Source: an optimization exercise on an open RTL-to-GDS flow (aim: small area and a short achievable clock period). Production flows keep margins and buffers that such runs may drop. The RTL was checked by simulation tests, not by an equivalence proof against the original design. Some runs may be left out. An edit can pass the tests and still lose a function that they never use.

Figure 1. Signal metal coverage by tile (run 1).
22 x 22 tiles, from dark blue (low) to red (high), scaled to the fullest tile. Values are wire area over tile area, all layers added.
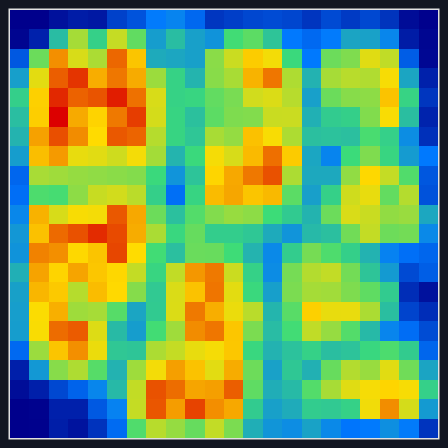
Figure 2. Clock routing (run 1).
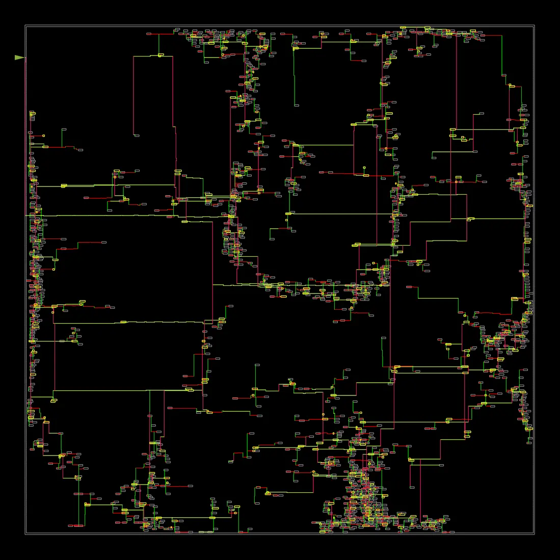
Figure 3. Placed cells, one colour a class (run 1).
Scale bar: 200 um. Fill, decap, tap and diode cells in grey.
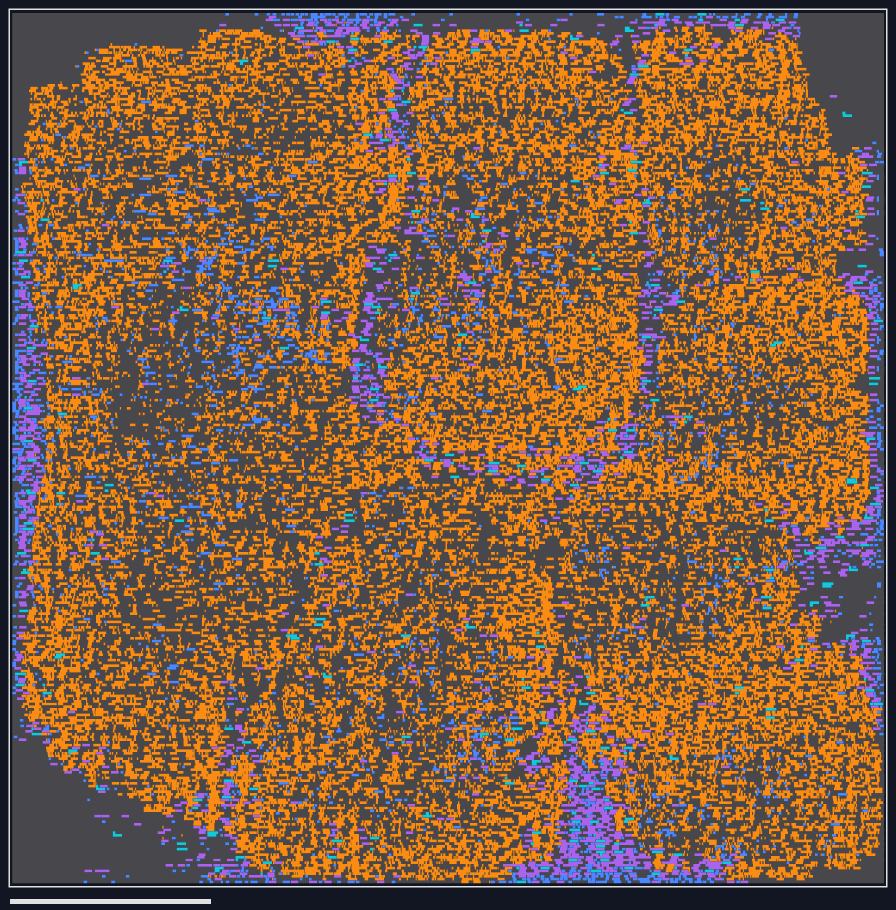
Figure 4. Metal 3 (run 1).
Scale bar: 200 um.
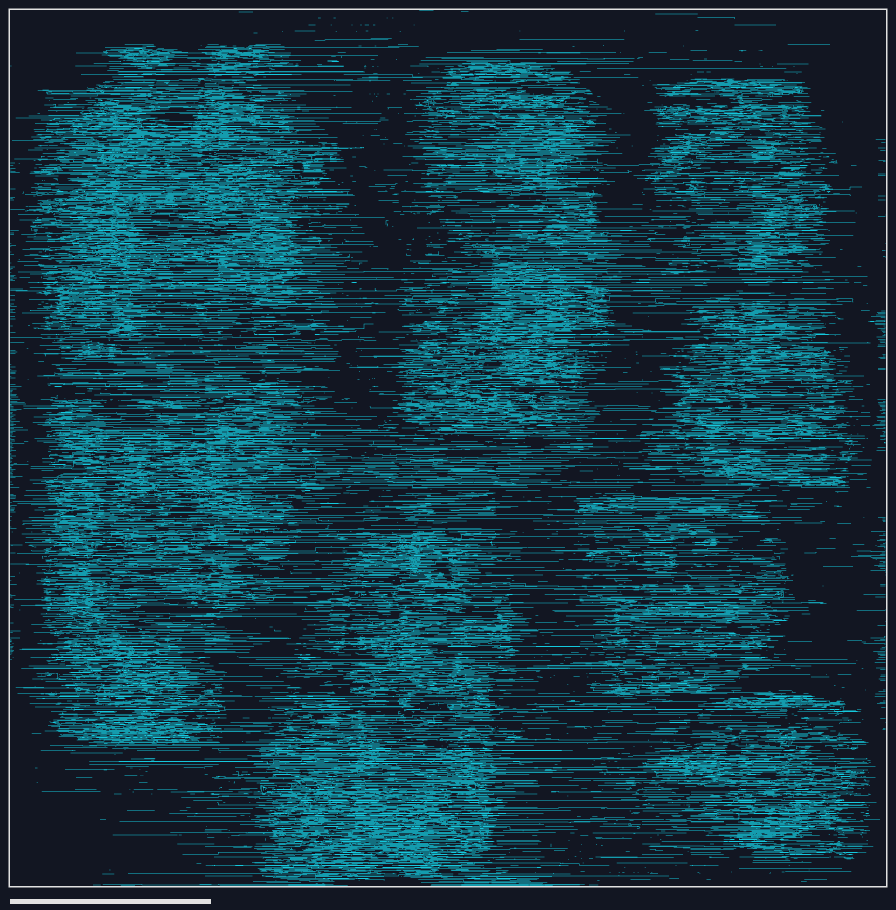
--- flow/design.v: outline only ---
// module fft008: 97 lines
// module fft8_bfly: 2696 lines
module fft008(fo_000,fo_001,fo_002,fo_003,fo_004,fo_005,fo_006,fo_007,xi_000,xi_001,xi_002,xi_003,xi_004,xi_005,xi_006,xi_007,Wi000,Wi001,Wi002,Wi003,ck,rst,vi,vo);
  // ...
==> flow/flow/run.sh <==
#!/bin/bash
# Standard ORFS layout, with timing repair (CTS and global route) asked to reach
# more setup slack than the default, so that the achieved period shrinks. The
# clock period and constraints are the design's.
set -uo pipefail
bash standard.sh finish SETUP_SLACK_MARGIN=31 > standard_finish.log 2>&1
==> flow/standard.sh <==
#!/bin/bash
# synth_recipe.tcl (not shown) runs the flow's synth.tcl, then flattens the netlist and writes it again
# the make line also repeats each setting of config.mk as NAME=value (left out here)
make -C /OpenROAD-flow-scripts/flow DESIGN_CONFIG=/design/flow/config.mk WORK_HOME=/design/flow/orfs CLKGATE_MAP_FILE= SYNTH_SCRIPT=/design/flow/synth_recipe.tcl "${@:-finish}"
==> flow/config.mk <==
export PLATFORM = sky130hd
export DESIGN_NAME = fft008
export DESIGN_NICKNAME = fft008
export VERILOG_FILES = /design/flow/design.v
export SDC_FILE = /design/flow/constraint.sdc
export NUM_CORES = 8
export LEC_CHECK = 0
export ABC_AREA = 1
export CAP_MARGIN = 30
export CORE_MARGIN = 2
export CORE_UTILIZATION = 40
export SLEW_MARGIN = 30
==> flow/constraint.sdc <==
create_clock -name core_clock -period 40.0 [get_ports {ck}]
set_input_delay 8.0000 -clock core_clock [delete_from_list [all_inputs] [get_ports {ck}]]
set_output_delay 8.0000 -clock core_clock [all_outputs]
set_load 0.01 [all_outputs]
==> results.rst, run 1 <==
.. list-table::
   :header-rows: 1

   * - Metric
     - Value
   * - Clock latency at the later pin of the worst-skew pair
     - 1.12 ns
   * - Worst Path Required
     - 32.00 ns
   * - GR Layer Usage met2
     - 65.9%
   * - Multi-input gate area in the final layout
     - 241000 sq um
   * - Total of cells resized after clock tree synthesis
     - 2392
   * - Dominant kind of cell
     - multi-input combinational cells
   * - Final Instance Area
     - 340000 sq um
   * - Met1 wire length
     - 651000 um
   * - Number of buffers added for setup after CTS
     - 176
   * - CTS H-Tree Depth
     - 4
   * - TritonCTS clock tree
     - built
   * - Logic depth of the worst register-to-register path
     - 38
   * - Footprint of the flip-flops and latches
     - 28300 sq um
   * - Post-DP HPWL
     - 1360000 um
   * - Post-synthesis average cell area
     - 8.24 sq um
   * - Remaining number of nets flagged by the antenna check after routing
     - 0
   * - Worst path slowest cell
     - sky130_fd_sc_hd__dfxtp_4
   * - Asr flop ratio synth
     - 0%
   * - Sequential share of cell area
     - 8.33%
   * - Filler cell count in the final layout
     - 73636
   * - Die outline area
     - 758000 sq um
   * - Antenna violations before repair
     - 254
   * - Dominant register cell in the synthesized netlist
     - sky130_fd_sc_hd__dfxtp_1
   * - Number of hold-slack violations in the final timing report
     - 0
   * - Tcrit/Tclk final
     - 24.2%
   * - Buffers from clock root to sink, at most
     - 4
   * - Kind of launch point of the worst setup path
     - register
   * - Reg2Reg Setup Slack
     - 30.69 ns
   * - Pin count of the biggest net entering global routing
     - 64
   * - Crit path kind
     - register to output pin
   * - Post-route worst hold slack
     - 0.320 ns
   * - Total global routing track utilization
     - 48.9%
   * - Routed wire length on met3
     - 328000 um
   * - Clk cell area share
     - 1.98%
   * - Simple-gate portion of the synthesized area
     - 7.01%
   * - Area inside the core boundary
     - 749000 sq um
   * - Vias in the first global route
     - 305093
   * - Root buffer cell
     - sky130_fd_sc_hd__clkbuf_16
   * - Number of flops mapped to enable cells by yosys
     - 0
   * - Sum of routed wire length over all layers
     - 1940000 um
   * - Setup repair after global routing missed its margin
     - yes
   * - Post-Synth XOR/XNOR Area
     - 3.29%
   * - Final Max Tran Viols
     - 0
   * - Hold Path Depth
     - 0
   * - M1 GR Usage
     - 56.4%
   * - Final WS setup
     - 30.31 ns
   * - Met2 routed wirelength
     - 738000 um
   * - Final period demand of the worst path
     - 9.69 ns
   * - Share of the final layout cell area in multi-input gates
     - 70.7%
   * - Detailed router's first-iteration violation count
     - 55250
   * - Share of final layout cell area taken by non-clock buffers
     - 7.54%
   * - Endpoint class of the critical path
     - output pin
   * - Most common cell after layout, fill and taps aside
     - sky130_fd_sc_hd__inv_1
   * - Crit path cell chain
     - buf_6
   * - Number of nets at the end of the flow
     - 43557
   * - Post-synthesis register bit count
     - 1388
   * - Post-synthesis instance area
     - 300000 sq um
   * - Synthesized instance count
     - 36455
   * - Wire length of the first global-routing pass
     - 2580000 um
   * - Maximum Capacitance Violations
     - 0
   * - Antenna Cells
     - 349
   * - First-pass detailed-route iteration total
     - 14
   * - Synthesized netlist net count
     - 44119
   * - Initial core utilization
     - 40.1%
   * - Io pins
     - 644
   * - Post-route core utilization
     - 45.4%
   * - Top Metal Used
     - met5
   * - Multiplexer area fraction after synthesis
     - 0%
   * - Slew at the pin closest to its max-slew limit
     - 1.30 ns
   * - Arrival time of the worst setup path
     - 1.69 ns
   * - Path class of the lowest-slack min-delay path
     - register to register
   * - Total of plain and repair buffers excluding clock buffers
     - 2559
   * - GRT busiest layer
     - met2
   * - Most used cells in the layout excluding fill and tap cells
     - sky130_fd_sc_hd__inv_1, sky130_fd_sc_hd__fa_1, sky130_fd_sc_hd__a21oi_1
   * - Total number of sequential cells
     - 1388
   * - Top achievable clock speed
     - 0.103 GHz
   * - Chip Height
     - 871 um
   * - Final Setup Violations
     - 0
   * - Distinct cell type count of the synthesized netlist
     - 68
   * - Fin cells
     - 46319
   * - CP delay by family, top
     - flip-flops
   * - Critical path depth
     - 1
   * - Post-DP Area
     - 319000 sq um
   * - Fraction of the mapped netlist area in compound gates
     - 23.3%
   * - Combinational family with the most area after synthesis
     - adder cells
   * - Dpl cells
     - 45109
   * - CTS Hold Bufs
     - 0
   * - Arithmetic-cell share of the synthesized area counting full adders, half adders and majority gates
     - 44.6%
   * - Layout multi-input combinational cell count
     - 25148
   * - Warning count from the yosys run
     - 1
   * - Clock buffers created by TritonCTS
     - 193
   * - Met3 capacity usage during global routing
     - 26.3%
   * - Worst Clk Skew
     - 0.145 ns
   * - Via-per-instance ratio
     - 6.87
   * - Status
     - no timing/DRC/antenna violations
## Picture notes: Figure 1
fullest tile: 0.93
emptiest ninth of the die: north-east
mean over tiles: 0.49
tiles over half the peak: 56%
nearly empty tiles: 2.1%
Vias: 318005
routed wirelength normalized by instance count: 41.9 um

## Picture notes: Figure 2
Sink Count: 1388
Clock buffer cells: 223

## Picture notes: Figure 3
[purple] registers | cells: 1388 | share of their area: 8.7%
[cyan] clock drivers and dummy loads | cells: 352 | share of their area: 2.1%
[blue] remaining buffers and delay cells | cells: 2559 | share of their area: 7.8%
[orange] remaining logic cells | cells: 31751 | share of their area: 81%

## Picture notes: Figure 4
share of all routed wire: 17%
longest straight run: 396 um
wire length on this layer: 328 mm

run 1: synth_stat cells (all sizes together), types with 4 or more instances:
cell type  instances  area, sq um
a2111oi           13          114
a211oi            54          405
a21boi            17          128
a21o              46          345
a21oi           4410        22100
a221o             31          310
a221oi           227         1990
a22oi            382         2870
a31o              31          272
a31oi             36          225
and3               4         25.0
buf              553         2310
clkbuf          2787        10500
clkinv           189          709
dfxtp           1388        27800
fa              5736       115000
ha              1541        19300
inv             6403        24000
nand2           3333        12700
nand3            667         3520
nand3b            52          415
nand4             55          344
nor2             874         3440
nor3              81          405
nor4              14         87.6
o2111ai           39          342
o211a             22          220
o211ai           177         1330
o21a              21          158
o21ai           1029         5150
o21bai            58          435
o221a             15          169
o221ai           764         6690
o22ai           4180        26200
o311ai             7         61.3
o31ai             68          510
or2               13         81.3
xnor2            254         2220
xor2             872         7640
--- run 2 (diff from run 1) ---
==> flow/flow/run.sh (replaced) <==
#!/bin/bash
set -uo pipefail
CTS="-sink_clustering_enable -repair_clock_nets -sink_clustering_size 25 -sink_clustering_max_diameter 100 -dont_use_dummy_load -distance_between_buffers 400"
bash standard.sh finish SETUP_SLACK_MARGIN=31 "CTS_ARGS=$CTS" \
  "BUFFER_PORTS_ARGS=-buffer_cell sky130_fd_sc_hd__buf_1" > log_layout.txt 2>&1
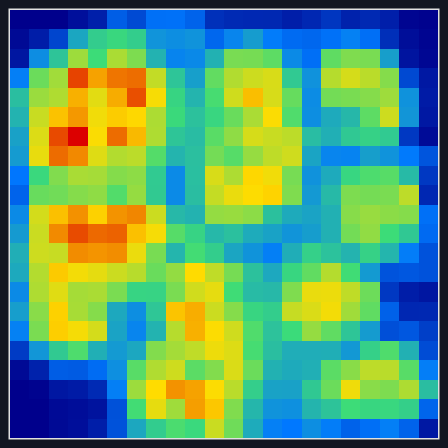
Figure 5: run 2, signal metal coverage by tile.
22 x 22 tiles, from dark blue (low) to red (high), scaled to the fullest tile. Values are wire area over tile area, all layers added.
mean over tiles: 0.49
tiles over half the peak: 47%
densest ninth of the die: west
nearly empty tiles: 2.9%
fullest tile: 1.0

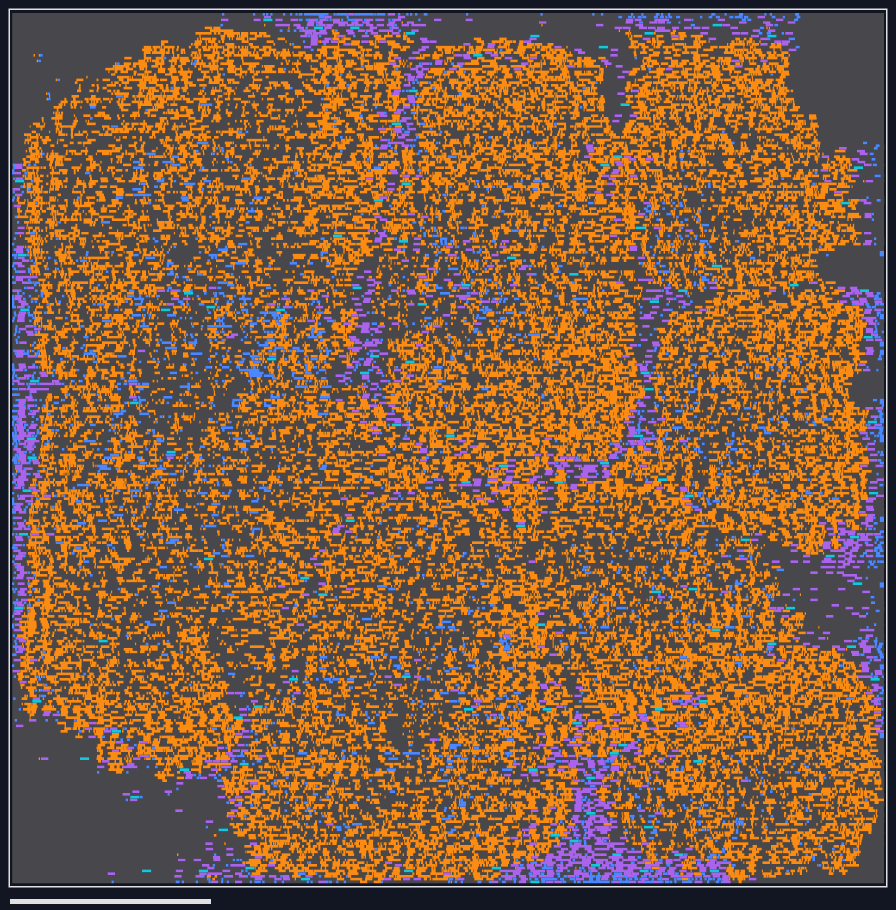
Figure 6: run 2, placed cells, one colour a class.
Scale bar: 200 um. Fill, decap, tap and diode cells in grey.
Final Instance Area: 333000 sq um
row cnt: 318
sequential share of cell area: 8.48%

==> results.rst, run 2 <==
.. list-table::
   :header-rows: 1

   * - Metric
     - Value
   * - Vias
     - 316547
   * - Largest cells by area after synthesis
     - sky130_fd_sc_hd__fa_1, sky130_fd_sc_hd__dfxtp_1, sky130_fd_sc_hd__o22ai_1
   * - Number of hold-slack violations in the final timing report
     - 0
   * - Die outline area
     - 758000 sq um
   * - Post-Synth XOR/XNOR Area
     - 3.29%
   * - Pin count of the biggest net entering global routing
     - 65
   * - Synthesized netlist net count
     - 44119
   * - Status
     - no timing/DRC/antenna violations
   * - Final period demand of the worst path
     - 9.65 ns
   * - Kind of launch point of the worst setup path
     - register
   * - Distinct cell type count of the synthesized netlist
     - 68
   * - Most common cell after layout, fill and taps aside
     - sky130_fd_sc_hd__inv_1
   * - Antenna violations before repair
     - 249
   * - Simple-gate portion of the synthesized area
     - 7.01%
   * - Logic depth of the worst register-to-register path
     - 26
   * - Top Metal Used
     - met5
   * - Endpoint class of the critical path
     - output pin
   * - Area share of the leading cell type in the synthesized netlist
     - 38.2%
   * - Post-synthesis average cell area
     - 8.24 sq um
   * - Arrival time of the worst setup path
     - 1.65 ns
   * - Fraction of the mapped netlist area in compound gates
     - 23.3%
   * - Synthesized instance count
     - 36455
   * - Maximum Capacitance Violations
     - 0
   * - Routed wirelength normalized by instance count
     - 41.1 um
   * - Post-synthesis register bit count
     - 1388
   * - Top achievable clock speed
     - 0.104 GHz
   * - Via-per-instance ratio
     - 6.87
   * - Crit path kind
     - register to output pin
   * - Path class of the lowest-slack min-delay path
     - register to register
   * - Wire length of the first global-routing pass
     - 2510000 um
   * - First-pass detailed-route iteration total
     - 15
   * - Critical path depth
     - 1
   * - CTS Hold Bufs
     - 0
   * - Reg2Reg Setup Slack
     - 30.86 ns
   * - Hold Path Depth
     - 0
   * - Clock buffers created by TritonCTS
     - 120
   * - Synth cell count leaders
     - sky130_fd_sc_hd__inv_1, sky130_fd_sc_hd__fa_1, sky130_fd_sc_hd__a21oi_1, sky130_fd_sc_hd__o22ai_1, sky130_fd_sc_hd__nand2_1
   * - Final Max Tran Viols
     - 0
   * - CTS H-Tree Depth
     - 3
   * - Sum of routed wire length over all layers
     - 1900000 um
   * - Final Setup Violations
     - 0
   * - Most used cells in the layout excluding fill and tap cells
     - sky130_fd_sc_hd__inv_1, sky130_fd_sc_hd__fa_1, sky130_fd_sc_hd__a21oi_1
   * - Area inside the core boundary
     - 749000 sq um
   * - Remaining number of nets flagged by the antenna check after routing
     - 0
   * - Worst Clk Skew
     - 0.147 ns
   * - Setup repair after global routing missed its margin
     - yes
   * - Chip Height
     - 871 um
   * - Io pins
     - 644
   * - TritonCTS clock tree
     - built
   * - Number of flops mapped to enable cells by yosys
     - 0
   * - Arithmetic-cell share of the synthesized area counting full adders, half adders and majority gates
     - 44.6%
   * - Total global routing track utilization
     - 47.5%
   * - Worst Path Required
     - 32.00 ns
   * - Final WS setup
     - 30.35 ns
   * - Asr flop ratio synth
     - 0%
   * - Clock latency at the later pin of the worst-skew pair
     - 1.10 ns
   * - Most common cell in the synthesized netlist
     - sky130_fd_sc_hd__inv_1
   * - Worst path slowest cell
     - sky130_fd_sc_hd__dfxtp_4
   * - Tcrit/Tclk final
     - 24.1%
   * - Dominant register cell in the synthesized netlist
     - sky130_fd_sc_hd__dfxtp_1
   * - Sink Count
     - 1388
[run 2: per-layer routing]
metal	up-vias	track usage, %
met4	161	39.6
met3	9975	25.2
met1	154499	55.0
met2	31482	63.8
li1	120430	-
met5	-	2.81
[run 2: cell families after synthesis]
| group | count (synthesis) |
|---|---|
| AOI/OAI and AO/OA | 11638 |
| buffers and inverters | 9932 |
| adders and majority gates | 7277 |
| DFF | 1388 |
| xor gates and xnor gates | 1126 |
| and+or+nand+nor | 5094 |
[run 2: through the flow]
step	area (sq um)	util [%]	hold slack, ns	instances
4_1_cts	324000	43.3	0.293	45369
3_3_place_gp	314000	41.9	0.312	45075
3_5_place_dp	314000	41.9	0.312	45079
2_1_floorplan	300000	-	0.310	36455
6_report	333000	44.5	0.298	46094
5_1_grt	333000	44.4	0.290	45897
[run 2: layout make-up]
class,instances,area (sq um)
antenna,391,978
timing repair buffer,2523,22600
sequential,1388,28300
fill,73977,416000
inverter,6592,25500
timing repair inverter,9,73.8
tap,9920,12400
clock buffer,120,3000
multi-input combinational,25151,240000
[run 2: what timing repair did]
item                                    in CTS  in global routing
endpoints found under the setup margin     721                469
pin swaps                                   84                146
setup buffers                              139                271
cloned                                      31                 52
resized for setup                         1437               1171
--- run 3 (diff from run 2) ---
--- a/flow/config.mk
+++ b/flow/config.mk
@@ -9,4 +9,7 @@
 export CAP_MARGIN = 30
+export CELL_PAD_IN_SITES_DETAIL_PLACEMENT = 2
+export CELL_PAD_IN_SITES_GLOBAL_PLACEMENT = 2
 export CORE_MARGIN = 2
-export CORE_UTILIZATION = 40
+export CORE_UTILIZATION = 28
+export GPL_ROUTABILITY_DRIVEN = 1
 export SLEW_MARGIN = 30
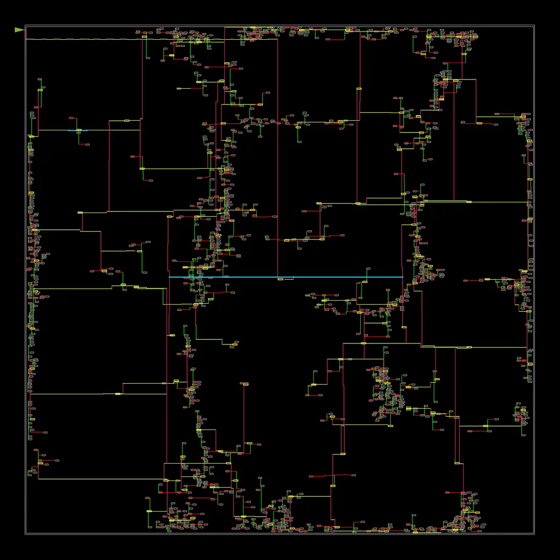
Figure 7: run 3, clock routing.
Worst Clk Skew: 0.145 ns
total number of sequential cells: 1388
clock buffers created by TritonCTS: 143

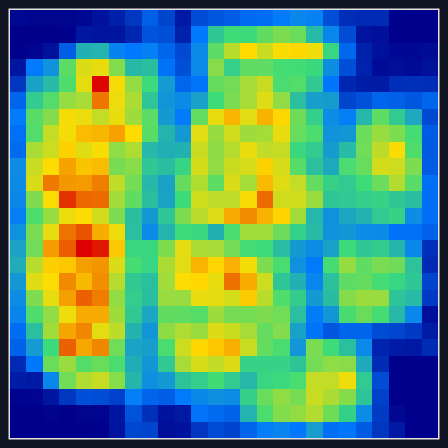
Figure 8: run 3, signal metal coverage by tile.
26 x 26 tiles, from dark blue (low) to red (high), scaled to the fullest tile. Values are wire area over tile area, all layers added.
Vias: 323295
total global routing track utilization: 39.0%
sum of routed wire length over all layers: 2220000 um

==> results.rst, run 3 <==
.. list-table::
   :header-rows: 1

   * - Metric
     - Value
   * - Via-per-instance ratio
     - 6.22
   * - Path class of the lowest-slack min-delay path
     - register to register
   * - Top Metal Used
     - met5
   * - Remaining number of nets flagged by the antenna check after routing
     - 1
   * - M1 GR Usage
     - 47.8%
   * - Layout checks that failed
     - antenna rules
   * - Share of final layout cell area taken by non-clock buffers
     - 7.65%
   * - Critical path depth
     - 1
   * - Synthesized netlist net count
     - 44119
   * - Fin cells
     - 51958
   * - Sequential share of cell area
     - 8.12%
   * - Status
     - finished with violations
   * - Final Setup Violations
     - 0
   * - Synthesized instance count
     - 36455
   * - Die outline area
     - 1080000 sq um
   * - Hold Path Depth
     - 0
   * - Largest cells by area after synthesis
     - sky130_fd_sc_hd__fa_1, sky130_fd_sc_hd__dfxtp_1, sky130_fd_sc_hd__o22ai_1
   * - Post-synthesis average cell area
     - 8.24 sq um
   * - GRT busiest layer
     - met2
   * - Buffers from clock root to sink, at most
     - 4
   * - Share of the final layout cell area in multi-input gates
     - 69.6%
   * - CTS Hold Bufs
     - 0
   * - Post-route worst hold slack
     - 0.286 ns
   * - Reg2Reg Setup Slack
     - 30.62 ns
   * - Tcrit/Tclk final
     - 23.9%
   * - Pin count of the biggest net entering global routing
     - 68
   * - TritonCTS clock tree
     - built
   * - Most common cell in the synthesized netlist
     - sky130_fd_sc_hd__inv_1
   * - Total of plain and repair buffers excluding clock buffers
     - 2833
   * - Multi-input gate area in the final layout
     - 242000 sq um
   * - Io pins
     - 644
   * - CP delay by family, top
     - flip-flops
   * - Dominant register cell in the synthesized netlist
     - sky130_fd_sc_hd__dfxtp_1
   * - Synth cell count leaders
     - sky130_fd_sc_hd__inv_1, sky130_fd_sc_hd__fa_1, sky130_fd_sc_hd__a21oi_1, sky130_fd_sc_hd__o22ai_1, sky130_fd_sc_hd__nand2_1
   * - Aggregate global routing overflow
     - 0
   * - Arrival time of the worst setup path
     - 1.56 ns
   * - Filler cell count in the final layout
     - 120720
   * - Clock latency at the later pin of the worst-skew pair
     - 1.11 ns
   * - Met2 routed wirelength
     - 905000 um
   * - Crit path kind
     - register to output pin
   * - Final Max Tran Viols
     - 38
   * - Number of hold-slack violations in the final timing report
     - 0
   * - Warning count from the yosys run
     - 1
   * - Met1 wire length
     - 822000 um
   * - Kind of launch point of the worst setup path
     - register
   * - Setup repair after global routing missed its margin
     - yes
   * - Antenna violations before repair
     - 313
   * - Clock buffer cells
     - 143
   * - Post-synthesis register bit count
     - 1388
   * - Worst Path Required
     - 32.00 ns
   * - Top cell type by total area after synthesis
     - sky130_fd_sc_hd__fa_1
   * - Most used cells in the layout excluding fill and tap cells
     - sky130_fd_sc_hd__inv_1, sky130_fd_sc_hd__fa_1, sky130_fd_sc_hd__a21oi_1
   * - Slew at the pin closest to its max-slew limit
     - 1.61 ns
   * - Initial core utilization
     - 28.1%
   * - Most common cell after layout, fill and taps aside
     - sky130_fd_sc_hd__inv_1
   * - Routed wire length on met3
     - 282000 um
   * - Endpoint class of the critical path
     - output pin
   * - Maximum Capacitance Violations
     - 1
   * - Clk cell area share
     - 1.03%
   * - Distinct cell type count of the synthesized netlist
     - 68
   * - Logic depth of the worst register-to-register path
     - 36
   * - Top achievable clock speed
     - 0.105 GHz
   * - Sink Count
     - 1388
   * - GR Layer Usage met2
     - 55.3%
   * - Vias in the first global route
     - 331161
   * - Area inside the core boundary
     - 1070000 sq um
   * - Post-synthesis instance area
     - 300000 sq um
   * - Asr flop ratio synth
     - 0%
   * - Root buffer cell
     - sky130_fd_sc_hd__clkbuf_16
   * - Crit path cell chain
     - buf_6
   * - First-pass detailed-route iteration total
     - 9
   * - Number of flops mapped to enable cells by yosys
     - 0
   * - Number of nets at the end of the flow
     - 43782
   * - Tapcell Cnt
     - 14325
   * - Antenna Cells
     - 1517
   * - Post-DP HPWL
     - 1580000 um
   * - Detailed router's first-iteration violation count
     - 41146
   * - Met3 capacity usage during global routing
     - 14.0%
   * - CP max stage delay
     - 0.40 ns
==> run 3: cell counts after synthesis <==
Identical to the previous run, type by type.
==> run 3: through the flow <==
stage | instance area, sq um | util [%]
2_1_floorplan | 300000 | -
3_3_place_gp | 321000 | 30.0
3_5_place_dp | 321000 | 30.0
4_1_cts | 335000 | 31.3
5_1_grt | 347000 | 32.5
6_report | 348000 | 32.5
==> run 3: cells by family (layout without fill, tap and decap cells) <==
| family | after synthesis | after routing | share of synthesized area (%) |
|---|---|---|---|
| xor+xnor | 1126 | 1126 | 3.29 |
| flops | 1388 | 1388 | 9.25 |
| compound gates | 11638 | 11638 | 23.3 |
| fa+ha+maj | 7277 | 7277 | 44.6 |
| other cells | 0 | 1517 | 0 |
| buf+inv | 9932 | 9574 | 12.5 |
| simple gates | 5094 | 5113 | 7.01 |
==> run 3: timing repair <==
action | 4_1_cts | 5_1_grt
cloned | 48 | 58
pin swaps | 135 | 255
resized for setup | 1944 | 1389
setup buffers | 222 | 311
setup endpoints to repair | 800 | 442
## Run 4: large edit since run 3, in outline
flow/design.v: 2793 -> 2804 lines; modules unchanged: 0
  fft008: edited, 97 -> 173 lines
  fft8_wpre: new, 118 lines
  fft8_wsel: new, 253 lines
  fft8_bfly: edited, 2696 -> 2260 lines
==> module fft8_wsel as of run 4 <==
module fft8_wsel(w, p, e);
  input [31:0] w;
  input [35:0] p;
  output [117:0] e;
  wire n1 = ~w[17] & w[16];
  wire n2 = w[17] & w[16];
  wire n3 = ~(w[17] & w[16]);
  wire n4 = w[17] ^ w[16];
  wire n5 = ~w[16] & n4;
  wire n6 = ~(n1 | n5);
  wire n7 = ~n6;
  wire n8 = w[18] ^ p[0];
  wire n9 = ~w[19] & n8;
  wire n10 = w[19] & n8;
  wire n11 = ~(w[19] & n8);
  wire n12 = w[19] ^ w[18];
  wire n13 = ~n8 & n12;
  wire n14 = ~(n9 | n13);
  wire n15 = ~n14;
  wire n16 = w[20] ^ p[1];
  wire n17 = ~w[21] & n16;
  wire n18 = w[21] & n16;
  wire n19 = ~(w[21] & n16);
  wire n20 = w[21] ^ w[20];
  wire n21 = ~n16 & n20;
  wire n22 = ~(n17 | n21);
  wire n23 = ~n22;
  wire n24 = w[22] ^ p[2];
  wire n25 = ~w[23] & n24;
  wire n26 = w[23] & n24;
  wire n27 = ~(w[23] & n24);
  wire n28 = w[23] ^ w[22];
  wire n29 = ~n24 & n28;
  wire n30 = ~(n25 | n29);
  wire n31 = ~n30;
  wire n32 = w[24] ^ p[3];
  wire n33 = ~w[25] & n32;
  wire n34 = w[25] & n32;
  wire n35 = ~(w[25] & n32);
  wire n36 = w[25] ^ w[24];
  wire n37 = ~n32 & n36;
  wire n38 = ~(n33 | n37);
  wire n39 = ~n38;
  wire n40 = w[26] ^ p[4];
  wire n41 = ~w[27] & n40;
  wire n42 = w[27] & n40;
  wire n43 = ~(w[27] & n40);
  wire n44 = w[27] ^ w[26];
  wire n45 = ~n40 & n44;
  wire n46 = ~(n41 | n45);
  wire n47 = ~n46;
  wire n48 = w[28] ^ p[5];
  wire n49 = ~w[29] & n48;
  wire n50 = w[29] & n48;
  wire n51 = ~(w[29] & n48);
  wire n52 = w[29] ^ w[28];
  wire n53 = ~n48 & n52;
  wire n54 = ~(n49 | n53);
  wire n55 = ~n54;
  wire n56 = w[30] ^ p[6];
  wire n57 = w[30] & p[6];
  wire n58 = ~w[31] & n57;
  wire n59 = w[30] | p[6];
  wire n60 = ~n59 & w[31];
  wire n61 = n58 | n60;
  wire n62 = ~n57 & w[31];
  wire n63 = ~w[31] & n59;
  wire n64 = ~n62;
  wire n65 = ~n63;
  wire n66 = ~w[1] & w[0];
  wire n67 = w[1] & w[0];
  wire n68 = ~(w[1] & w[0]);
  wire n69 = w[1] ^ w[0];
  wire n70 = ~w[0] & n69;
  wire n71 = ~(n66 | n70);
  wire n72 = ~n71;
  wire n73 = w[2] ^ p[18];
  wire n74 = ~w[3] & n73;
  wire n75 = w[3] & n73;
  wire n76 = ~(w[3] & n73);
  wire n77 = w[3] ^ w[2];
  wire n78 = ~n73 & n77;
  wire n79 = ~(n74 | n78);
  wire n80 = ~n79;
  wire n81 = w[4] ^ p[19];
  wire n82 = ~w[5] & n81;
  wire n83 = w[5] & n81;
  wire n84 = ~(w[5] & n81);
  wire n85 = w[5] ^ w[4];
  wire n86 = ~n81 & n85;
  wire n87 = ~(n82 | n86);
  wire n88 = ~n87;
  wire n89 = w[6] ^ p[20];
  wire n90 = ~w[7] & n89;
  wire n91 = w[7] & n89;
  wire n92 = ~(w[7] & n89);
  wire n93 = w[7] ^ w[6];
  wire n94 = ~n89 & n93;
  wire n95 = ~(n90 | n94);
  wire n96 = ~n95;
  wire n97 = w[8] ^ p[21];
  wire n98 = ~w[9] & n97;
  wire n99 = w[9] & n97;
  wire n100 = ~(w[9] & n97);
  wire n101 = w[9] ^ w[8];
  wire n102 = ~n97 & n101;
  wire n103 = ~(n98 | n102);
  wire n104 = ~n103;
  wire n105 = w[10] ^ p[22];
  wire n106 = ~w[11] & n105;
  wire n107 = w[11] & n105;
  wire n108 = ~(w[11] & n105);
  wire n109 = w[11] ^ w[10];
  wire n110 = ~n105 & n109;
  wire n111 = ~(n106 | n110);
  wire n112 = ~n111;
  wire n113 = w[12] ^ p[23];
  wire n114 = ~w[13] & n113;
  wire n115 = w[13] & n113;
  wire n116 = ~(w[13] & n113);
  wire n117 = w[13] ^ w[12];
  wire n118 = ~n113 & n117;
  wire n119 = ~(n114 | n118);
  wire n120 = ~n119;
  wire n121 = w[14] ^ p[24];
  wire n122 = w[14] & p[24];
  wire n123 = ~w[15] & n122;
  wire n124 = w[14] | p[24];
  wire n125 = ~n124 & w[15];
  wire n126 = n123 | n125;
  wire n127 = ~n122 & w[15];
  wire n128 = ~w[15] & n124;
  wire n129 = ~n127;
  wire n130 = ~n128;
  assign e[0] = n1;
  assign e[1] = n9;
  assign e[2] = n17;
  assign e[3] = n25;
  assign e[4] = n33;
  assign e[5] = n41;
  assign e[6] = n49;
  assign e[7] = n5;
  assign e[8] = n13;
  assign e[9] = n21;
  assign e[10] = n29;
  assign e[11] = n37;
  assign e[12] = n45;
  assign e[13] = n53;
  assign e[14] = n2;
  assign e[15] = n10;
  assign e[16] = n18;
  assign e[17] = n26;
  assign e[18] = n34;
  assign e[19] = n42;
  assign e[20] = n50;
  assign e[21] = n7;
  assign e[22] = n15;
  assign e[23] = n23;
  assign e[24] = n31;
  assign e[25] = n39;
  assign e[26] = n47;
  assign e[27] = n55;
  assign e[28] = n3;
  assign e[29] = n11;
  assign e[30] = n19;
  assign e[31] = n27;
  assign e[32] = n35;
  assign e[33] = n43;
  assign e[34] = n51;
  assign e[35] = n6;
  assign e[36] = n14;
  assign e[37] = n22;
  assign e[38] = n30;
  assign e[39] = n38;
  assign e[40] = n46;
  assign e[41] = n54;
  assign e[42] = n56;
  assign e[43] = n61;
  assign e[44] = n62;
  assign e[45] = n63;
  assign e[46] = n64;
  assign e[47] = n65;
  assign e[48] = p[7];
  assign e[49] = p[8];
  assign e[50] = p[9];
  assign e[51] = p[10];
  assign e[52] = p[11];
  assign e[53] = p[12];
  assign e[54] = p[13];
  assign e[55] = p[14];
  assign e[56] = p[15];
  assign e[57] = p[16];
  assign e[58] = p[17];
  assign e[59] = n66;
  assign e[60] = n74;
  assign e[61] = n82;
  assign e[62] = n90;
  assign e[63] = n98;
  assign e[64] = n106;
  assign e[65] = n114;
  assign e[66] = n70;
  assign e[67] = n78;
  assign e[68] = n86;
  assign e[69] = n94;
  assign e[70] = n102;
  assign e[71] = n110;
  assign e[72] = n118;
  assign e[73] = n67;
  assign e[74] = n75;
  assign e[75] = n83;
  assign e[76] = n91;
  assign e[77] = n99;
  assign e[78] = n107;
  assign e[79] = n115;
  assign e[80] = n72;
  assign e[81] = n80;
  assign e[82] = n88;
  assign e[83] = n96;
  assign e[84] = n104;
  assign e[85] = n112;
  assign e[86] = n120;
  assign e[87] = n68;
  assign e[88] = n76;
  assign e[89] = n84;
  assign e[90] = n92;
  assign e[91] = n100;
  assign e[92] = n108;
  assign e[93] = n116;
  assign e[94] = n71;
  assign e[95] = n79;
  assign e[96] = n87;
  assign e[97] = n95;
  assign e[98] = n103;
  assign e[99] = n111;
  assign e[100] = n119;
  assign e[101] = n121;
  assign e[102] = n126;
  assign e[103] = n127;
  assign e[104] = n128;
  assign e[105] = n129;
  assign e[106] = n130;
  assign e[107] = p[25];
  assign e[108] = p[26];
  assign e[109] = p[27];
  assign e[110] = p[28];
  assign e[111] = p[29];
  assign e[112] = p[30];
  assign e[113] = p[31];
  assign e[114] = p[32];
  assign e[115] = p[33];
  assign e[116] = p[34];
  assign e[117] = p[35];
endmodule
==> module fft8_wpre as of run 4 <==
module fft8_wpre(w, p);
  input [31:0] w;
  output [35:0] p;
  wire n1 = ~(w[17] & w[16]);
  wire n2 = ~(w[19] & w[18]);
  wire n3 = ~(w[21] & w[20]);
  wire n4 = ~(w[23] & w[22]);
  wire n5 = ~(w[25] & w[24]);
  wire n6 = ~(w[27] & w[26]);
  wire n7 = ~(w[29] & w[28]);
  wire n8 = ~n1;
  wire n9 = ~((w[19] & n8) | ~n2);
  wire n10 = ~n3;
  wire n11 = ~((w[23] & n10) | ~n4);
  wire n12 = ~(w[23] & w[21]);
  wire n13 = ~n5;
  wire n14 = ~((w[27] & n13) | ~n6);
  wire n15 = ~(w[27] & w[25]);
  wire n16 = ~n9;
  wire n17 = ~((w[21] & n16) | ~n3);
  wire n18 = ~((n12 | n9) & n11);
  wire n19 = ~n14;
  wire n20 = ~((w[29] & n19) | ~n7);
  wire n21 = ~n15 & w[29];
  wire n22 = ~((w[25] & n18) | ~n5);
  wire n23 = ~n18;
  wire n24 = ~((n15 | n23) & n14);
  wire n25 = ~((n21 & n18) | ~n20);
  wire n26 = ~n17;
  wire n27 = ~n22;
  wire n28 = ~n25;
  wire n29 = ~w[16];
  wire n30 = ~w[17] & n29;
  wire n31 = ~w[18] & n30;
  wire n32 = ~w[19] & n31;
  wire n33 = ~w[20] & n32;
  wire n34 = ~w[21] & n33;
  wire n35 = ~w[22] & n34;
  wire n36 = ~w[23] & n35;
  wire n37 = ~w[24] & n36;
  wire n38 = ~w[25] & n37;
  wire n39 = ~w[26] & n38;
  wire n40 = ~(w[1] & w[0]);
  wire n41 = ~(w[3] & w[2]);
  wire n42 = ~(w[5] & w[4]);
  wire n43 = ~(w[7] & w[6]);
  wire n44 = ~(w[9] & w[8]);
  wire n45 = ~(w[11] & w[10]);
  wire n46 = ~(w[13] & w[12]);
  wire n47 = ~n40;
  wire n48 = ~((w[3] & n47) | ~n41);
  wire n49 = ~n42;
  wire n50 = ~((w[7] & n49) | ~n43);
  wire n51 = ~(w[7] & w[5]);
  wire n52 = ~n44;
  wire n53 = ~((w[11] & n52) | ~n45);
  wire n54 = ~(w[11] & w[9]);
  wire n55 = ~n48;
  wire n56 = ~((w[5] & n55) | ~n42);
  wire n57 = ~((n51 | n48) & n50);
  wire n58 = ~n53;
  wire n59 = ~((w[13] & n58) | ~n46);
  wire n60 = ~n54 & w[13];
  wire n61 = ~((w[9] & n57) | ~n44);
  wire n62 = ~n57;
  wire n63 = ~((n54 | n62) & n53);
  wire n64 = ~((n60 & n57) | ~n59);
  wire n65 = ~n56;
  wire n66 = ~n61;
  wire n67 = ~n64;
  wire n68 = ~w[0];
  wire n69 = ~w[1] & n68;
  wire n70 = ~w[2] & n69;
  wire n71 = ~w[3] & n70;
  wire n72 = ~w[4] & n71;
  wire n73 = ~w[5] & n72;
  wire n74 = ~w[6] & n73;
  wire n75 = ~w[7] & n74;
  wire n76 = ~w[8] & n75;
  wire n77 = ~w[9] & n76;
  wire n78 = ~w[10] & n77;
  assign p[0] = n8;
  assign p[1] = n16;
  assign p[2] = n26;
  assign p[3] = n18;
  assign p[4] = n27;
  assign p[5] = n24;
  assign p[6] = n28;
  assign p[7] = n29;
  assign p[8] = n30;
  assign p[9] = n31;
  assign p[10] = n32;
  assign p[11] = n33;
  assign p[12] = n34;
  assign p[13] = n35;
  assign p[14] = n36;
  assign p[15] = n37;
  assign p[16] = n38;
  assign p[17] = n39;
  assign p[18] = n47;
  assign p[19] = n55;
  assign p[20] = n65;
  assign p[21] = n57;
  assign p[22] = n66;
  assign p[23] = n63;
  assign p[24] = n67;
  assign p[25] = n68;
  assign p[26] = n69;
  assign p[27] = n70;
  assign p[28] = n71;
  assign p[29] = n72;
  assign p[30] = n73;
  assign p[31] = n74;
  assign p[32] = n75;
  assign p[33] = n76;
  assign p[34] = n77;
  assign p[35] = n78;
endmodule
changed, not shown: flow/flow/run.sh
new, not shown: flow/flow/check.py
new, not shown: flow/flow/gen2.py
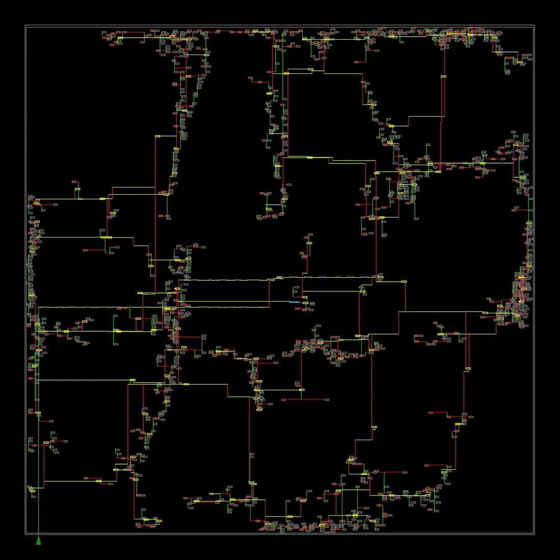
Figure 9: run 4, clock routing.
clock buffers created by TritonCTS: 135
Worst Clk Skew: 0.183 ns
clock latency at the later pin of the worst-skew pair: 1.17 ns

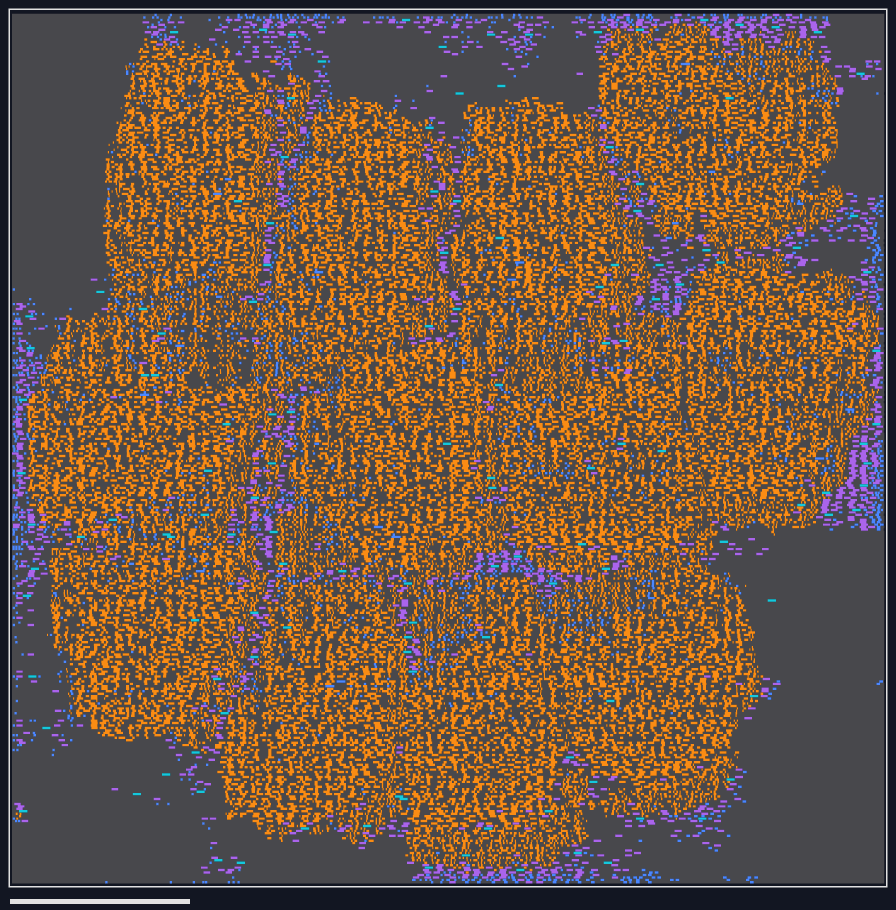
Figure 10: run 4, placed cells, one colour a class.
Scale bar: 200 um. Fill, decap, tap and diode cells in grey.
post-route core utilization: 32.2%
area inside the core boundary: 935000 sq um
row cnt: 355
sequential share of cell area: 9.39%
Final Instance Area: 301000 sq um

==> results.rst, run 4 <==
.. list-table::
   :header-rows: 1

   * - Metric
     - Value
   * - Final Setup Violations
     - 0
   * - Weighted congestion reported at the end of routability-driven placement
     - 0.961
   * - Io pins
     - 644
   * - TritonCTS clock tree
     - built
   * - Remaining number of nets flagged by the antenna check after routing
     - 0
   * - Fin cells
     - 37836
   * - Clk slew on worst S/H paths
     - 0.09 ns
   * - Detailed router's first-iteration violation count
     - 61927
   * - Top achievable clock speed
     - 0.104 GHz
   * - Sink Count
     - 1388
   * - Footprint of the flip-flops and latches
     - 28300 sq um
   * - Maximum Capacitance Violations
     - 0
   * - Logic depth of the worst register-to-register path
     - 25
   * - Synthesized netlist net count
     - 29833
   * - Slew at the pin closest to its max-slew limit
     - 1.20 ns
   * - Worst path slowest cell
     - sky130_fd_sc_hd__dfxtp_4
   * - Path class of the lowest-slack min-delay path
     - register to register
   * - Top Metal Used
     - met5
   * - Antenna violations before repair
     - 131
   * - CTS H-Tree Depth
     - 4
   * - Final period demand of the worst path
     - 9.59 ns
   * - CP max stage delay
     - 0.39 ns
   * - GR Layer Usage met2
     - 49.7%
   * - Most common cell after layout, fill and taps aside
     - sky130_fd_sc_hd__fa_1
   * - Die outline area
     - 946000 sq um
   * - Reg2Reg Setup Slack
     - 31.05 ns
   * - Worst Path Required
     - 32.00 ns
   * - Setup repair after global routing missed its margin
     - yes
   * - CP delay by family, top
     - flip-flops
   * - Root buffer cell
     - sky130_fd_sc_hd__clkbuf_16
   * - First-pass detailed-route iteration total
     - 22
   * - Post-route worst hold slack
     - 0.269 ns
   * - Kind of launch point of the worst setup path
     - register
   * - Sum of routed wire length over all layers
     - 1640000 um
   * - Dpl cells
     - 37402
   * - Horizontal die dimension
     - 973 um
   * - Met2 routed wirelength
     - 700000 um
   * - Post-DP HPWL
     - 1110000 um
   * - Most used cells in the layout excluding fill and tap cells
     - sky130_fd_sc_hd__fa_1, sky130_fd_sc_hd__a222oi_1, sky130_fd_sc_hd__inv_1
   * - Post-DP Area
     - 292000 sq um
   * - Aggregate global routing overflow
     - 0
   * - Post-synthesis average cell area
     - 11.4 sq um
   * - Crit path kind
     - register to output pin
   * - Number of hold-slack violations in the final timing report
     - 0
   * - Share of final-layout standard cells stronger than drive strength 1
     - 12.1%
   * - Max-Slew Margin vs Limit
     - 20.0%
   * - Residual DRC
     - 0
   * - Vias
     - 267041
   * - Number of nets at the end of the flow
     - 31821
   * - Worst-path maximum fanout
     - 1
   * - Final Max Tran Viols
     - 0
   * - M1 GR Usage
     - 38.7%
   * - Post-synthesis instance area
     - 263000 sq um
   * - Multi-input gate area in the final layout
     - 232000 sq um
   * - Via-per-instance ratio
     - 7.06
   * - Setup slack at placement
     - 27.31 ns
   * - Number of buffer and inverter stages on the critical path
     - 1
   * - Warning count from the yosys run
     - 1
   * - GRT busiest layer
     - met2
   * - Crit path cell chain
     - buf_6
   * - Total global routing track utilization
     - 32.9%
   * - Met1 wire length
     - 569000 um
   * - Initial core utilization
     - 28.1%
   * - Hold Path Depth
     - 0
   * - Wire length of the first global-routing pass
     - 2250000 um
   * - Routed wirelength normalized by instance count
     - 43.3 um
   * - Area delta synth->final
     - 14.6%
   * - CTS Hold Bufs
     - 0
   * - Met3 capacity usage during global routing
     - 12.3%
   * - Tcrit/Tclk final
     - 24.0%
   * - Final WS setup
     - 30.41 ns
   * - Pin count of the biggest net entering global routing
     - 35
   * - Synthesized instance count
     - 23134
   * - Arrival time of the worst setup path
     - 1.59 ns
   * - Vias in the first global route
     - 286972
   * - Status
     - no timing/DRC/antenna violations
   * - Buffers from clock root to sink, at most
     - 4
   * - Endpoint class of the critical path
     - output pin
   * - Chip Height
     - 973 um
   * - PortBufs
     - 643
   * - Critical path depth
     - 1
   * - Final total negative setup slack
     - 0 ns
   * - Routed wire length on met3
     - 227000 um
   * - Filler cell count in the final layout
     - 100422
-- run 4: changes by cell type in the layout (fill, tap and decap cells not counted), sizes merged, moves of 1156 or more --
cell    change
a21oi    -3570
a222oi   +4992
diode    -1296
inv      -4845
nand2    -2612
nor2b    +1156
o22ai    -4180
-- run 4: area by class of cell --
| cell class | count | area share, % |
|---|---|---|
| Antenna cell | 221 | 0.184 |
| Clock buffer | 135 | 1.12 |
| Inverter | 1520 | 1.90 |
| Multi-Input combinational cell | 19972 | 77.0 |
| Sequential cell | 1388 | 9.39 |
| Tap cell | 12495 | 5.19 |
| Timing Repair Buffer | 2105 | 5.17 |
-- run 4: what timing repair did --
item                       CTS  global route
setup buffers               39            34
pin swaps                   15            20
gates resized for setup    923           381
setup endpoints to repair  797           583
gates cloned                 2             0
## Run 5: large edit since run 4, in outline
flow/design.v: 2804 -> 2737 lines; modules unchanged: 1
  fft008: edited, 173 -> 149 lines
  fft8_wenc: new, 328 lines
  removed: fft8_wpre, fft8_wsel
==> module fft8_wenc as of run 5 <==
module fft8_wenc(w, e);
  input [31:0] w;
  output [117:0] e;
  wire n1 = ~(w[17] & w[16]);
  wire n2 = ~(w[19] & w[18]);
  wire n3 = ~(w[21] & w[20]);
  wire n4 = ~(w[23] & w[22]);
  wire n5 = ~(w[25] & w[24]);
  wire n6 = ~(w[27] & w[26]);
  wire n7 = ~(w[29] & w[28]);
  wire n8 = ~n1;
  wire n9 = ~((w[19] & n8) | ~n2);
  wire n10 = ~n3;
  wire n11 = ~((w[23] & n10) | ~n4);
  wire n12 = ~(w[23] & w[21]);
  wire n13 = ~n5;
  wire n14 = ~((w[27] & n13) | ~n6);
  wire n15 = ~(w[27] & w[25]);
  wire n16 = ~n9;
  wire n17 = ~((w[21] & n16) | ~n3);
  wire n18 = ~((n12 | n9) & n11);
  wire n19 = ~n14;
  wire n20 = ~((w[29] & n19) | ~n7);
  wire n21 = ~n15 & w[29];
  wire n22 = ~((w[25] & n18) | ~n5);
  wire n23 = ~n18;
  wire n24 = ~((n15 | n23) & n14);
  wire n25 = ~((n21 & n18) | ~n20);
  wire n26 = ~n17;
  wire n27 = ~n22;
  wire n28 = ~n25;
  wire n29 = ~w[17] & w[16];
  wire n30 = w[17] & w[16];
  wire n31 = w[17] ^ w[16];
  wire n32 = ~w[16] & n31;
  wire n33 = ~(n29 | n32);
  wire n34 = ~n33;
  wire n35 = w[18] ^ n8;
  wire n36 = ~w[19] & n35;
  wire n37 = w[19] & n35;
  wire n38 = ~(w[19] & n35);
  wire n39 = w[19] ^ w[18];
  wire n40 = ~n35 & n39;
  wire n41 = ~(n36 | n40);
  wire n42 = ~n41;
  wire n43 = w[20] ^ n16;
  wire n44 = ~w[21] & n43;
  wire n45 = w[21] & n43;
  wire n46 = ~(w[21] & n43);
  wire n47 = w[21] ^ w[20];
  wire n48 = ~n43 & n47;
  wire n49 = ~(n44 | n48);
  wire n50 = ~n49;
  wire n51 = w[22] ^ n26;
  wire n52 = ~w[23] & n51;
  wire n53 = w[23] & n51;
  wire n54 = ~(w[23] & n51);
  wire n55 = w[23] ^ w[22];
  wire n56 = ~n51 & n55;
  wire n57 = ~(n52 | n56);
  wire n58 = ~n57;
  wire n59 = w[24] ^ n18;
  wire n60 = ~w[25] & n59;
  wire n61 = w[25] & n59;
  wire n62 = ~(w[25] & n59);
  wire n63 = w[25] ^ w[24];
  wire n64 = ~n59 & n63;
  wire n65 = ~(n60 | n64);
  wire n66 = ~n65;
  wire n67 = w[26] ^ n27;
  wire n68 = ~w[27] & n67;
  wire n69 = w[27] & n67;
  wire n70 = ~(w[27] & n67);
  wire n71 = w[27] ^ w[26];
  wire n72 = ~n67 & n71;
  wire n73 = ~(n68 | n72);
  wire n74 = ~n73;
  wire n75 = w[28] ^ n24;
  wire n76 = ~w[29] & n75;
  wire n77 = w[29] & n75;
  wire n78 = ~(w[29] & n75);
  wire n79 = w[29] ^ w[28];
  wire n80 = ~n75 & n79;
  wire n81 = ~(n76 | n80);
  wire n82 = ~n81;
  wire n83 = w[30] ^ n28;
  wire n84 = w[30] & n28;
  wire n85 = ~w[31] & n84;
  wire n86 = w[30] | n28;
  wire n87 = ~n86 & w[31];
  wire n88 = n85 | n87;
  wire n89 = ~n84 & w[31];
  wire n90 = ~w[31] & n86;
  wire n91 = ~w[16];
  wire n92 = ~w[17] & n91;
  wire n93 = ~w[18] & n92;
  wire n94 = ~w[19] & n93;
  wire n95 = ~w[20] & n94;
  wire n96 = ~w[21] & n95;
  wire n97 = ~w[22] & n96;
  wire n98 = ~w[23] & n97;
  wire n99 = ~w[24] & n98;
  wire n100 = ~w[25] & n99;
  wire n101 = ~w[26] & n100;
  wire n102 = ~n89;
  wire n103 = ~n90;
  wire n104 = ~(w[1] & w[0]);
  wire n105 = ~(w[3] & w[2]);
  wire n106 = ~(w[5] & w[4]);
  wire n107 = ~(w[7] & w[6]);
  wire n108 = ~(w[9] & w[8]);
  wire n109 = ~(w[11] & w[10]);
  wire n110 = ~(w[13] & w[12]);
  wire n111 = ~n104;
  wire n112 = ~((w[3] & n111) | ~n105);
  wire n113 = ~n106;
  wire n114 = ~((w[7] & n113) | ~n107);
  wire n115 = ~(w[7] & w[5]);
  wire n116 = ~n108;
  wire n117 = ~((w[11] & n116) | ~n109);
  wire n118 = ~(w[11] & w[9]);
  wire n119 = ~n112;
  wire n120 = ~((w[5] & n119) | ~n106);
  wire n121 = ~((n115 | n112) & n114);
  wire n122 = ~n117;
  wire n123 = ~((w[13] & n122) | ~n110);
  wire n124 = ~n118 & w[13];
  wire n125 = ~((w[9] & n121) | ~n108);
  wire n126 = ~n121;
  wire n127 = ~((n118 | n126) & n117);
  wire n128 = ~((n124 & n121) | ~n123);
  wire n129 = ~n120;
  wire n130 = ~n125;
  wire n131 = ~n128;
  wire n132 = ~w[1] & w[0];
  wire n133 = w[1] & w[0];
  wire n134 = w[1] ^ w[0];
  wire n135 = ~w[0] & n134;
  wire n136 = ~(n132 | n135);
  wire n137 = ~n136;
  wire n138 = w[2] ^ n111;
  wire n139 = ~w[3] & n138;
  wire n140 = w[3] & n138;
  wire n141 = ~(w[3] & n138);
  wire n142 = w[3] ^ w[2];
  wire n143 = ~n138 & n142;
  wire n144 = ~(n139 | n143);
  wire n145 = ~n144;
  wire n146 = w[4] ^ n119;
  wire n147 = ~w[5] & n146;
  wire n148 = w[5] & n146;
  wire n149 = ~(w[5] & n146);
  wire n150 = w[5] ^ w[4];
  wire n151 = ~n146 & n150;
  wire n152 = ~(n147 | n151);
  wire n153 = ~n152;
  wire n154 = w[6] ^ n129;
  wire n155 = ~w[7] & n154;
  wire n156 = w[7] & n154;
  wire n157 = ~(w[7] & n154);
  wire n158 = w[7] ^ w[6];
  wire n159 = ~n154 & n158;
  wire n160 = ~(n155 | n159);
  wire n161 = ~n160;
  wire n162 = w[8] ^ n121;
  wire n163 = ~w[9] & n162;
  wire n164 = w[9] & n162;
  wire n165 = ~(w[9] & n162);
  wire n166 = w[9] ^ w[8];
  wire n167 = ~n162 & n166;
  wire n168 = ~(n163 | n167);
  wire n169 = ~n168;
  wire n170 = w[10] ^ n130;
  wire n171 = ~w[11] & n170;
  wire n172 = w[11] & n170;
  wire n173 = ~(w[11] & n170);
  wire n174 = w[11] ^ w[10];
  wire n175 = ~n170 & n174;
  wire n176 = ~(n171 | n175);
  wire n177 = ~n176;
  wire n178 = w[12] ^ n127;
  wire n179 = ~w[13] & n178;
  wire n180 = w[13] & n178;
  wire n181 = ~(w[13] & n178);
  wire n182 = w[13] ^ w[12];
  wire n183 = ~n178 & n182;
  wire n184 = ~(n179 | n183);
  wire n185 = ~n184;
  wire n186 = w[14] ^ n131;
  wire n187 = w[14] & n131;
  wire n188 = ~w[15] & n187;
  wire n189 = w[14] | n131;
  wire n190 = ~n189 & w[15];
  wire n191 = n188 | n190;
  wire n192 = ~n187 & w[15];
  wire n193 = ~w[15] & n189;
  wire n194 = ~w[0];
  wire n195 = ~w[1] & n194;
  wire n196 = ~w[2] & n195;
  wire n197 = ~w[3] & n196;
  wire n198 = ~w[4] & n197;
  wire n199 = ~w[5] & n198;
  wire n200 = ~w[6] & n199;
  wire n201 = ~w[7] & n200;
  wire n202 = ~w[8] & n201;
  wire n203 = ~w[9] & n202;
  wire n204 = ~w[10] & n203;
  wire n205 = ~n192;
  wire n206 = ~n193;
  assign e[0] = n29;
  assign e[1] = n36;
  assign e[2] = n44;
  assign e[3] = n52;
  assign e[4] = n60;
  assign e[5] = n68;
  assign e[6] = n76;
  assign e[7] = n32;
  assign e[8] = n40;
  assign e[9] = n48;
  assign e[10] = n56;
  assign e[11] = n64;
  assign e[12] = n72;
  assign e[13] = n80;
  assign e[14] = n30;
  assign e[15] = n37;
  assign e[16] = n45;
  assign e[17] = n53;
  assign e[18] = n61;
  assign e[19] = n69;
  assign e[20] = n77;
  assign e[21] = n34;
  assign e[22] = n42;
  assign e[23] = n50;
  assign e[24] = n58;
  assign e[25] = n66;
  assign e[26] = n74;
  assign e[27] = n82;
  assign e[28] = n1;
  assign e[29] = n38;
  assign e[30] = n46;
  assign e[31] = n54;
  assign e[32] = n62;
  assign e[33] = n70;
  assign e[34] = n78;
  assign e[35] = n33;
  assign e[36] = n41;
  assign e[37] = n49;
  assign e[38] = n57;
  assign e[39] = n65;
  assign e[40] = n73;
  assign e[41] = n81;
  assign e[42] = n83;
  assign e[43] = n88;
  assign e[44] = n89;
  assign e[45] = n90;
  assign e[46] = n102;
  assign e[47] = n103;
  assign e[48] = n91;
  assign e[49] = n92;
  assign e[50] = n93;
  assign e[51] = n94;
  assign e[52] = n95;
  assign e[53] = n96;
  assign e[54] = n97;
  assign e[55] = n98;
  assign e[56] = n99;
  assign e[57] = n100;
  assign e[58] = n101;
  assign e[59] = n132;
  assign e[60] = n139;
  assign e[61] = n147;
  assign e[62] = n155;
  assign e[63] = n163;
  assign e[64] = n171;
  assign e[65] = n179;
  assign e[66] = n135;
  assign e[67] = n143;
  assign e[68] = n151;
  assign e[69] = n159;
  assign e[70] = n167;
  assign e[71] = n175;
  assign e[72] = n183;
  assign e[73] = n133;
  assign e[74] = n140;
  assign e[75] = n148;
  assign e[76] = n156;
  assign e[77] = n164;
  assign e[78] = n172;
  assign e[79] = n180;
  assign e[80] = n137;
  assign e[81] = n145;
  assign e[82] = n153;
  assign e[83] = n161;
  assign e[84] = n169;
  assign e[85] = n177;
  assign e[86] = n185;
  assign e[87] = n104;
  assign e[88] = n141;
  assign e[89] = n149;
  assign e[90] = n157;
  assign e[91] = n165;
  assign e[92] = n173;
  assign e[93] = n181;
  assign e[94] = n136;
  assign e[95] = n144;
  assign e[96] = n152;
  assign e[97] = n160;
  assign e[98] = n168;
  assign e[99] = n176;
  assign e[100] = n184;
  assign e[101] = n186;
  assign e[102] = n191;
  assign e[103] = n192;
  assign e[104] = n193;
  assign e[105] = n205;
  assign e[106] = n206;
  assign e[107] = n194;
  assign e[108] = n195;
  assign e[109] = n196;
  assign e[110] = n197;
  assign e[111] = n198;
  assign e[112] = n199;
  assign e[113] = n200;
  assign e[114] = n201;
  assign e[115] = n202;
  assign e[116] = n203;
  assign e[117] = n204;
endmodule
==> module fft008 as of run 5 <==
module fft008(fo_000,fo_001,fo_002,fo_003,fo_004,fo_005,fo_006,fo_007,xi_000,xi_001,xi_002,xi_003,xi_004,xi_005,xi_006,xi_007,Wi000,Wi001,Wi002,Wi003,ck,rst,vi,vo);
  input ck, rst, vi;
  output reg vo;
  input [31:0] xi_000,xi_001,xi_002,xi_003,xi_004,xi_005,xi_006,xi_007;
  input [31:0] Wi000,Wi001,Wi002,Wi003;
  output [31:0] fo_000,fo_001,fo_002,fo_003,fo_004,fo_005,fo_006,fo_007;
  reg [2:0] v_p;
  reg [31:0] x0_0,x0_1,x0_2,x0_3,x0_4,x0_5,x0_6,x0_7;
  reg [31:0] w0_0,w0_1,w0_2,w0_3;
  reg [31:0] x1_0;
  reg [31:0] x1_1;
  reg [31:0] x1_2;
  reg [31:0] x1_3;
  reg [29:0] x1_4;
  reg [29:0] x1_5;
  reg [29:0] x1_6;
  reg [29:0] x1_7;
  reg [31:0] w1_0;
  reg [31:0] w1_1;
  reg [31:0] w1_2;
  reg [31:0] w1_3;
  reg [31:0] x2_0;
  reg [31:0] x2_1;
  reg [29:0] x2_2;
  reg [29:0] x2_3;
  reg [31:0] x2_4;
  reg [31:0] x2_5;
  reg [29:0] x2_6;
  reg [29:0] x2_7;
  reg [31:0] w2_0;
  reg [31:0] w2_1;
  reg [31:0] w2_2;
  reg [31:0] w2_3;
  reg [31:0] r_fo0;
  reg [31:0] r_fo1;
  reg [31:0] r_fo2;
  reg [31:0] r_fo3;
  reg [29:0] r_fo4;
  reg [29:0] r_fo5;
  reg [29:0] r_fo6;
  reg [29:0] r_fo7;
  wire [117:0] e0_0;
  wire [31:0] y0_0, y0_4;
  wire [31:0] y0_2, y0_6;
  wire [31:0] y0_1, y0_5;
  wire [31:0] y0_3, y0_7;
  wire [31:0] v1_4 = {x1_4[29:15], x1_0[16], x1_4[14:0], x1_0[0]};
  wire [31:0] v1_6 = {x1_6[29:15], x1_2[16], x1_6[14:0], x1_2[0]};
  wire [31:0] v1_5 = {x1_5[29:15], x1_1[16], x1_5[14:0], x1_1[0]};
  wire [31:0] v1_7 = {x1_7[29:15], x1_3[16], x1_7[14:0], x1_3[0]};
  wire [117:0] e1_0;
  wire [117:0] e1_2;
  wire [31:0] y1_0, y1_2;
  wire [31:0] y1_4, y1_6;
  wire [31:0] y1_1, y1_3;
  wire [31:0] y1_5, y1_7;
  wire [31:0] v2_2 = {x2_2[29:15], x2_0[16], x2_2[14:0], x2_0[0]};
  wire [31:0] v2_6 = {x2_6[29:15], x2_4[16], x2_6[14:0], x2_4[0]};
  wire [31:0] v2_3 = {x2_3[29:15], x2_1[16], x2_3[14:0], x2_1[0]};
  wire [31:0] v2_7 = {x2_7[29:15], x2_5[16], x2_7[14:0], x2_5[0]};
  wire [117:0] e2_0;
  wire [117:0] e2_1;
  wire [117:0] e2_2;
  wire [117:0] e2_3;
  wire [31:0] y2_0, y2_1;
  wire [31:0] y2_4, y2_5;
  wire [31:0] y2_2, y2_3;
  wire [31:0] y2_6, y2_7;
  always @(posedge ck) begin
    if (rst) begin
      v_p <= 3'b000; vo <= 1'b0;
    end else begin
      v_p <= {v_p[1:0], vi}; vo <= v_p[2];
    end
  end
  always @(posedge ck) begin
    x0_0 <= xi_000;
    x0_1 <= xi_001;
    x0_2 <= xi_002;
    x0_3 <= xi_003;
    x0_4 <= xi_004;
    x0_5 <= xi_005;
    x0_6 <= xi_006;
    x0_7 <= xi_007;
    w0_0 <= Wi000;
    w0_1 <= Wi001;
    w0_2 <= Wi002;
    w0_3 <= Wi003;
    x1_0 <= y0_0;
    x1_1 <= y0_1;
    x1_2 <= y0_2;
    x1_3 <= y0_3;
    x1_4 <= {y0_4[31:17], y0_4[15:1]};
    x1_5 <= {y0_5[31:17], y0_5[15:1]};
    x1_6 <= {y0_6[31:17], y0_6[15:1]};
    x1_7 <= {y0_7[31:17], y0_7[15:1]};
    w1_0 <= w0_0;
    w1_1 <= w0_1;
    w1_2 <= w0_2;
    w1_3 <= w0_3;
    x2_0 <= y1_0;
    x2_1 <= y1_1;
    x2_2 <= {y1_2[31:17], y1_2[15:1]};
    x2_3 <= {y1_3[31:17], y1_3[15:1]};
    x2_4 <= y1_4;
    x2_5 <= y1_5;
    x2_6 <= {y1_6[31:17], y1_6[15:1]};
    x2_7 <= {y1_7[31:17], y1_7[15:1]};
    w2_0 <= w1_0;
    w2_1 <= w1_1;
    w2_2 <= w1_2;
    w2_3 <= w1_3;
    r_fo0 <= y2_0;
    r_fo1 <= y2_4;
    r_fo2 <= y2_2;
    r_fo3 <= y2_6;
    r_fo4 <= {y2_1[31:17], y2_1[15:1]};
    r_fo5 <= {y2_5[31:17], y2_5[15:1]};
    r_fo6 <= {y2_3[31:17], y2_3[15:1]};
    r_fo7 <= {y2_7[31:17], y2_7[15:1]};
  end
  fft8_wenc u_e0_0(.w(w0_0), .e(e0_0));
  fft8_wenc u_e1_0(.w(w1_0), .e(e1_0));
  fft8_wenc u_e1_2(.w(w1_2), .e(e1_2));
  fft8_wenc u_e2_0(.w(w2_0), .e(e2_0));
  fft8_wenc u_e2_1(.w(w2_1), .e(e2_1));
  fft8_wenc u_e2_2(.w(w2_2), .e(e2_2));
  fft8_wenc u_e2_3(.w(w2_3), .e(e2_3));
  fft8_bfly u_b00(.x0(x0_0), .x1(x0_4), .w(w0_0), .e(e0_0), .y0(y0_0), .y1(y0_4));
  fft8_bfly u_b01(.x0(x0_2), .x1(x0_6), .w(w0_0), .e(e0_0), .y0(y0_2), .y1(y0_6));
  fft8_bfly u_b02(.x0(x0_1), .x1(x0_5), .w(w0_0), .e(e0_0), .y0(y0_1), .y1(y0_5));
  fft8_bfly u_b03(.x0(x0_3), .x1(x0_7), .w(w0_0), .e(e0_0), .y0(y0_3), .y1(y0_7));
  fft8_bfly u_b10(.x0(x1_0), .x1(x1_2), .w(w1_0), .e(e1_0), .y0(y1_0), .y1(y1_2));
  fft8_bfly u_b11(.x0(v1_4), .x1(v1_6), .w(w1_2), .e(e1_2), .y0(y1_4), .y1(y1_6));
  fft8_bfly u_b12(.x0(x1_1), .x1(x1_3), .w(w1_0), .e(e1_0), .y0(y1_1), .y1(y1_3));
  fft8_bfly u_b13(.x0(v1_5), .x1(v1_7), .w(w1_2), .e(e1_2), .y0(y1_5), .y1(y1_7));
  fft8_bfly u_b20(.x0(x2_0), .x1(x2_1), .w(w2_0), .e(e2_0), .y0(y2_0), .y1(y2_1));
  fft8_bfly u_b21(.x0(x2_4), .x1(x2_5), .w(w2_1), .e(e2_1), .y0(y2_4), .y1(y2_5));
  fft8_bfly u_b22(.x0(v2_2), .x1(v2_3), .w(w2_2), .e(e2_2), .y0(y2_2), .y1(y2_3));
  fft8_bfly u_b23(.x0(v2_6), .x1(v2_7), .w(w2_3), .e(e2_3), .y0(y2_6), .y1(y2_7));
  assign fo_000 = r_fo0;
  assign fo_004 = {r_fo4[29:15], r_fo0[16], r_fo4[14:0], r_fo0[0]};
  assign fo_001 = r_fo1;
  assign fo_005 = {r_fo5[29:15], r_fo1[16], r_fo5[14:0], r_fo1[0]};
  assign fo_002 = r_fo2;
  assign fo_006 = {r_fo6[29:15], r_fo2[16], r_fo6[14:0], r_fo2[0]};
  assign fo_003 = r_fo3;
  assign fo_007 = {r_fo7[29:15], r_fo3[16], r_fo7[14:0], r_fo3[0]};
endmodule
--- a/flow/flow/gen2.py
+++ b/flow/flow/gen2.py
@@ -469,7 +469,7 @@
 # twiddle encoder (module fft8_wenc): per 16-bit half b of w
 
-def wpre(nl, w):
-    """recoding carries and trailing-zero thermometers of both halves of w."""
-    P = {}
+def wenc(nl, w):
+    """Returns dict of nets for the two halves 'r' (w[31:16]) and 'i' (w[15:0])."""
+    E = {}
     for h, base in (('r', 16), ('i', 0)):
         b = [f'{w}[{base + k}]' for k in range(16)]
@@ -480,28 +480,4 @@
         grp = prefix(nl, gp, 'sk')
         c = ['0'] + [Pol(nl).get(grp[k][0], 0) for k in range(7)]
-        # trailing-zero thermometer z[k] = (b[k-1:0] == 0)
-        z = ['1']
-        for k in range(1, 12):
-            z.append(nl.andnot(b[k - 1], z[k - 1]) if k > 1 else nl.inv(b[0]))
-        P[h] = dict(c=c, z=z)
-    return P
-
-
-def pre_port_list():
-    L = []
-    for h in ('r', 'i'):
-        for k in range(1, 8):
-            L.append((h, 'c', k))
-        for k in range(1, 12):
-            L.append((h, 'z', k))
-    return L
-
-
-def wsel(nl, w, P):
-    """digit selects of both halves of w, given the carries and thermometers P."""
-    E = {}
-    for h, base in (('r', 16), ('i', 0)):
-        b = [f'{w}[{base + k}]' for k in range(16)]
-        c = P[h]['c']
         s1, s2, s3, s12, ns3, ns12 = [], [], [], [], [], []
         for k in range(7):
@@ -520,6 +496,10 @@
         en7 = nl.andnot(nl.and2(b14, c7), b15)
         ep7 = nl.andnot(b15, nl.or2(b14, c7))
+        # trailing-zero thermometer z[k] = (b[k-1:0] == 0)
+        z = ['1']
+        for k in range(1, 12):
+            z.append(nl.andnot(b[k - 1], z[k - 1]) if k > 1 else nl.inv(b[0]))
         E[h] = dict(s1=s1, s2=s2, s3=s3, s12=s12, ns3=ns3, ns12=ns12, one7=one7, two7=two7,
-                    en7=en7, ep7=ep7, nen7=nl.inv(en7), nep7=nl.inv(ep7), z=P[h]['z'], b15=b15)
+                    en7=en7, ep7=ep7, nen7=nl.inv(en7), nep7=nl.inv(ep7), z=z, b15=b15)
     return E
 
@@ -717,22 +697,17 @@
 
 def build_all():
-    sect('wpre')
-    pnl = NL('n')
-    P = wpre(pnl, 'w')
-    pre_nets = [P[h][f][k] for (h, f, k) in pre_port_list()]
-    sect('wsel')
-    snl = NL('n')
-    Pin = {'r': {'c': ['0'] + [None] * 7, 'z': ['1'] + [None] * 11},
-           'i': {'c': ['0'] + [None] * 7, 'z': ['1'] + [None] * 11}}
-    for idx, (h, f, k) in enumerate(pre_port_list()):
-        Pin[h][f][k] = f'p[{idx}]'
-    E = wsel(snl, 'w', Pin)
+    # encoder module
+    sect('wenc')
+    enl = NL('n')
+    E = wenc(enl, 'w')
+    EP = enc_port_list()
     enc_nets = []
-    for (h, f, k) in enc_port_list():
-        enc_nets.append(E[h][f] if k is None else E[h][f][k])
+    for (h, f, k) in EP:
+        v = E[h][f] if k is None else E[h][f][k]
+        enc_nets.append(v)
     sect('bfly')
     bnl = NL('n')
     y0, y1 = bfly(bnl)
-    return pnl, pre_nets, snl, enc_nets, bnl, y0, y1
+    return enl, enc_nets, bnl, y0, y1
 
 
@@ -744,5 +719,4 @@
 FMAP = {0: 0, 1: 4, 2: 2, 3: 6, 4: 1, 5: 5, 6: 3, 7: 7}   # fo_00f = stage-3 value FMAP[f]
 NENC = len(enc_port_list())
-NPRE = len(pre_port_list())
 
 
@@ -763,12 +737,10 @@
         used = sorted(set(w for (_, _, w) in STAGES[s]))
         for wi in used:
-            wires.append(f'  wire [{NPRE-1}:0] p{s}_{wi};')
-            einst.append(('pre', f'u_p{s}_{wi}', curw[wi], None, f'p{s}_{wi}'))
+            wires.append(f'  wire [{NENC-1}:0] e{s}_{wi};')
+            einst.append((f'u_e{s}_{wi}', curw[wi], f'e{s}_{wi}'))
         nx = [None] * 8
         for b, (i0, i1, wi) in enumerate(STAGES[s]):
-            wires.append(f'  wire [{NENC-1}:0] e{s}{b};')
-            einst.append(('sel', f'u_s{s}{b}', curw[wi], f'p{s}_{wi}', f'e{s}{b}'))
             wires.append(f'  wire [31:0] y{s}_{i0}, y{s}_{i1};')
-            binst.append((f'u_b{s}{b}', cur[i0], cur[i1], curw[wi], f'e{s}{b}',
+            binst.append((f'u_b{s}{b}', cur[i0], cur[i1], curw[wi], f'e{s}_{wi}',
                           f'y{s}_{i0}', f'y{s}_{i1}'))
             nx[i0], nx[i1] = (f'y{s}_{i0}', 'y0'), (f'y{s}_{i1}', 'y1')
@@ -811,5 +783,5 @@
 
 
-def gen_rtl(pnl, pre_nets, snl, enc_nets, bnl, y0, y1):
+def gen_rtl(enl, enc_nets, bnl, y0, y1):
     ports = ('fo_000,fo_001,fo_002,fo_003,fo_004,fo_005,fo_006,fo_007,'
              'xi_000,xi_001,xi_002,xi_003,xi_004,xi_005,xi_006,xi_007,'
@@ -834,9 +806,6 @@
     o += alw
     o.append('  end')
-    for (kind, nm, w, p, e) in einst:
-        if kind == 'pre':
-            o.append(f'  fft8_wpre {nm}(.w({w}), .p({e}));')
-        else:
-            o.append(f'  fft8_wsel {nm}(.w({w}), .p({p}), .e({e}));')
+    for (nm, w, e) in einst:
+        o.append(f'  fft8_wenc {nm}(.w({w}), .e({e}));')
     for (nm, x0, x1, w, e, y0n, y1n) in binst:
         o.append(f'  fft8_bfly {nm}(.x0({x0}), .x1({x1}), .w({w}), .e({e}), .y0({y0n}), .y1({y1n}));')
@@ -844,10 +813,6 @@
     o.append('endmodule')
     text = '\n'.join(o) + '\n\n'
-    asg = [f'  assign p[{i}] = {fix(n)};' for i, n in enumerate(pre_nets)]
-    text += emit_module_rtl('fft8_wpre', [('input', 'w', 32), ('output', 'p', NPRE)], pnl, asg)
-    text += '\n'
     asg = [f'  assign e[{i}] = {fix(n)};' for i, n in enumerate(enc_nets)]
-    text += emit_module_rtl('fft8_wsel', [('input', 'w', 32), ('input', 'p', NPRE),
-                                          ('output', 'e', NENC)], snl, asg)
+    text += emit_module_rtl('fft8_wenc', [('input', 'w', 32), ('output', 'e', NENC)], enl, asg)
     text += '\n'
     asg = [f'  assign y0[{i}] = {fix(n)};' for i, n in enumerate(y0)]
@@ -871,5 +836,5 @@
 
 
-def gen_netlist(pnl, pre_nets, snl, enc_nets, bnl, y0, y1):
+def gen_netlist(enl, enc_nets, bnl, y0, y1):
     """Flat cell netlist of the same gates; flops named as the standard synthesis names them."""
     decl, alw, wires, assigns, binst, einst = top_plan()
@@ -936,9 +901,6 @@
             inst(ct, pins)
         return [mp(n) for n in outs]
-    for (kind, nm, w, p, e) in einst:
-        if kind == 'pre':
-            encnet[e] = place(pnl, nm, {'w': vec(w)}, pre_nets)
-        else:
-            encnet[e] = place(snl, nm, {'w': vec(w), 'p': encnet[p]}, enc_nets)
+    for (nm, w, e) in einst:
+        encnet[e] = place(enl, nm, {'w': vec(w)}, enc_nets)
     for (nm, x0, x1, w, e, y0n, y1n) in binst:
         outs = place(bnl, nm, {'x0': vec(x0), 'x1': vec(x1), 'w': vec(w), 'e': encnet[e]},
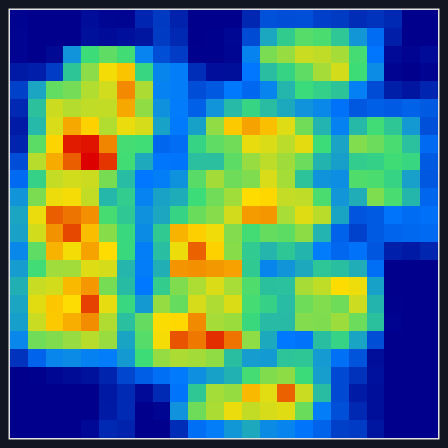
Figure 11: run 5, signal metal coverage by tile.
24 x 24 tiles, from dark blue (low) to red (high), scaled to the fullest tile. Values are wire area over tile area, all layers added.
mean over tiles: 0.35
tiles over half the peak: 38%
fullest tile: 0.90
nearly empty tiles: 14%
emptiest ninth of the die: south-east
sum of routed wire length over all layers: 1740000 um
routed wirelength normalized by instance count: 47.2 um
Vias: 270692

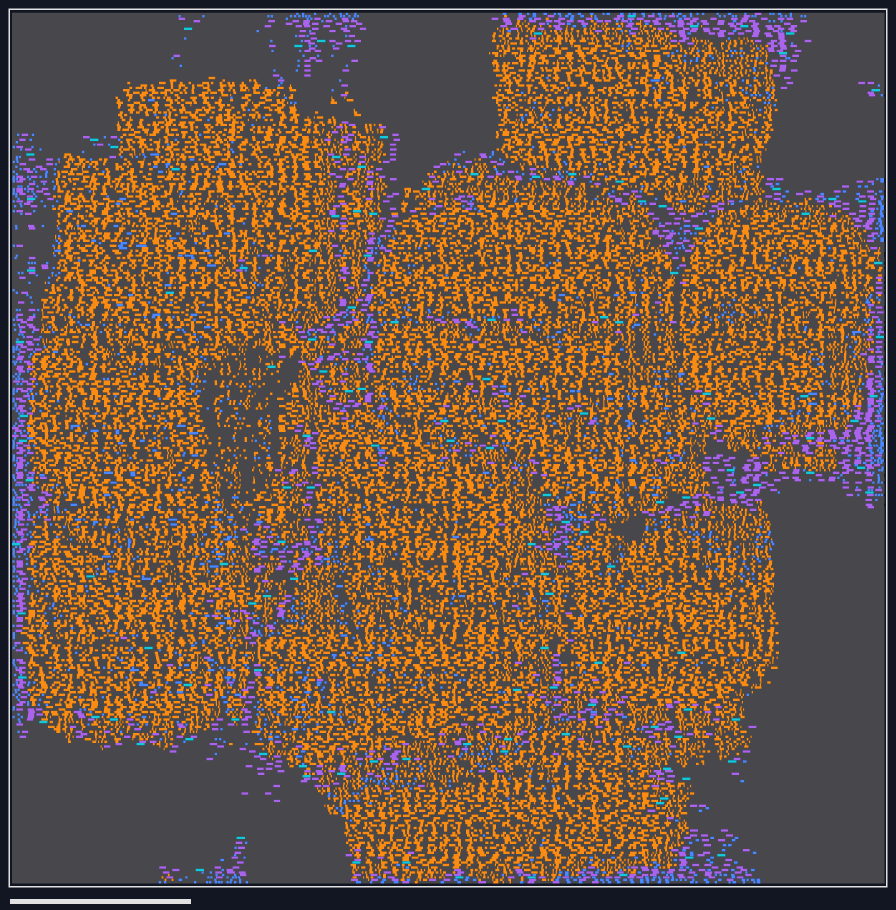
Figure 12: run 5, placed cells, one colour a class.
Scale bar: 200 um. Fill, decap, tap and diode cells in grey.
[orange] remaining logic cells | cells: 20909 | share of their area: 83%
[purple] registers | cells: 1388 | share of their area: 10%
[cyan] clock-net drivers | cells: 142 | share of their area: 1.3%
[blue] remaining buffers and delay cells | cells: 2108 | share of their area: 6.0%
post-route core utilization: 32.4%
Final Instance Area: 299000 sq um
area inside the core boundary: 923000 sq um
sequential share of cell area: 9.45%

==> results.rst, run 5 <==
.. list-table::
   :header-rows: 1

   * - Metric
     - Value
   * - Status
     - no timing/DRC/antenna violations
   * - Clock buffers created by TritonCTS
     - 142
   * - Sink Count
     - 1388
   * - Synthesized netlist net count
     - 29231
   * - Wire length of the first global-routing pass
     - 2360000 um
   * - Top Metal Used
     - met5
   * - Final Max Tran Viols
     - 0
   * - M1 GR Usage
     - 43.2%
   * - Post-synthesis instance area
     - 259000 sq um
   * - Aggregate global routing overflow
     - 0
   * - Final Setup Violations
     - 0
   * - Met3 capacity usage during global routing
     - 16.5%
   * - TritonCTS clock tree
     - built
   * - CTS H-Tree Depth
     - 4
   * - Root buffer cell
     - sky130_fd_sc_hd__clkbuf_16
   * - Critical path depth
     - 1
   * - Dpl cells
     - 36502
   * - Share of final-layout standard cells stronger than drive strength 1
     - 12.1%
   * - Hold Path Depth
     - 0
   * - Slew at the pin closest to its max-slew limit
     - 1.29 ns
   * - Row cnt
     - 353
   * - Io pins
     - 644
   * - CP delay by family, top
     - flip-flops
   * - Maximum Capacitance Violations
     - 0
   * - Chip Height
     - 966 um
   * - Vias in the first global route
     - 287289
   * - Met1 wire length
     - 623000 um
   * - Worst Clk Skew
     - 0.137 ns
   * - Arrival time of the worst setup path
     - 1.54 ns
   * - Worst path slowest cell
     - sky130_fd_sc_hd__dfxtp_4
   * - Most common cell after layout, fill and taps aside
     - sky130_fd_sc_hd__fa_1
   * - Most used cells in the layout excluding fill and tap cells
     - sky130_fd_sc_hd__fa_1, sky130_fd_sc_hd__a222oi_1, sky130_fd_sc_hd__inv_1
   * - Weighted congestion reported at the end of routability-driven placement
     - 0.981
   * - Detailed router's first-iteration violation count
     - 68811
   * - Post-DP Area
     - 288000 sq um
   * - Number of hold-slack violations in the final timing report
     - 0
   * - Remaining number of nets flagged by the antenna check after routing
     - 0
   * - Pin count of the biggest net entering global routing
     - 106
   * - Final period demand of the worst path
     - 9.54 ns
   * - Buffers from clock root to sink, at most
     - 4
   * - First-pass detailed-route iteration total
     - 21
   * - Total global routing track utilization
     - 35.4%
   * - PortBufs
     - 643
   * - Post-DP HPWL
     - 1170000 um
   * - Final total negative setup slack
     - 0 ns
   * - Setup repair after global routing missed its margin
     - yes
   * - Antenna violations before repair
     - 138
   * - Kind of launch point of the worst setup path
     - register
   * - GR Layer Usage met2
     - 49.3%
   * - Die outline area
     - 933000 sq um
   * - Max-Slew Margin vs Limit
     - 13.9%
   * - Worst Path Required
     - 32.00 ns
   * - Crit path kind
     - register to output pin
   * - Horizontal die dimension
     - 966 um
   * - Reg2Reg Setup Slack
     - 30.90 ns
   * - Post-synthesis average cell area
     - 11.5 sq um
   * - Logic depth of the worst register-to-register path
     - 26
   * - Top achievable clock speed
     - 0.105 GHz
   * - CTS Hold Bufs
     - 0
   * - Number of buffer and inverter stages on the critical path
     - 1
   * - Synthesized instance count
     - 22532
   * - CP max stage delay
     - 0.41 ns
   * - GRT busiest layer
     - met2
   * - Residual DRC
     - 0
   * - Clk slew on worst S/H paths
     - 0.09 ns
   * - Fin cells
     - 36934
   * - Warning count from the yosys run
     - 1
   * - Area delta synth->final
     - 15.4%
   * - Crit path cell chain
     - buf_6
   * - Number of buffers added for setup after CTS
     - 49
   * - Via-per-instance ratio
     - 7.33
   * - Met2 routed wirelength
     - 690000 um
   * - Clock latency at the later pin of the worst-skew pair
     - 1.05 ns
   * - Worst-path maximum fanout
     - 1
   * - Routed wire length on met3
     - 276000 um
   * - Endpoint class of the critical path
     - output pin
   * - Total of cells resized after clock tree synthesis
     - 1131
   * - Number of nets at the end of the flow
     - 31248
   * - Initial core utilization
     - 28.1%
   * - Tcrit/Tclk final
     - 23.9%
   * - Path class of the lowest-slack min-delay path
     - register to register
run 5: cell types whose count changed in the layout (fill, tap and decap cells not counted), sizes merged, moves of 17 or more:
cell,change
or2,-17
nand2,-42
and2,-69
nor2b,-170
xor2,-140
diode,-81
clkbuf,+19
nor2,-70
inv,-79
run 5: through the flow:
step / setup slack, ns / hold slack (ns)
after floorplan: 30.94 / 0.310
after global placement: 27.03 / 0.312
after detailed placement: 27.57 / 0.313
after CTS: 30.38 / 0.329
after global routing: 30.41 / 0.334
final: 30.46 / 0.329
run 5: final cells by class:
cell class              count  area, sq um
multi-input cells       19464       229000
well taps               12247        15300
fillers                 98500       624000
diodes                    140          350
clock buffers             142         3550
repair buffers           2108        17000
flip-flops and latches   1388        28300
inverters                1445         5440

-- afterwards: timing with drivers on the ports --
How much do the figures lean on ideal ports? The routed layouts below were timed once more, with nothing changed but the port constraints. Step 1: set_driving_cell puts a clkbuf_16 on ck and a buf_2 on each other input, an assumption about the parent block. Step 2 moves the port delays by t, midway between the first and last clock arrival at a register: inputs arrive t later, outputs are due t later. That takes back most of the time a late clock gives input paths. a / b / c = ideal ports / drivers / drivers and shift; a / b = the first two.
| run | t (ns) | slack for setup (ns) | pins driven straight from the clock port |
|---|---|---|---|
| run 1 | 1.204 | 30.310 / 30.157 / 30.568 | 1 |
| run 2 | 1.183 | 30.351 / 30.196 / 30.863 | 1 |
| run 3 | 1.208 | 30.438 / 30.264 / 30.621 | 1 |
| run 4 | 1.190 | 30.414 / 30.291 / 31.050 | 1 |
| run 5 | 1.148 | 30.459 / 30.300 / 30.899 | 1 |
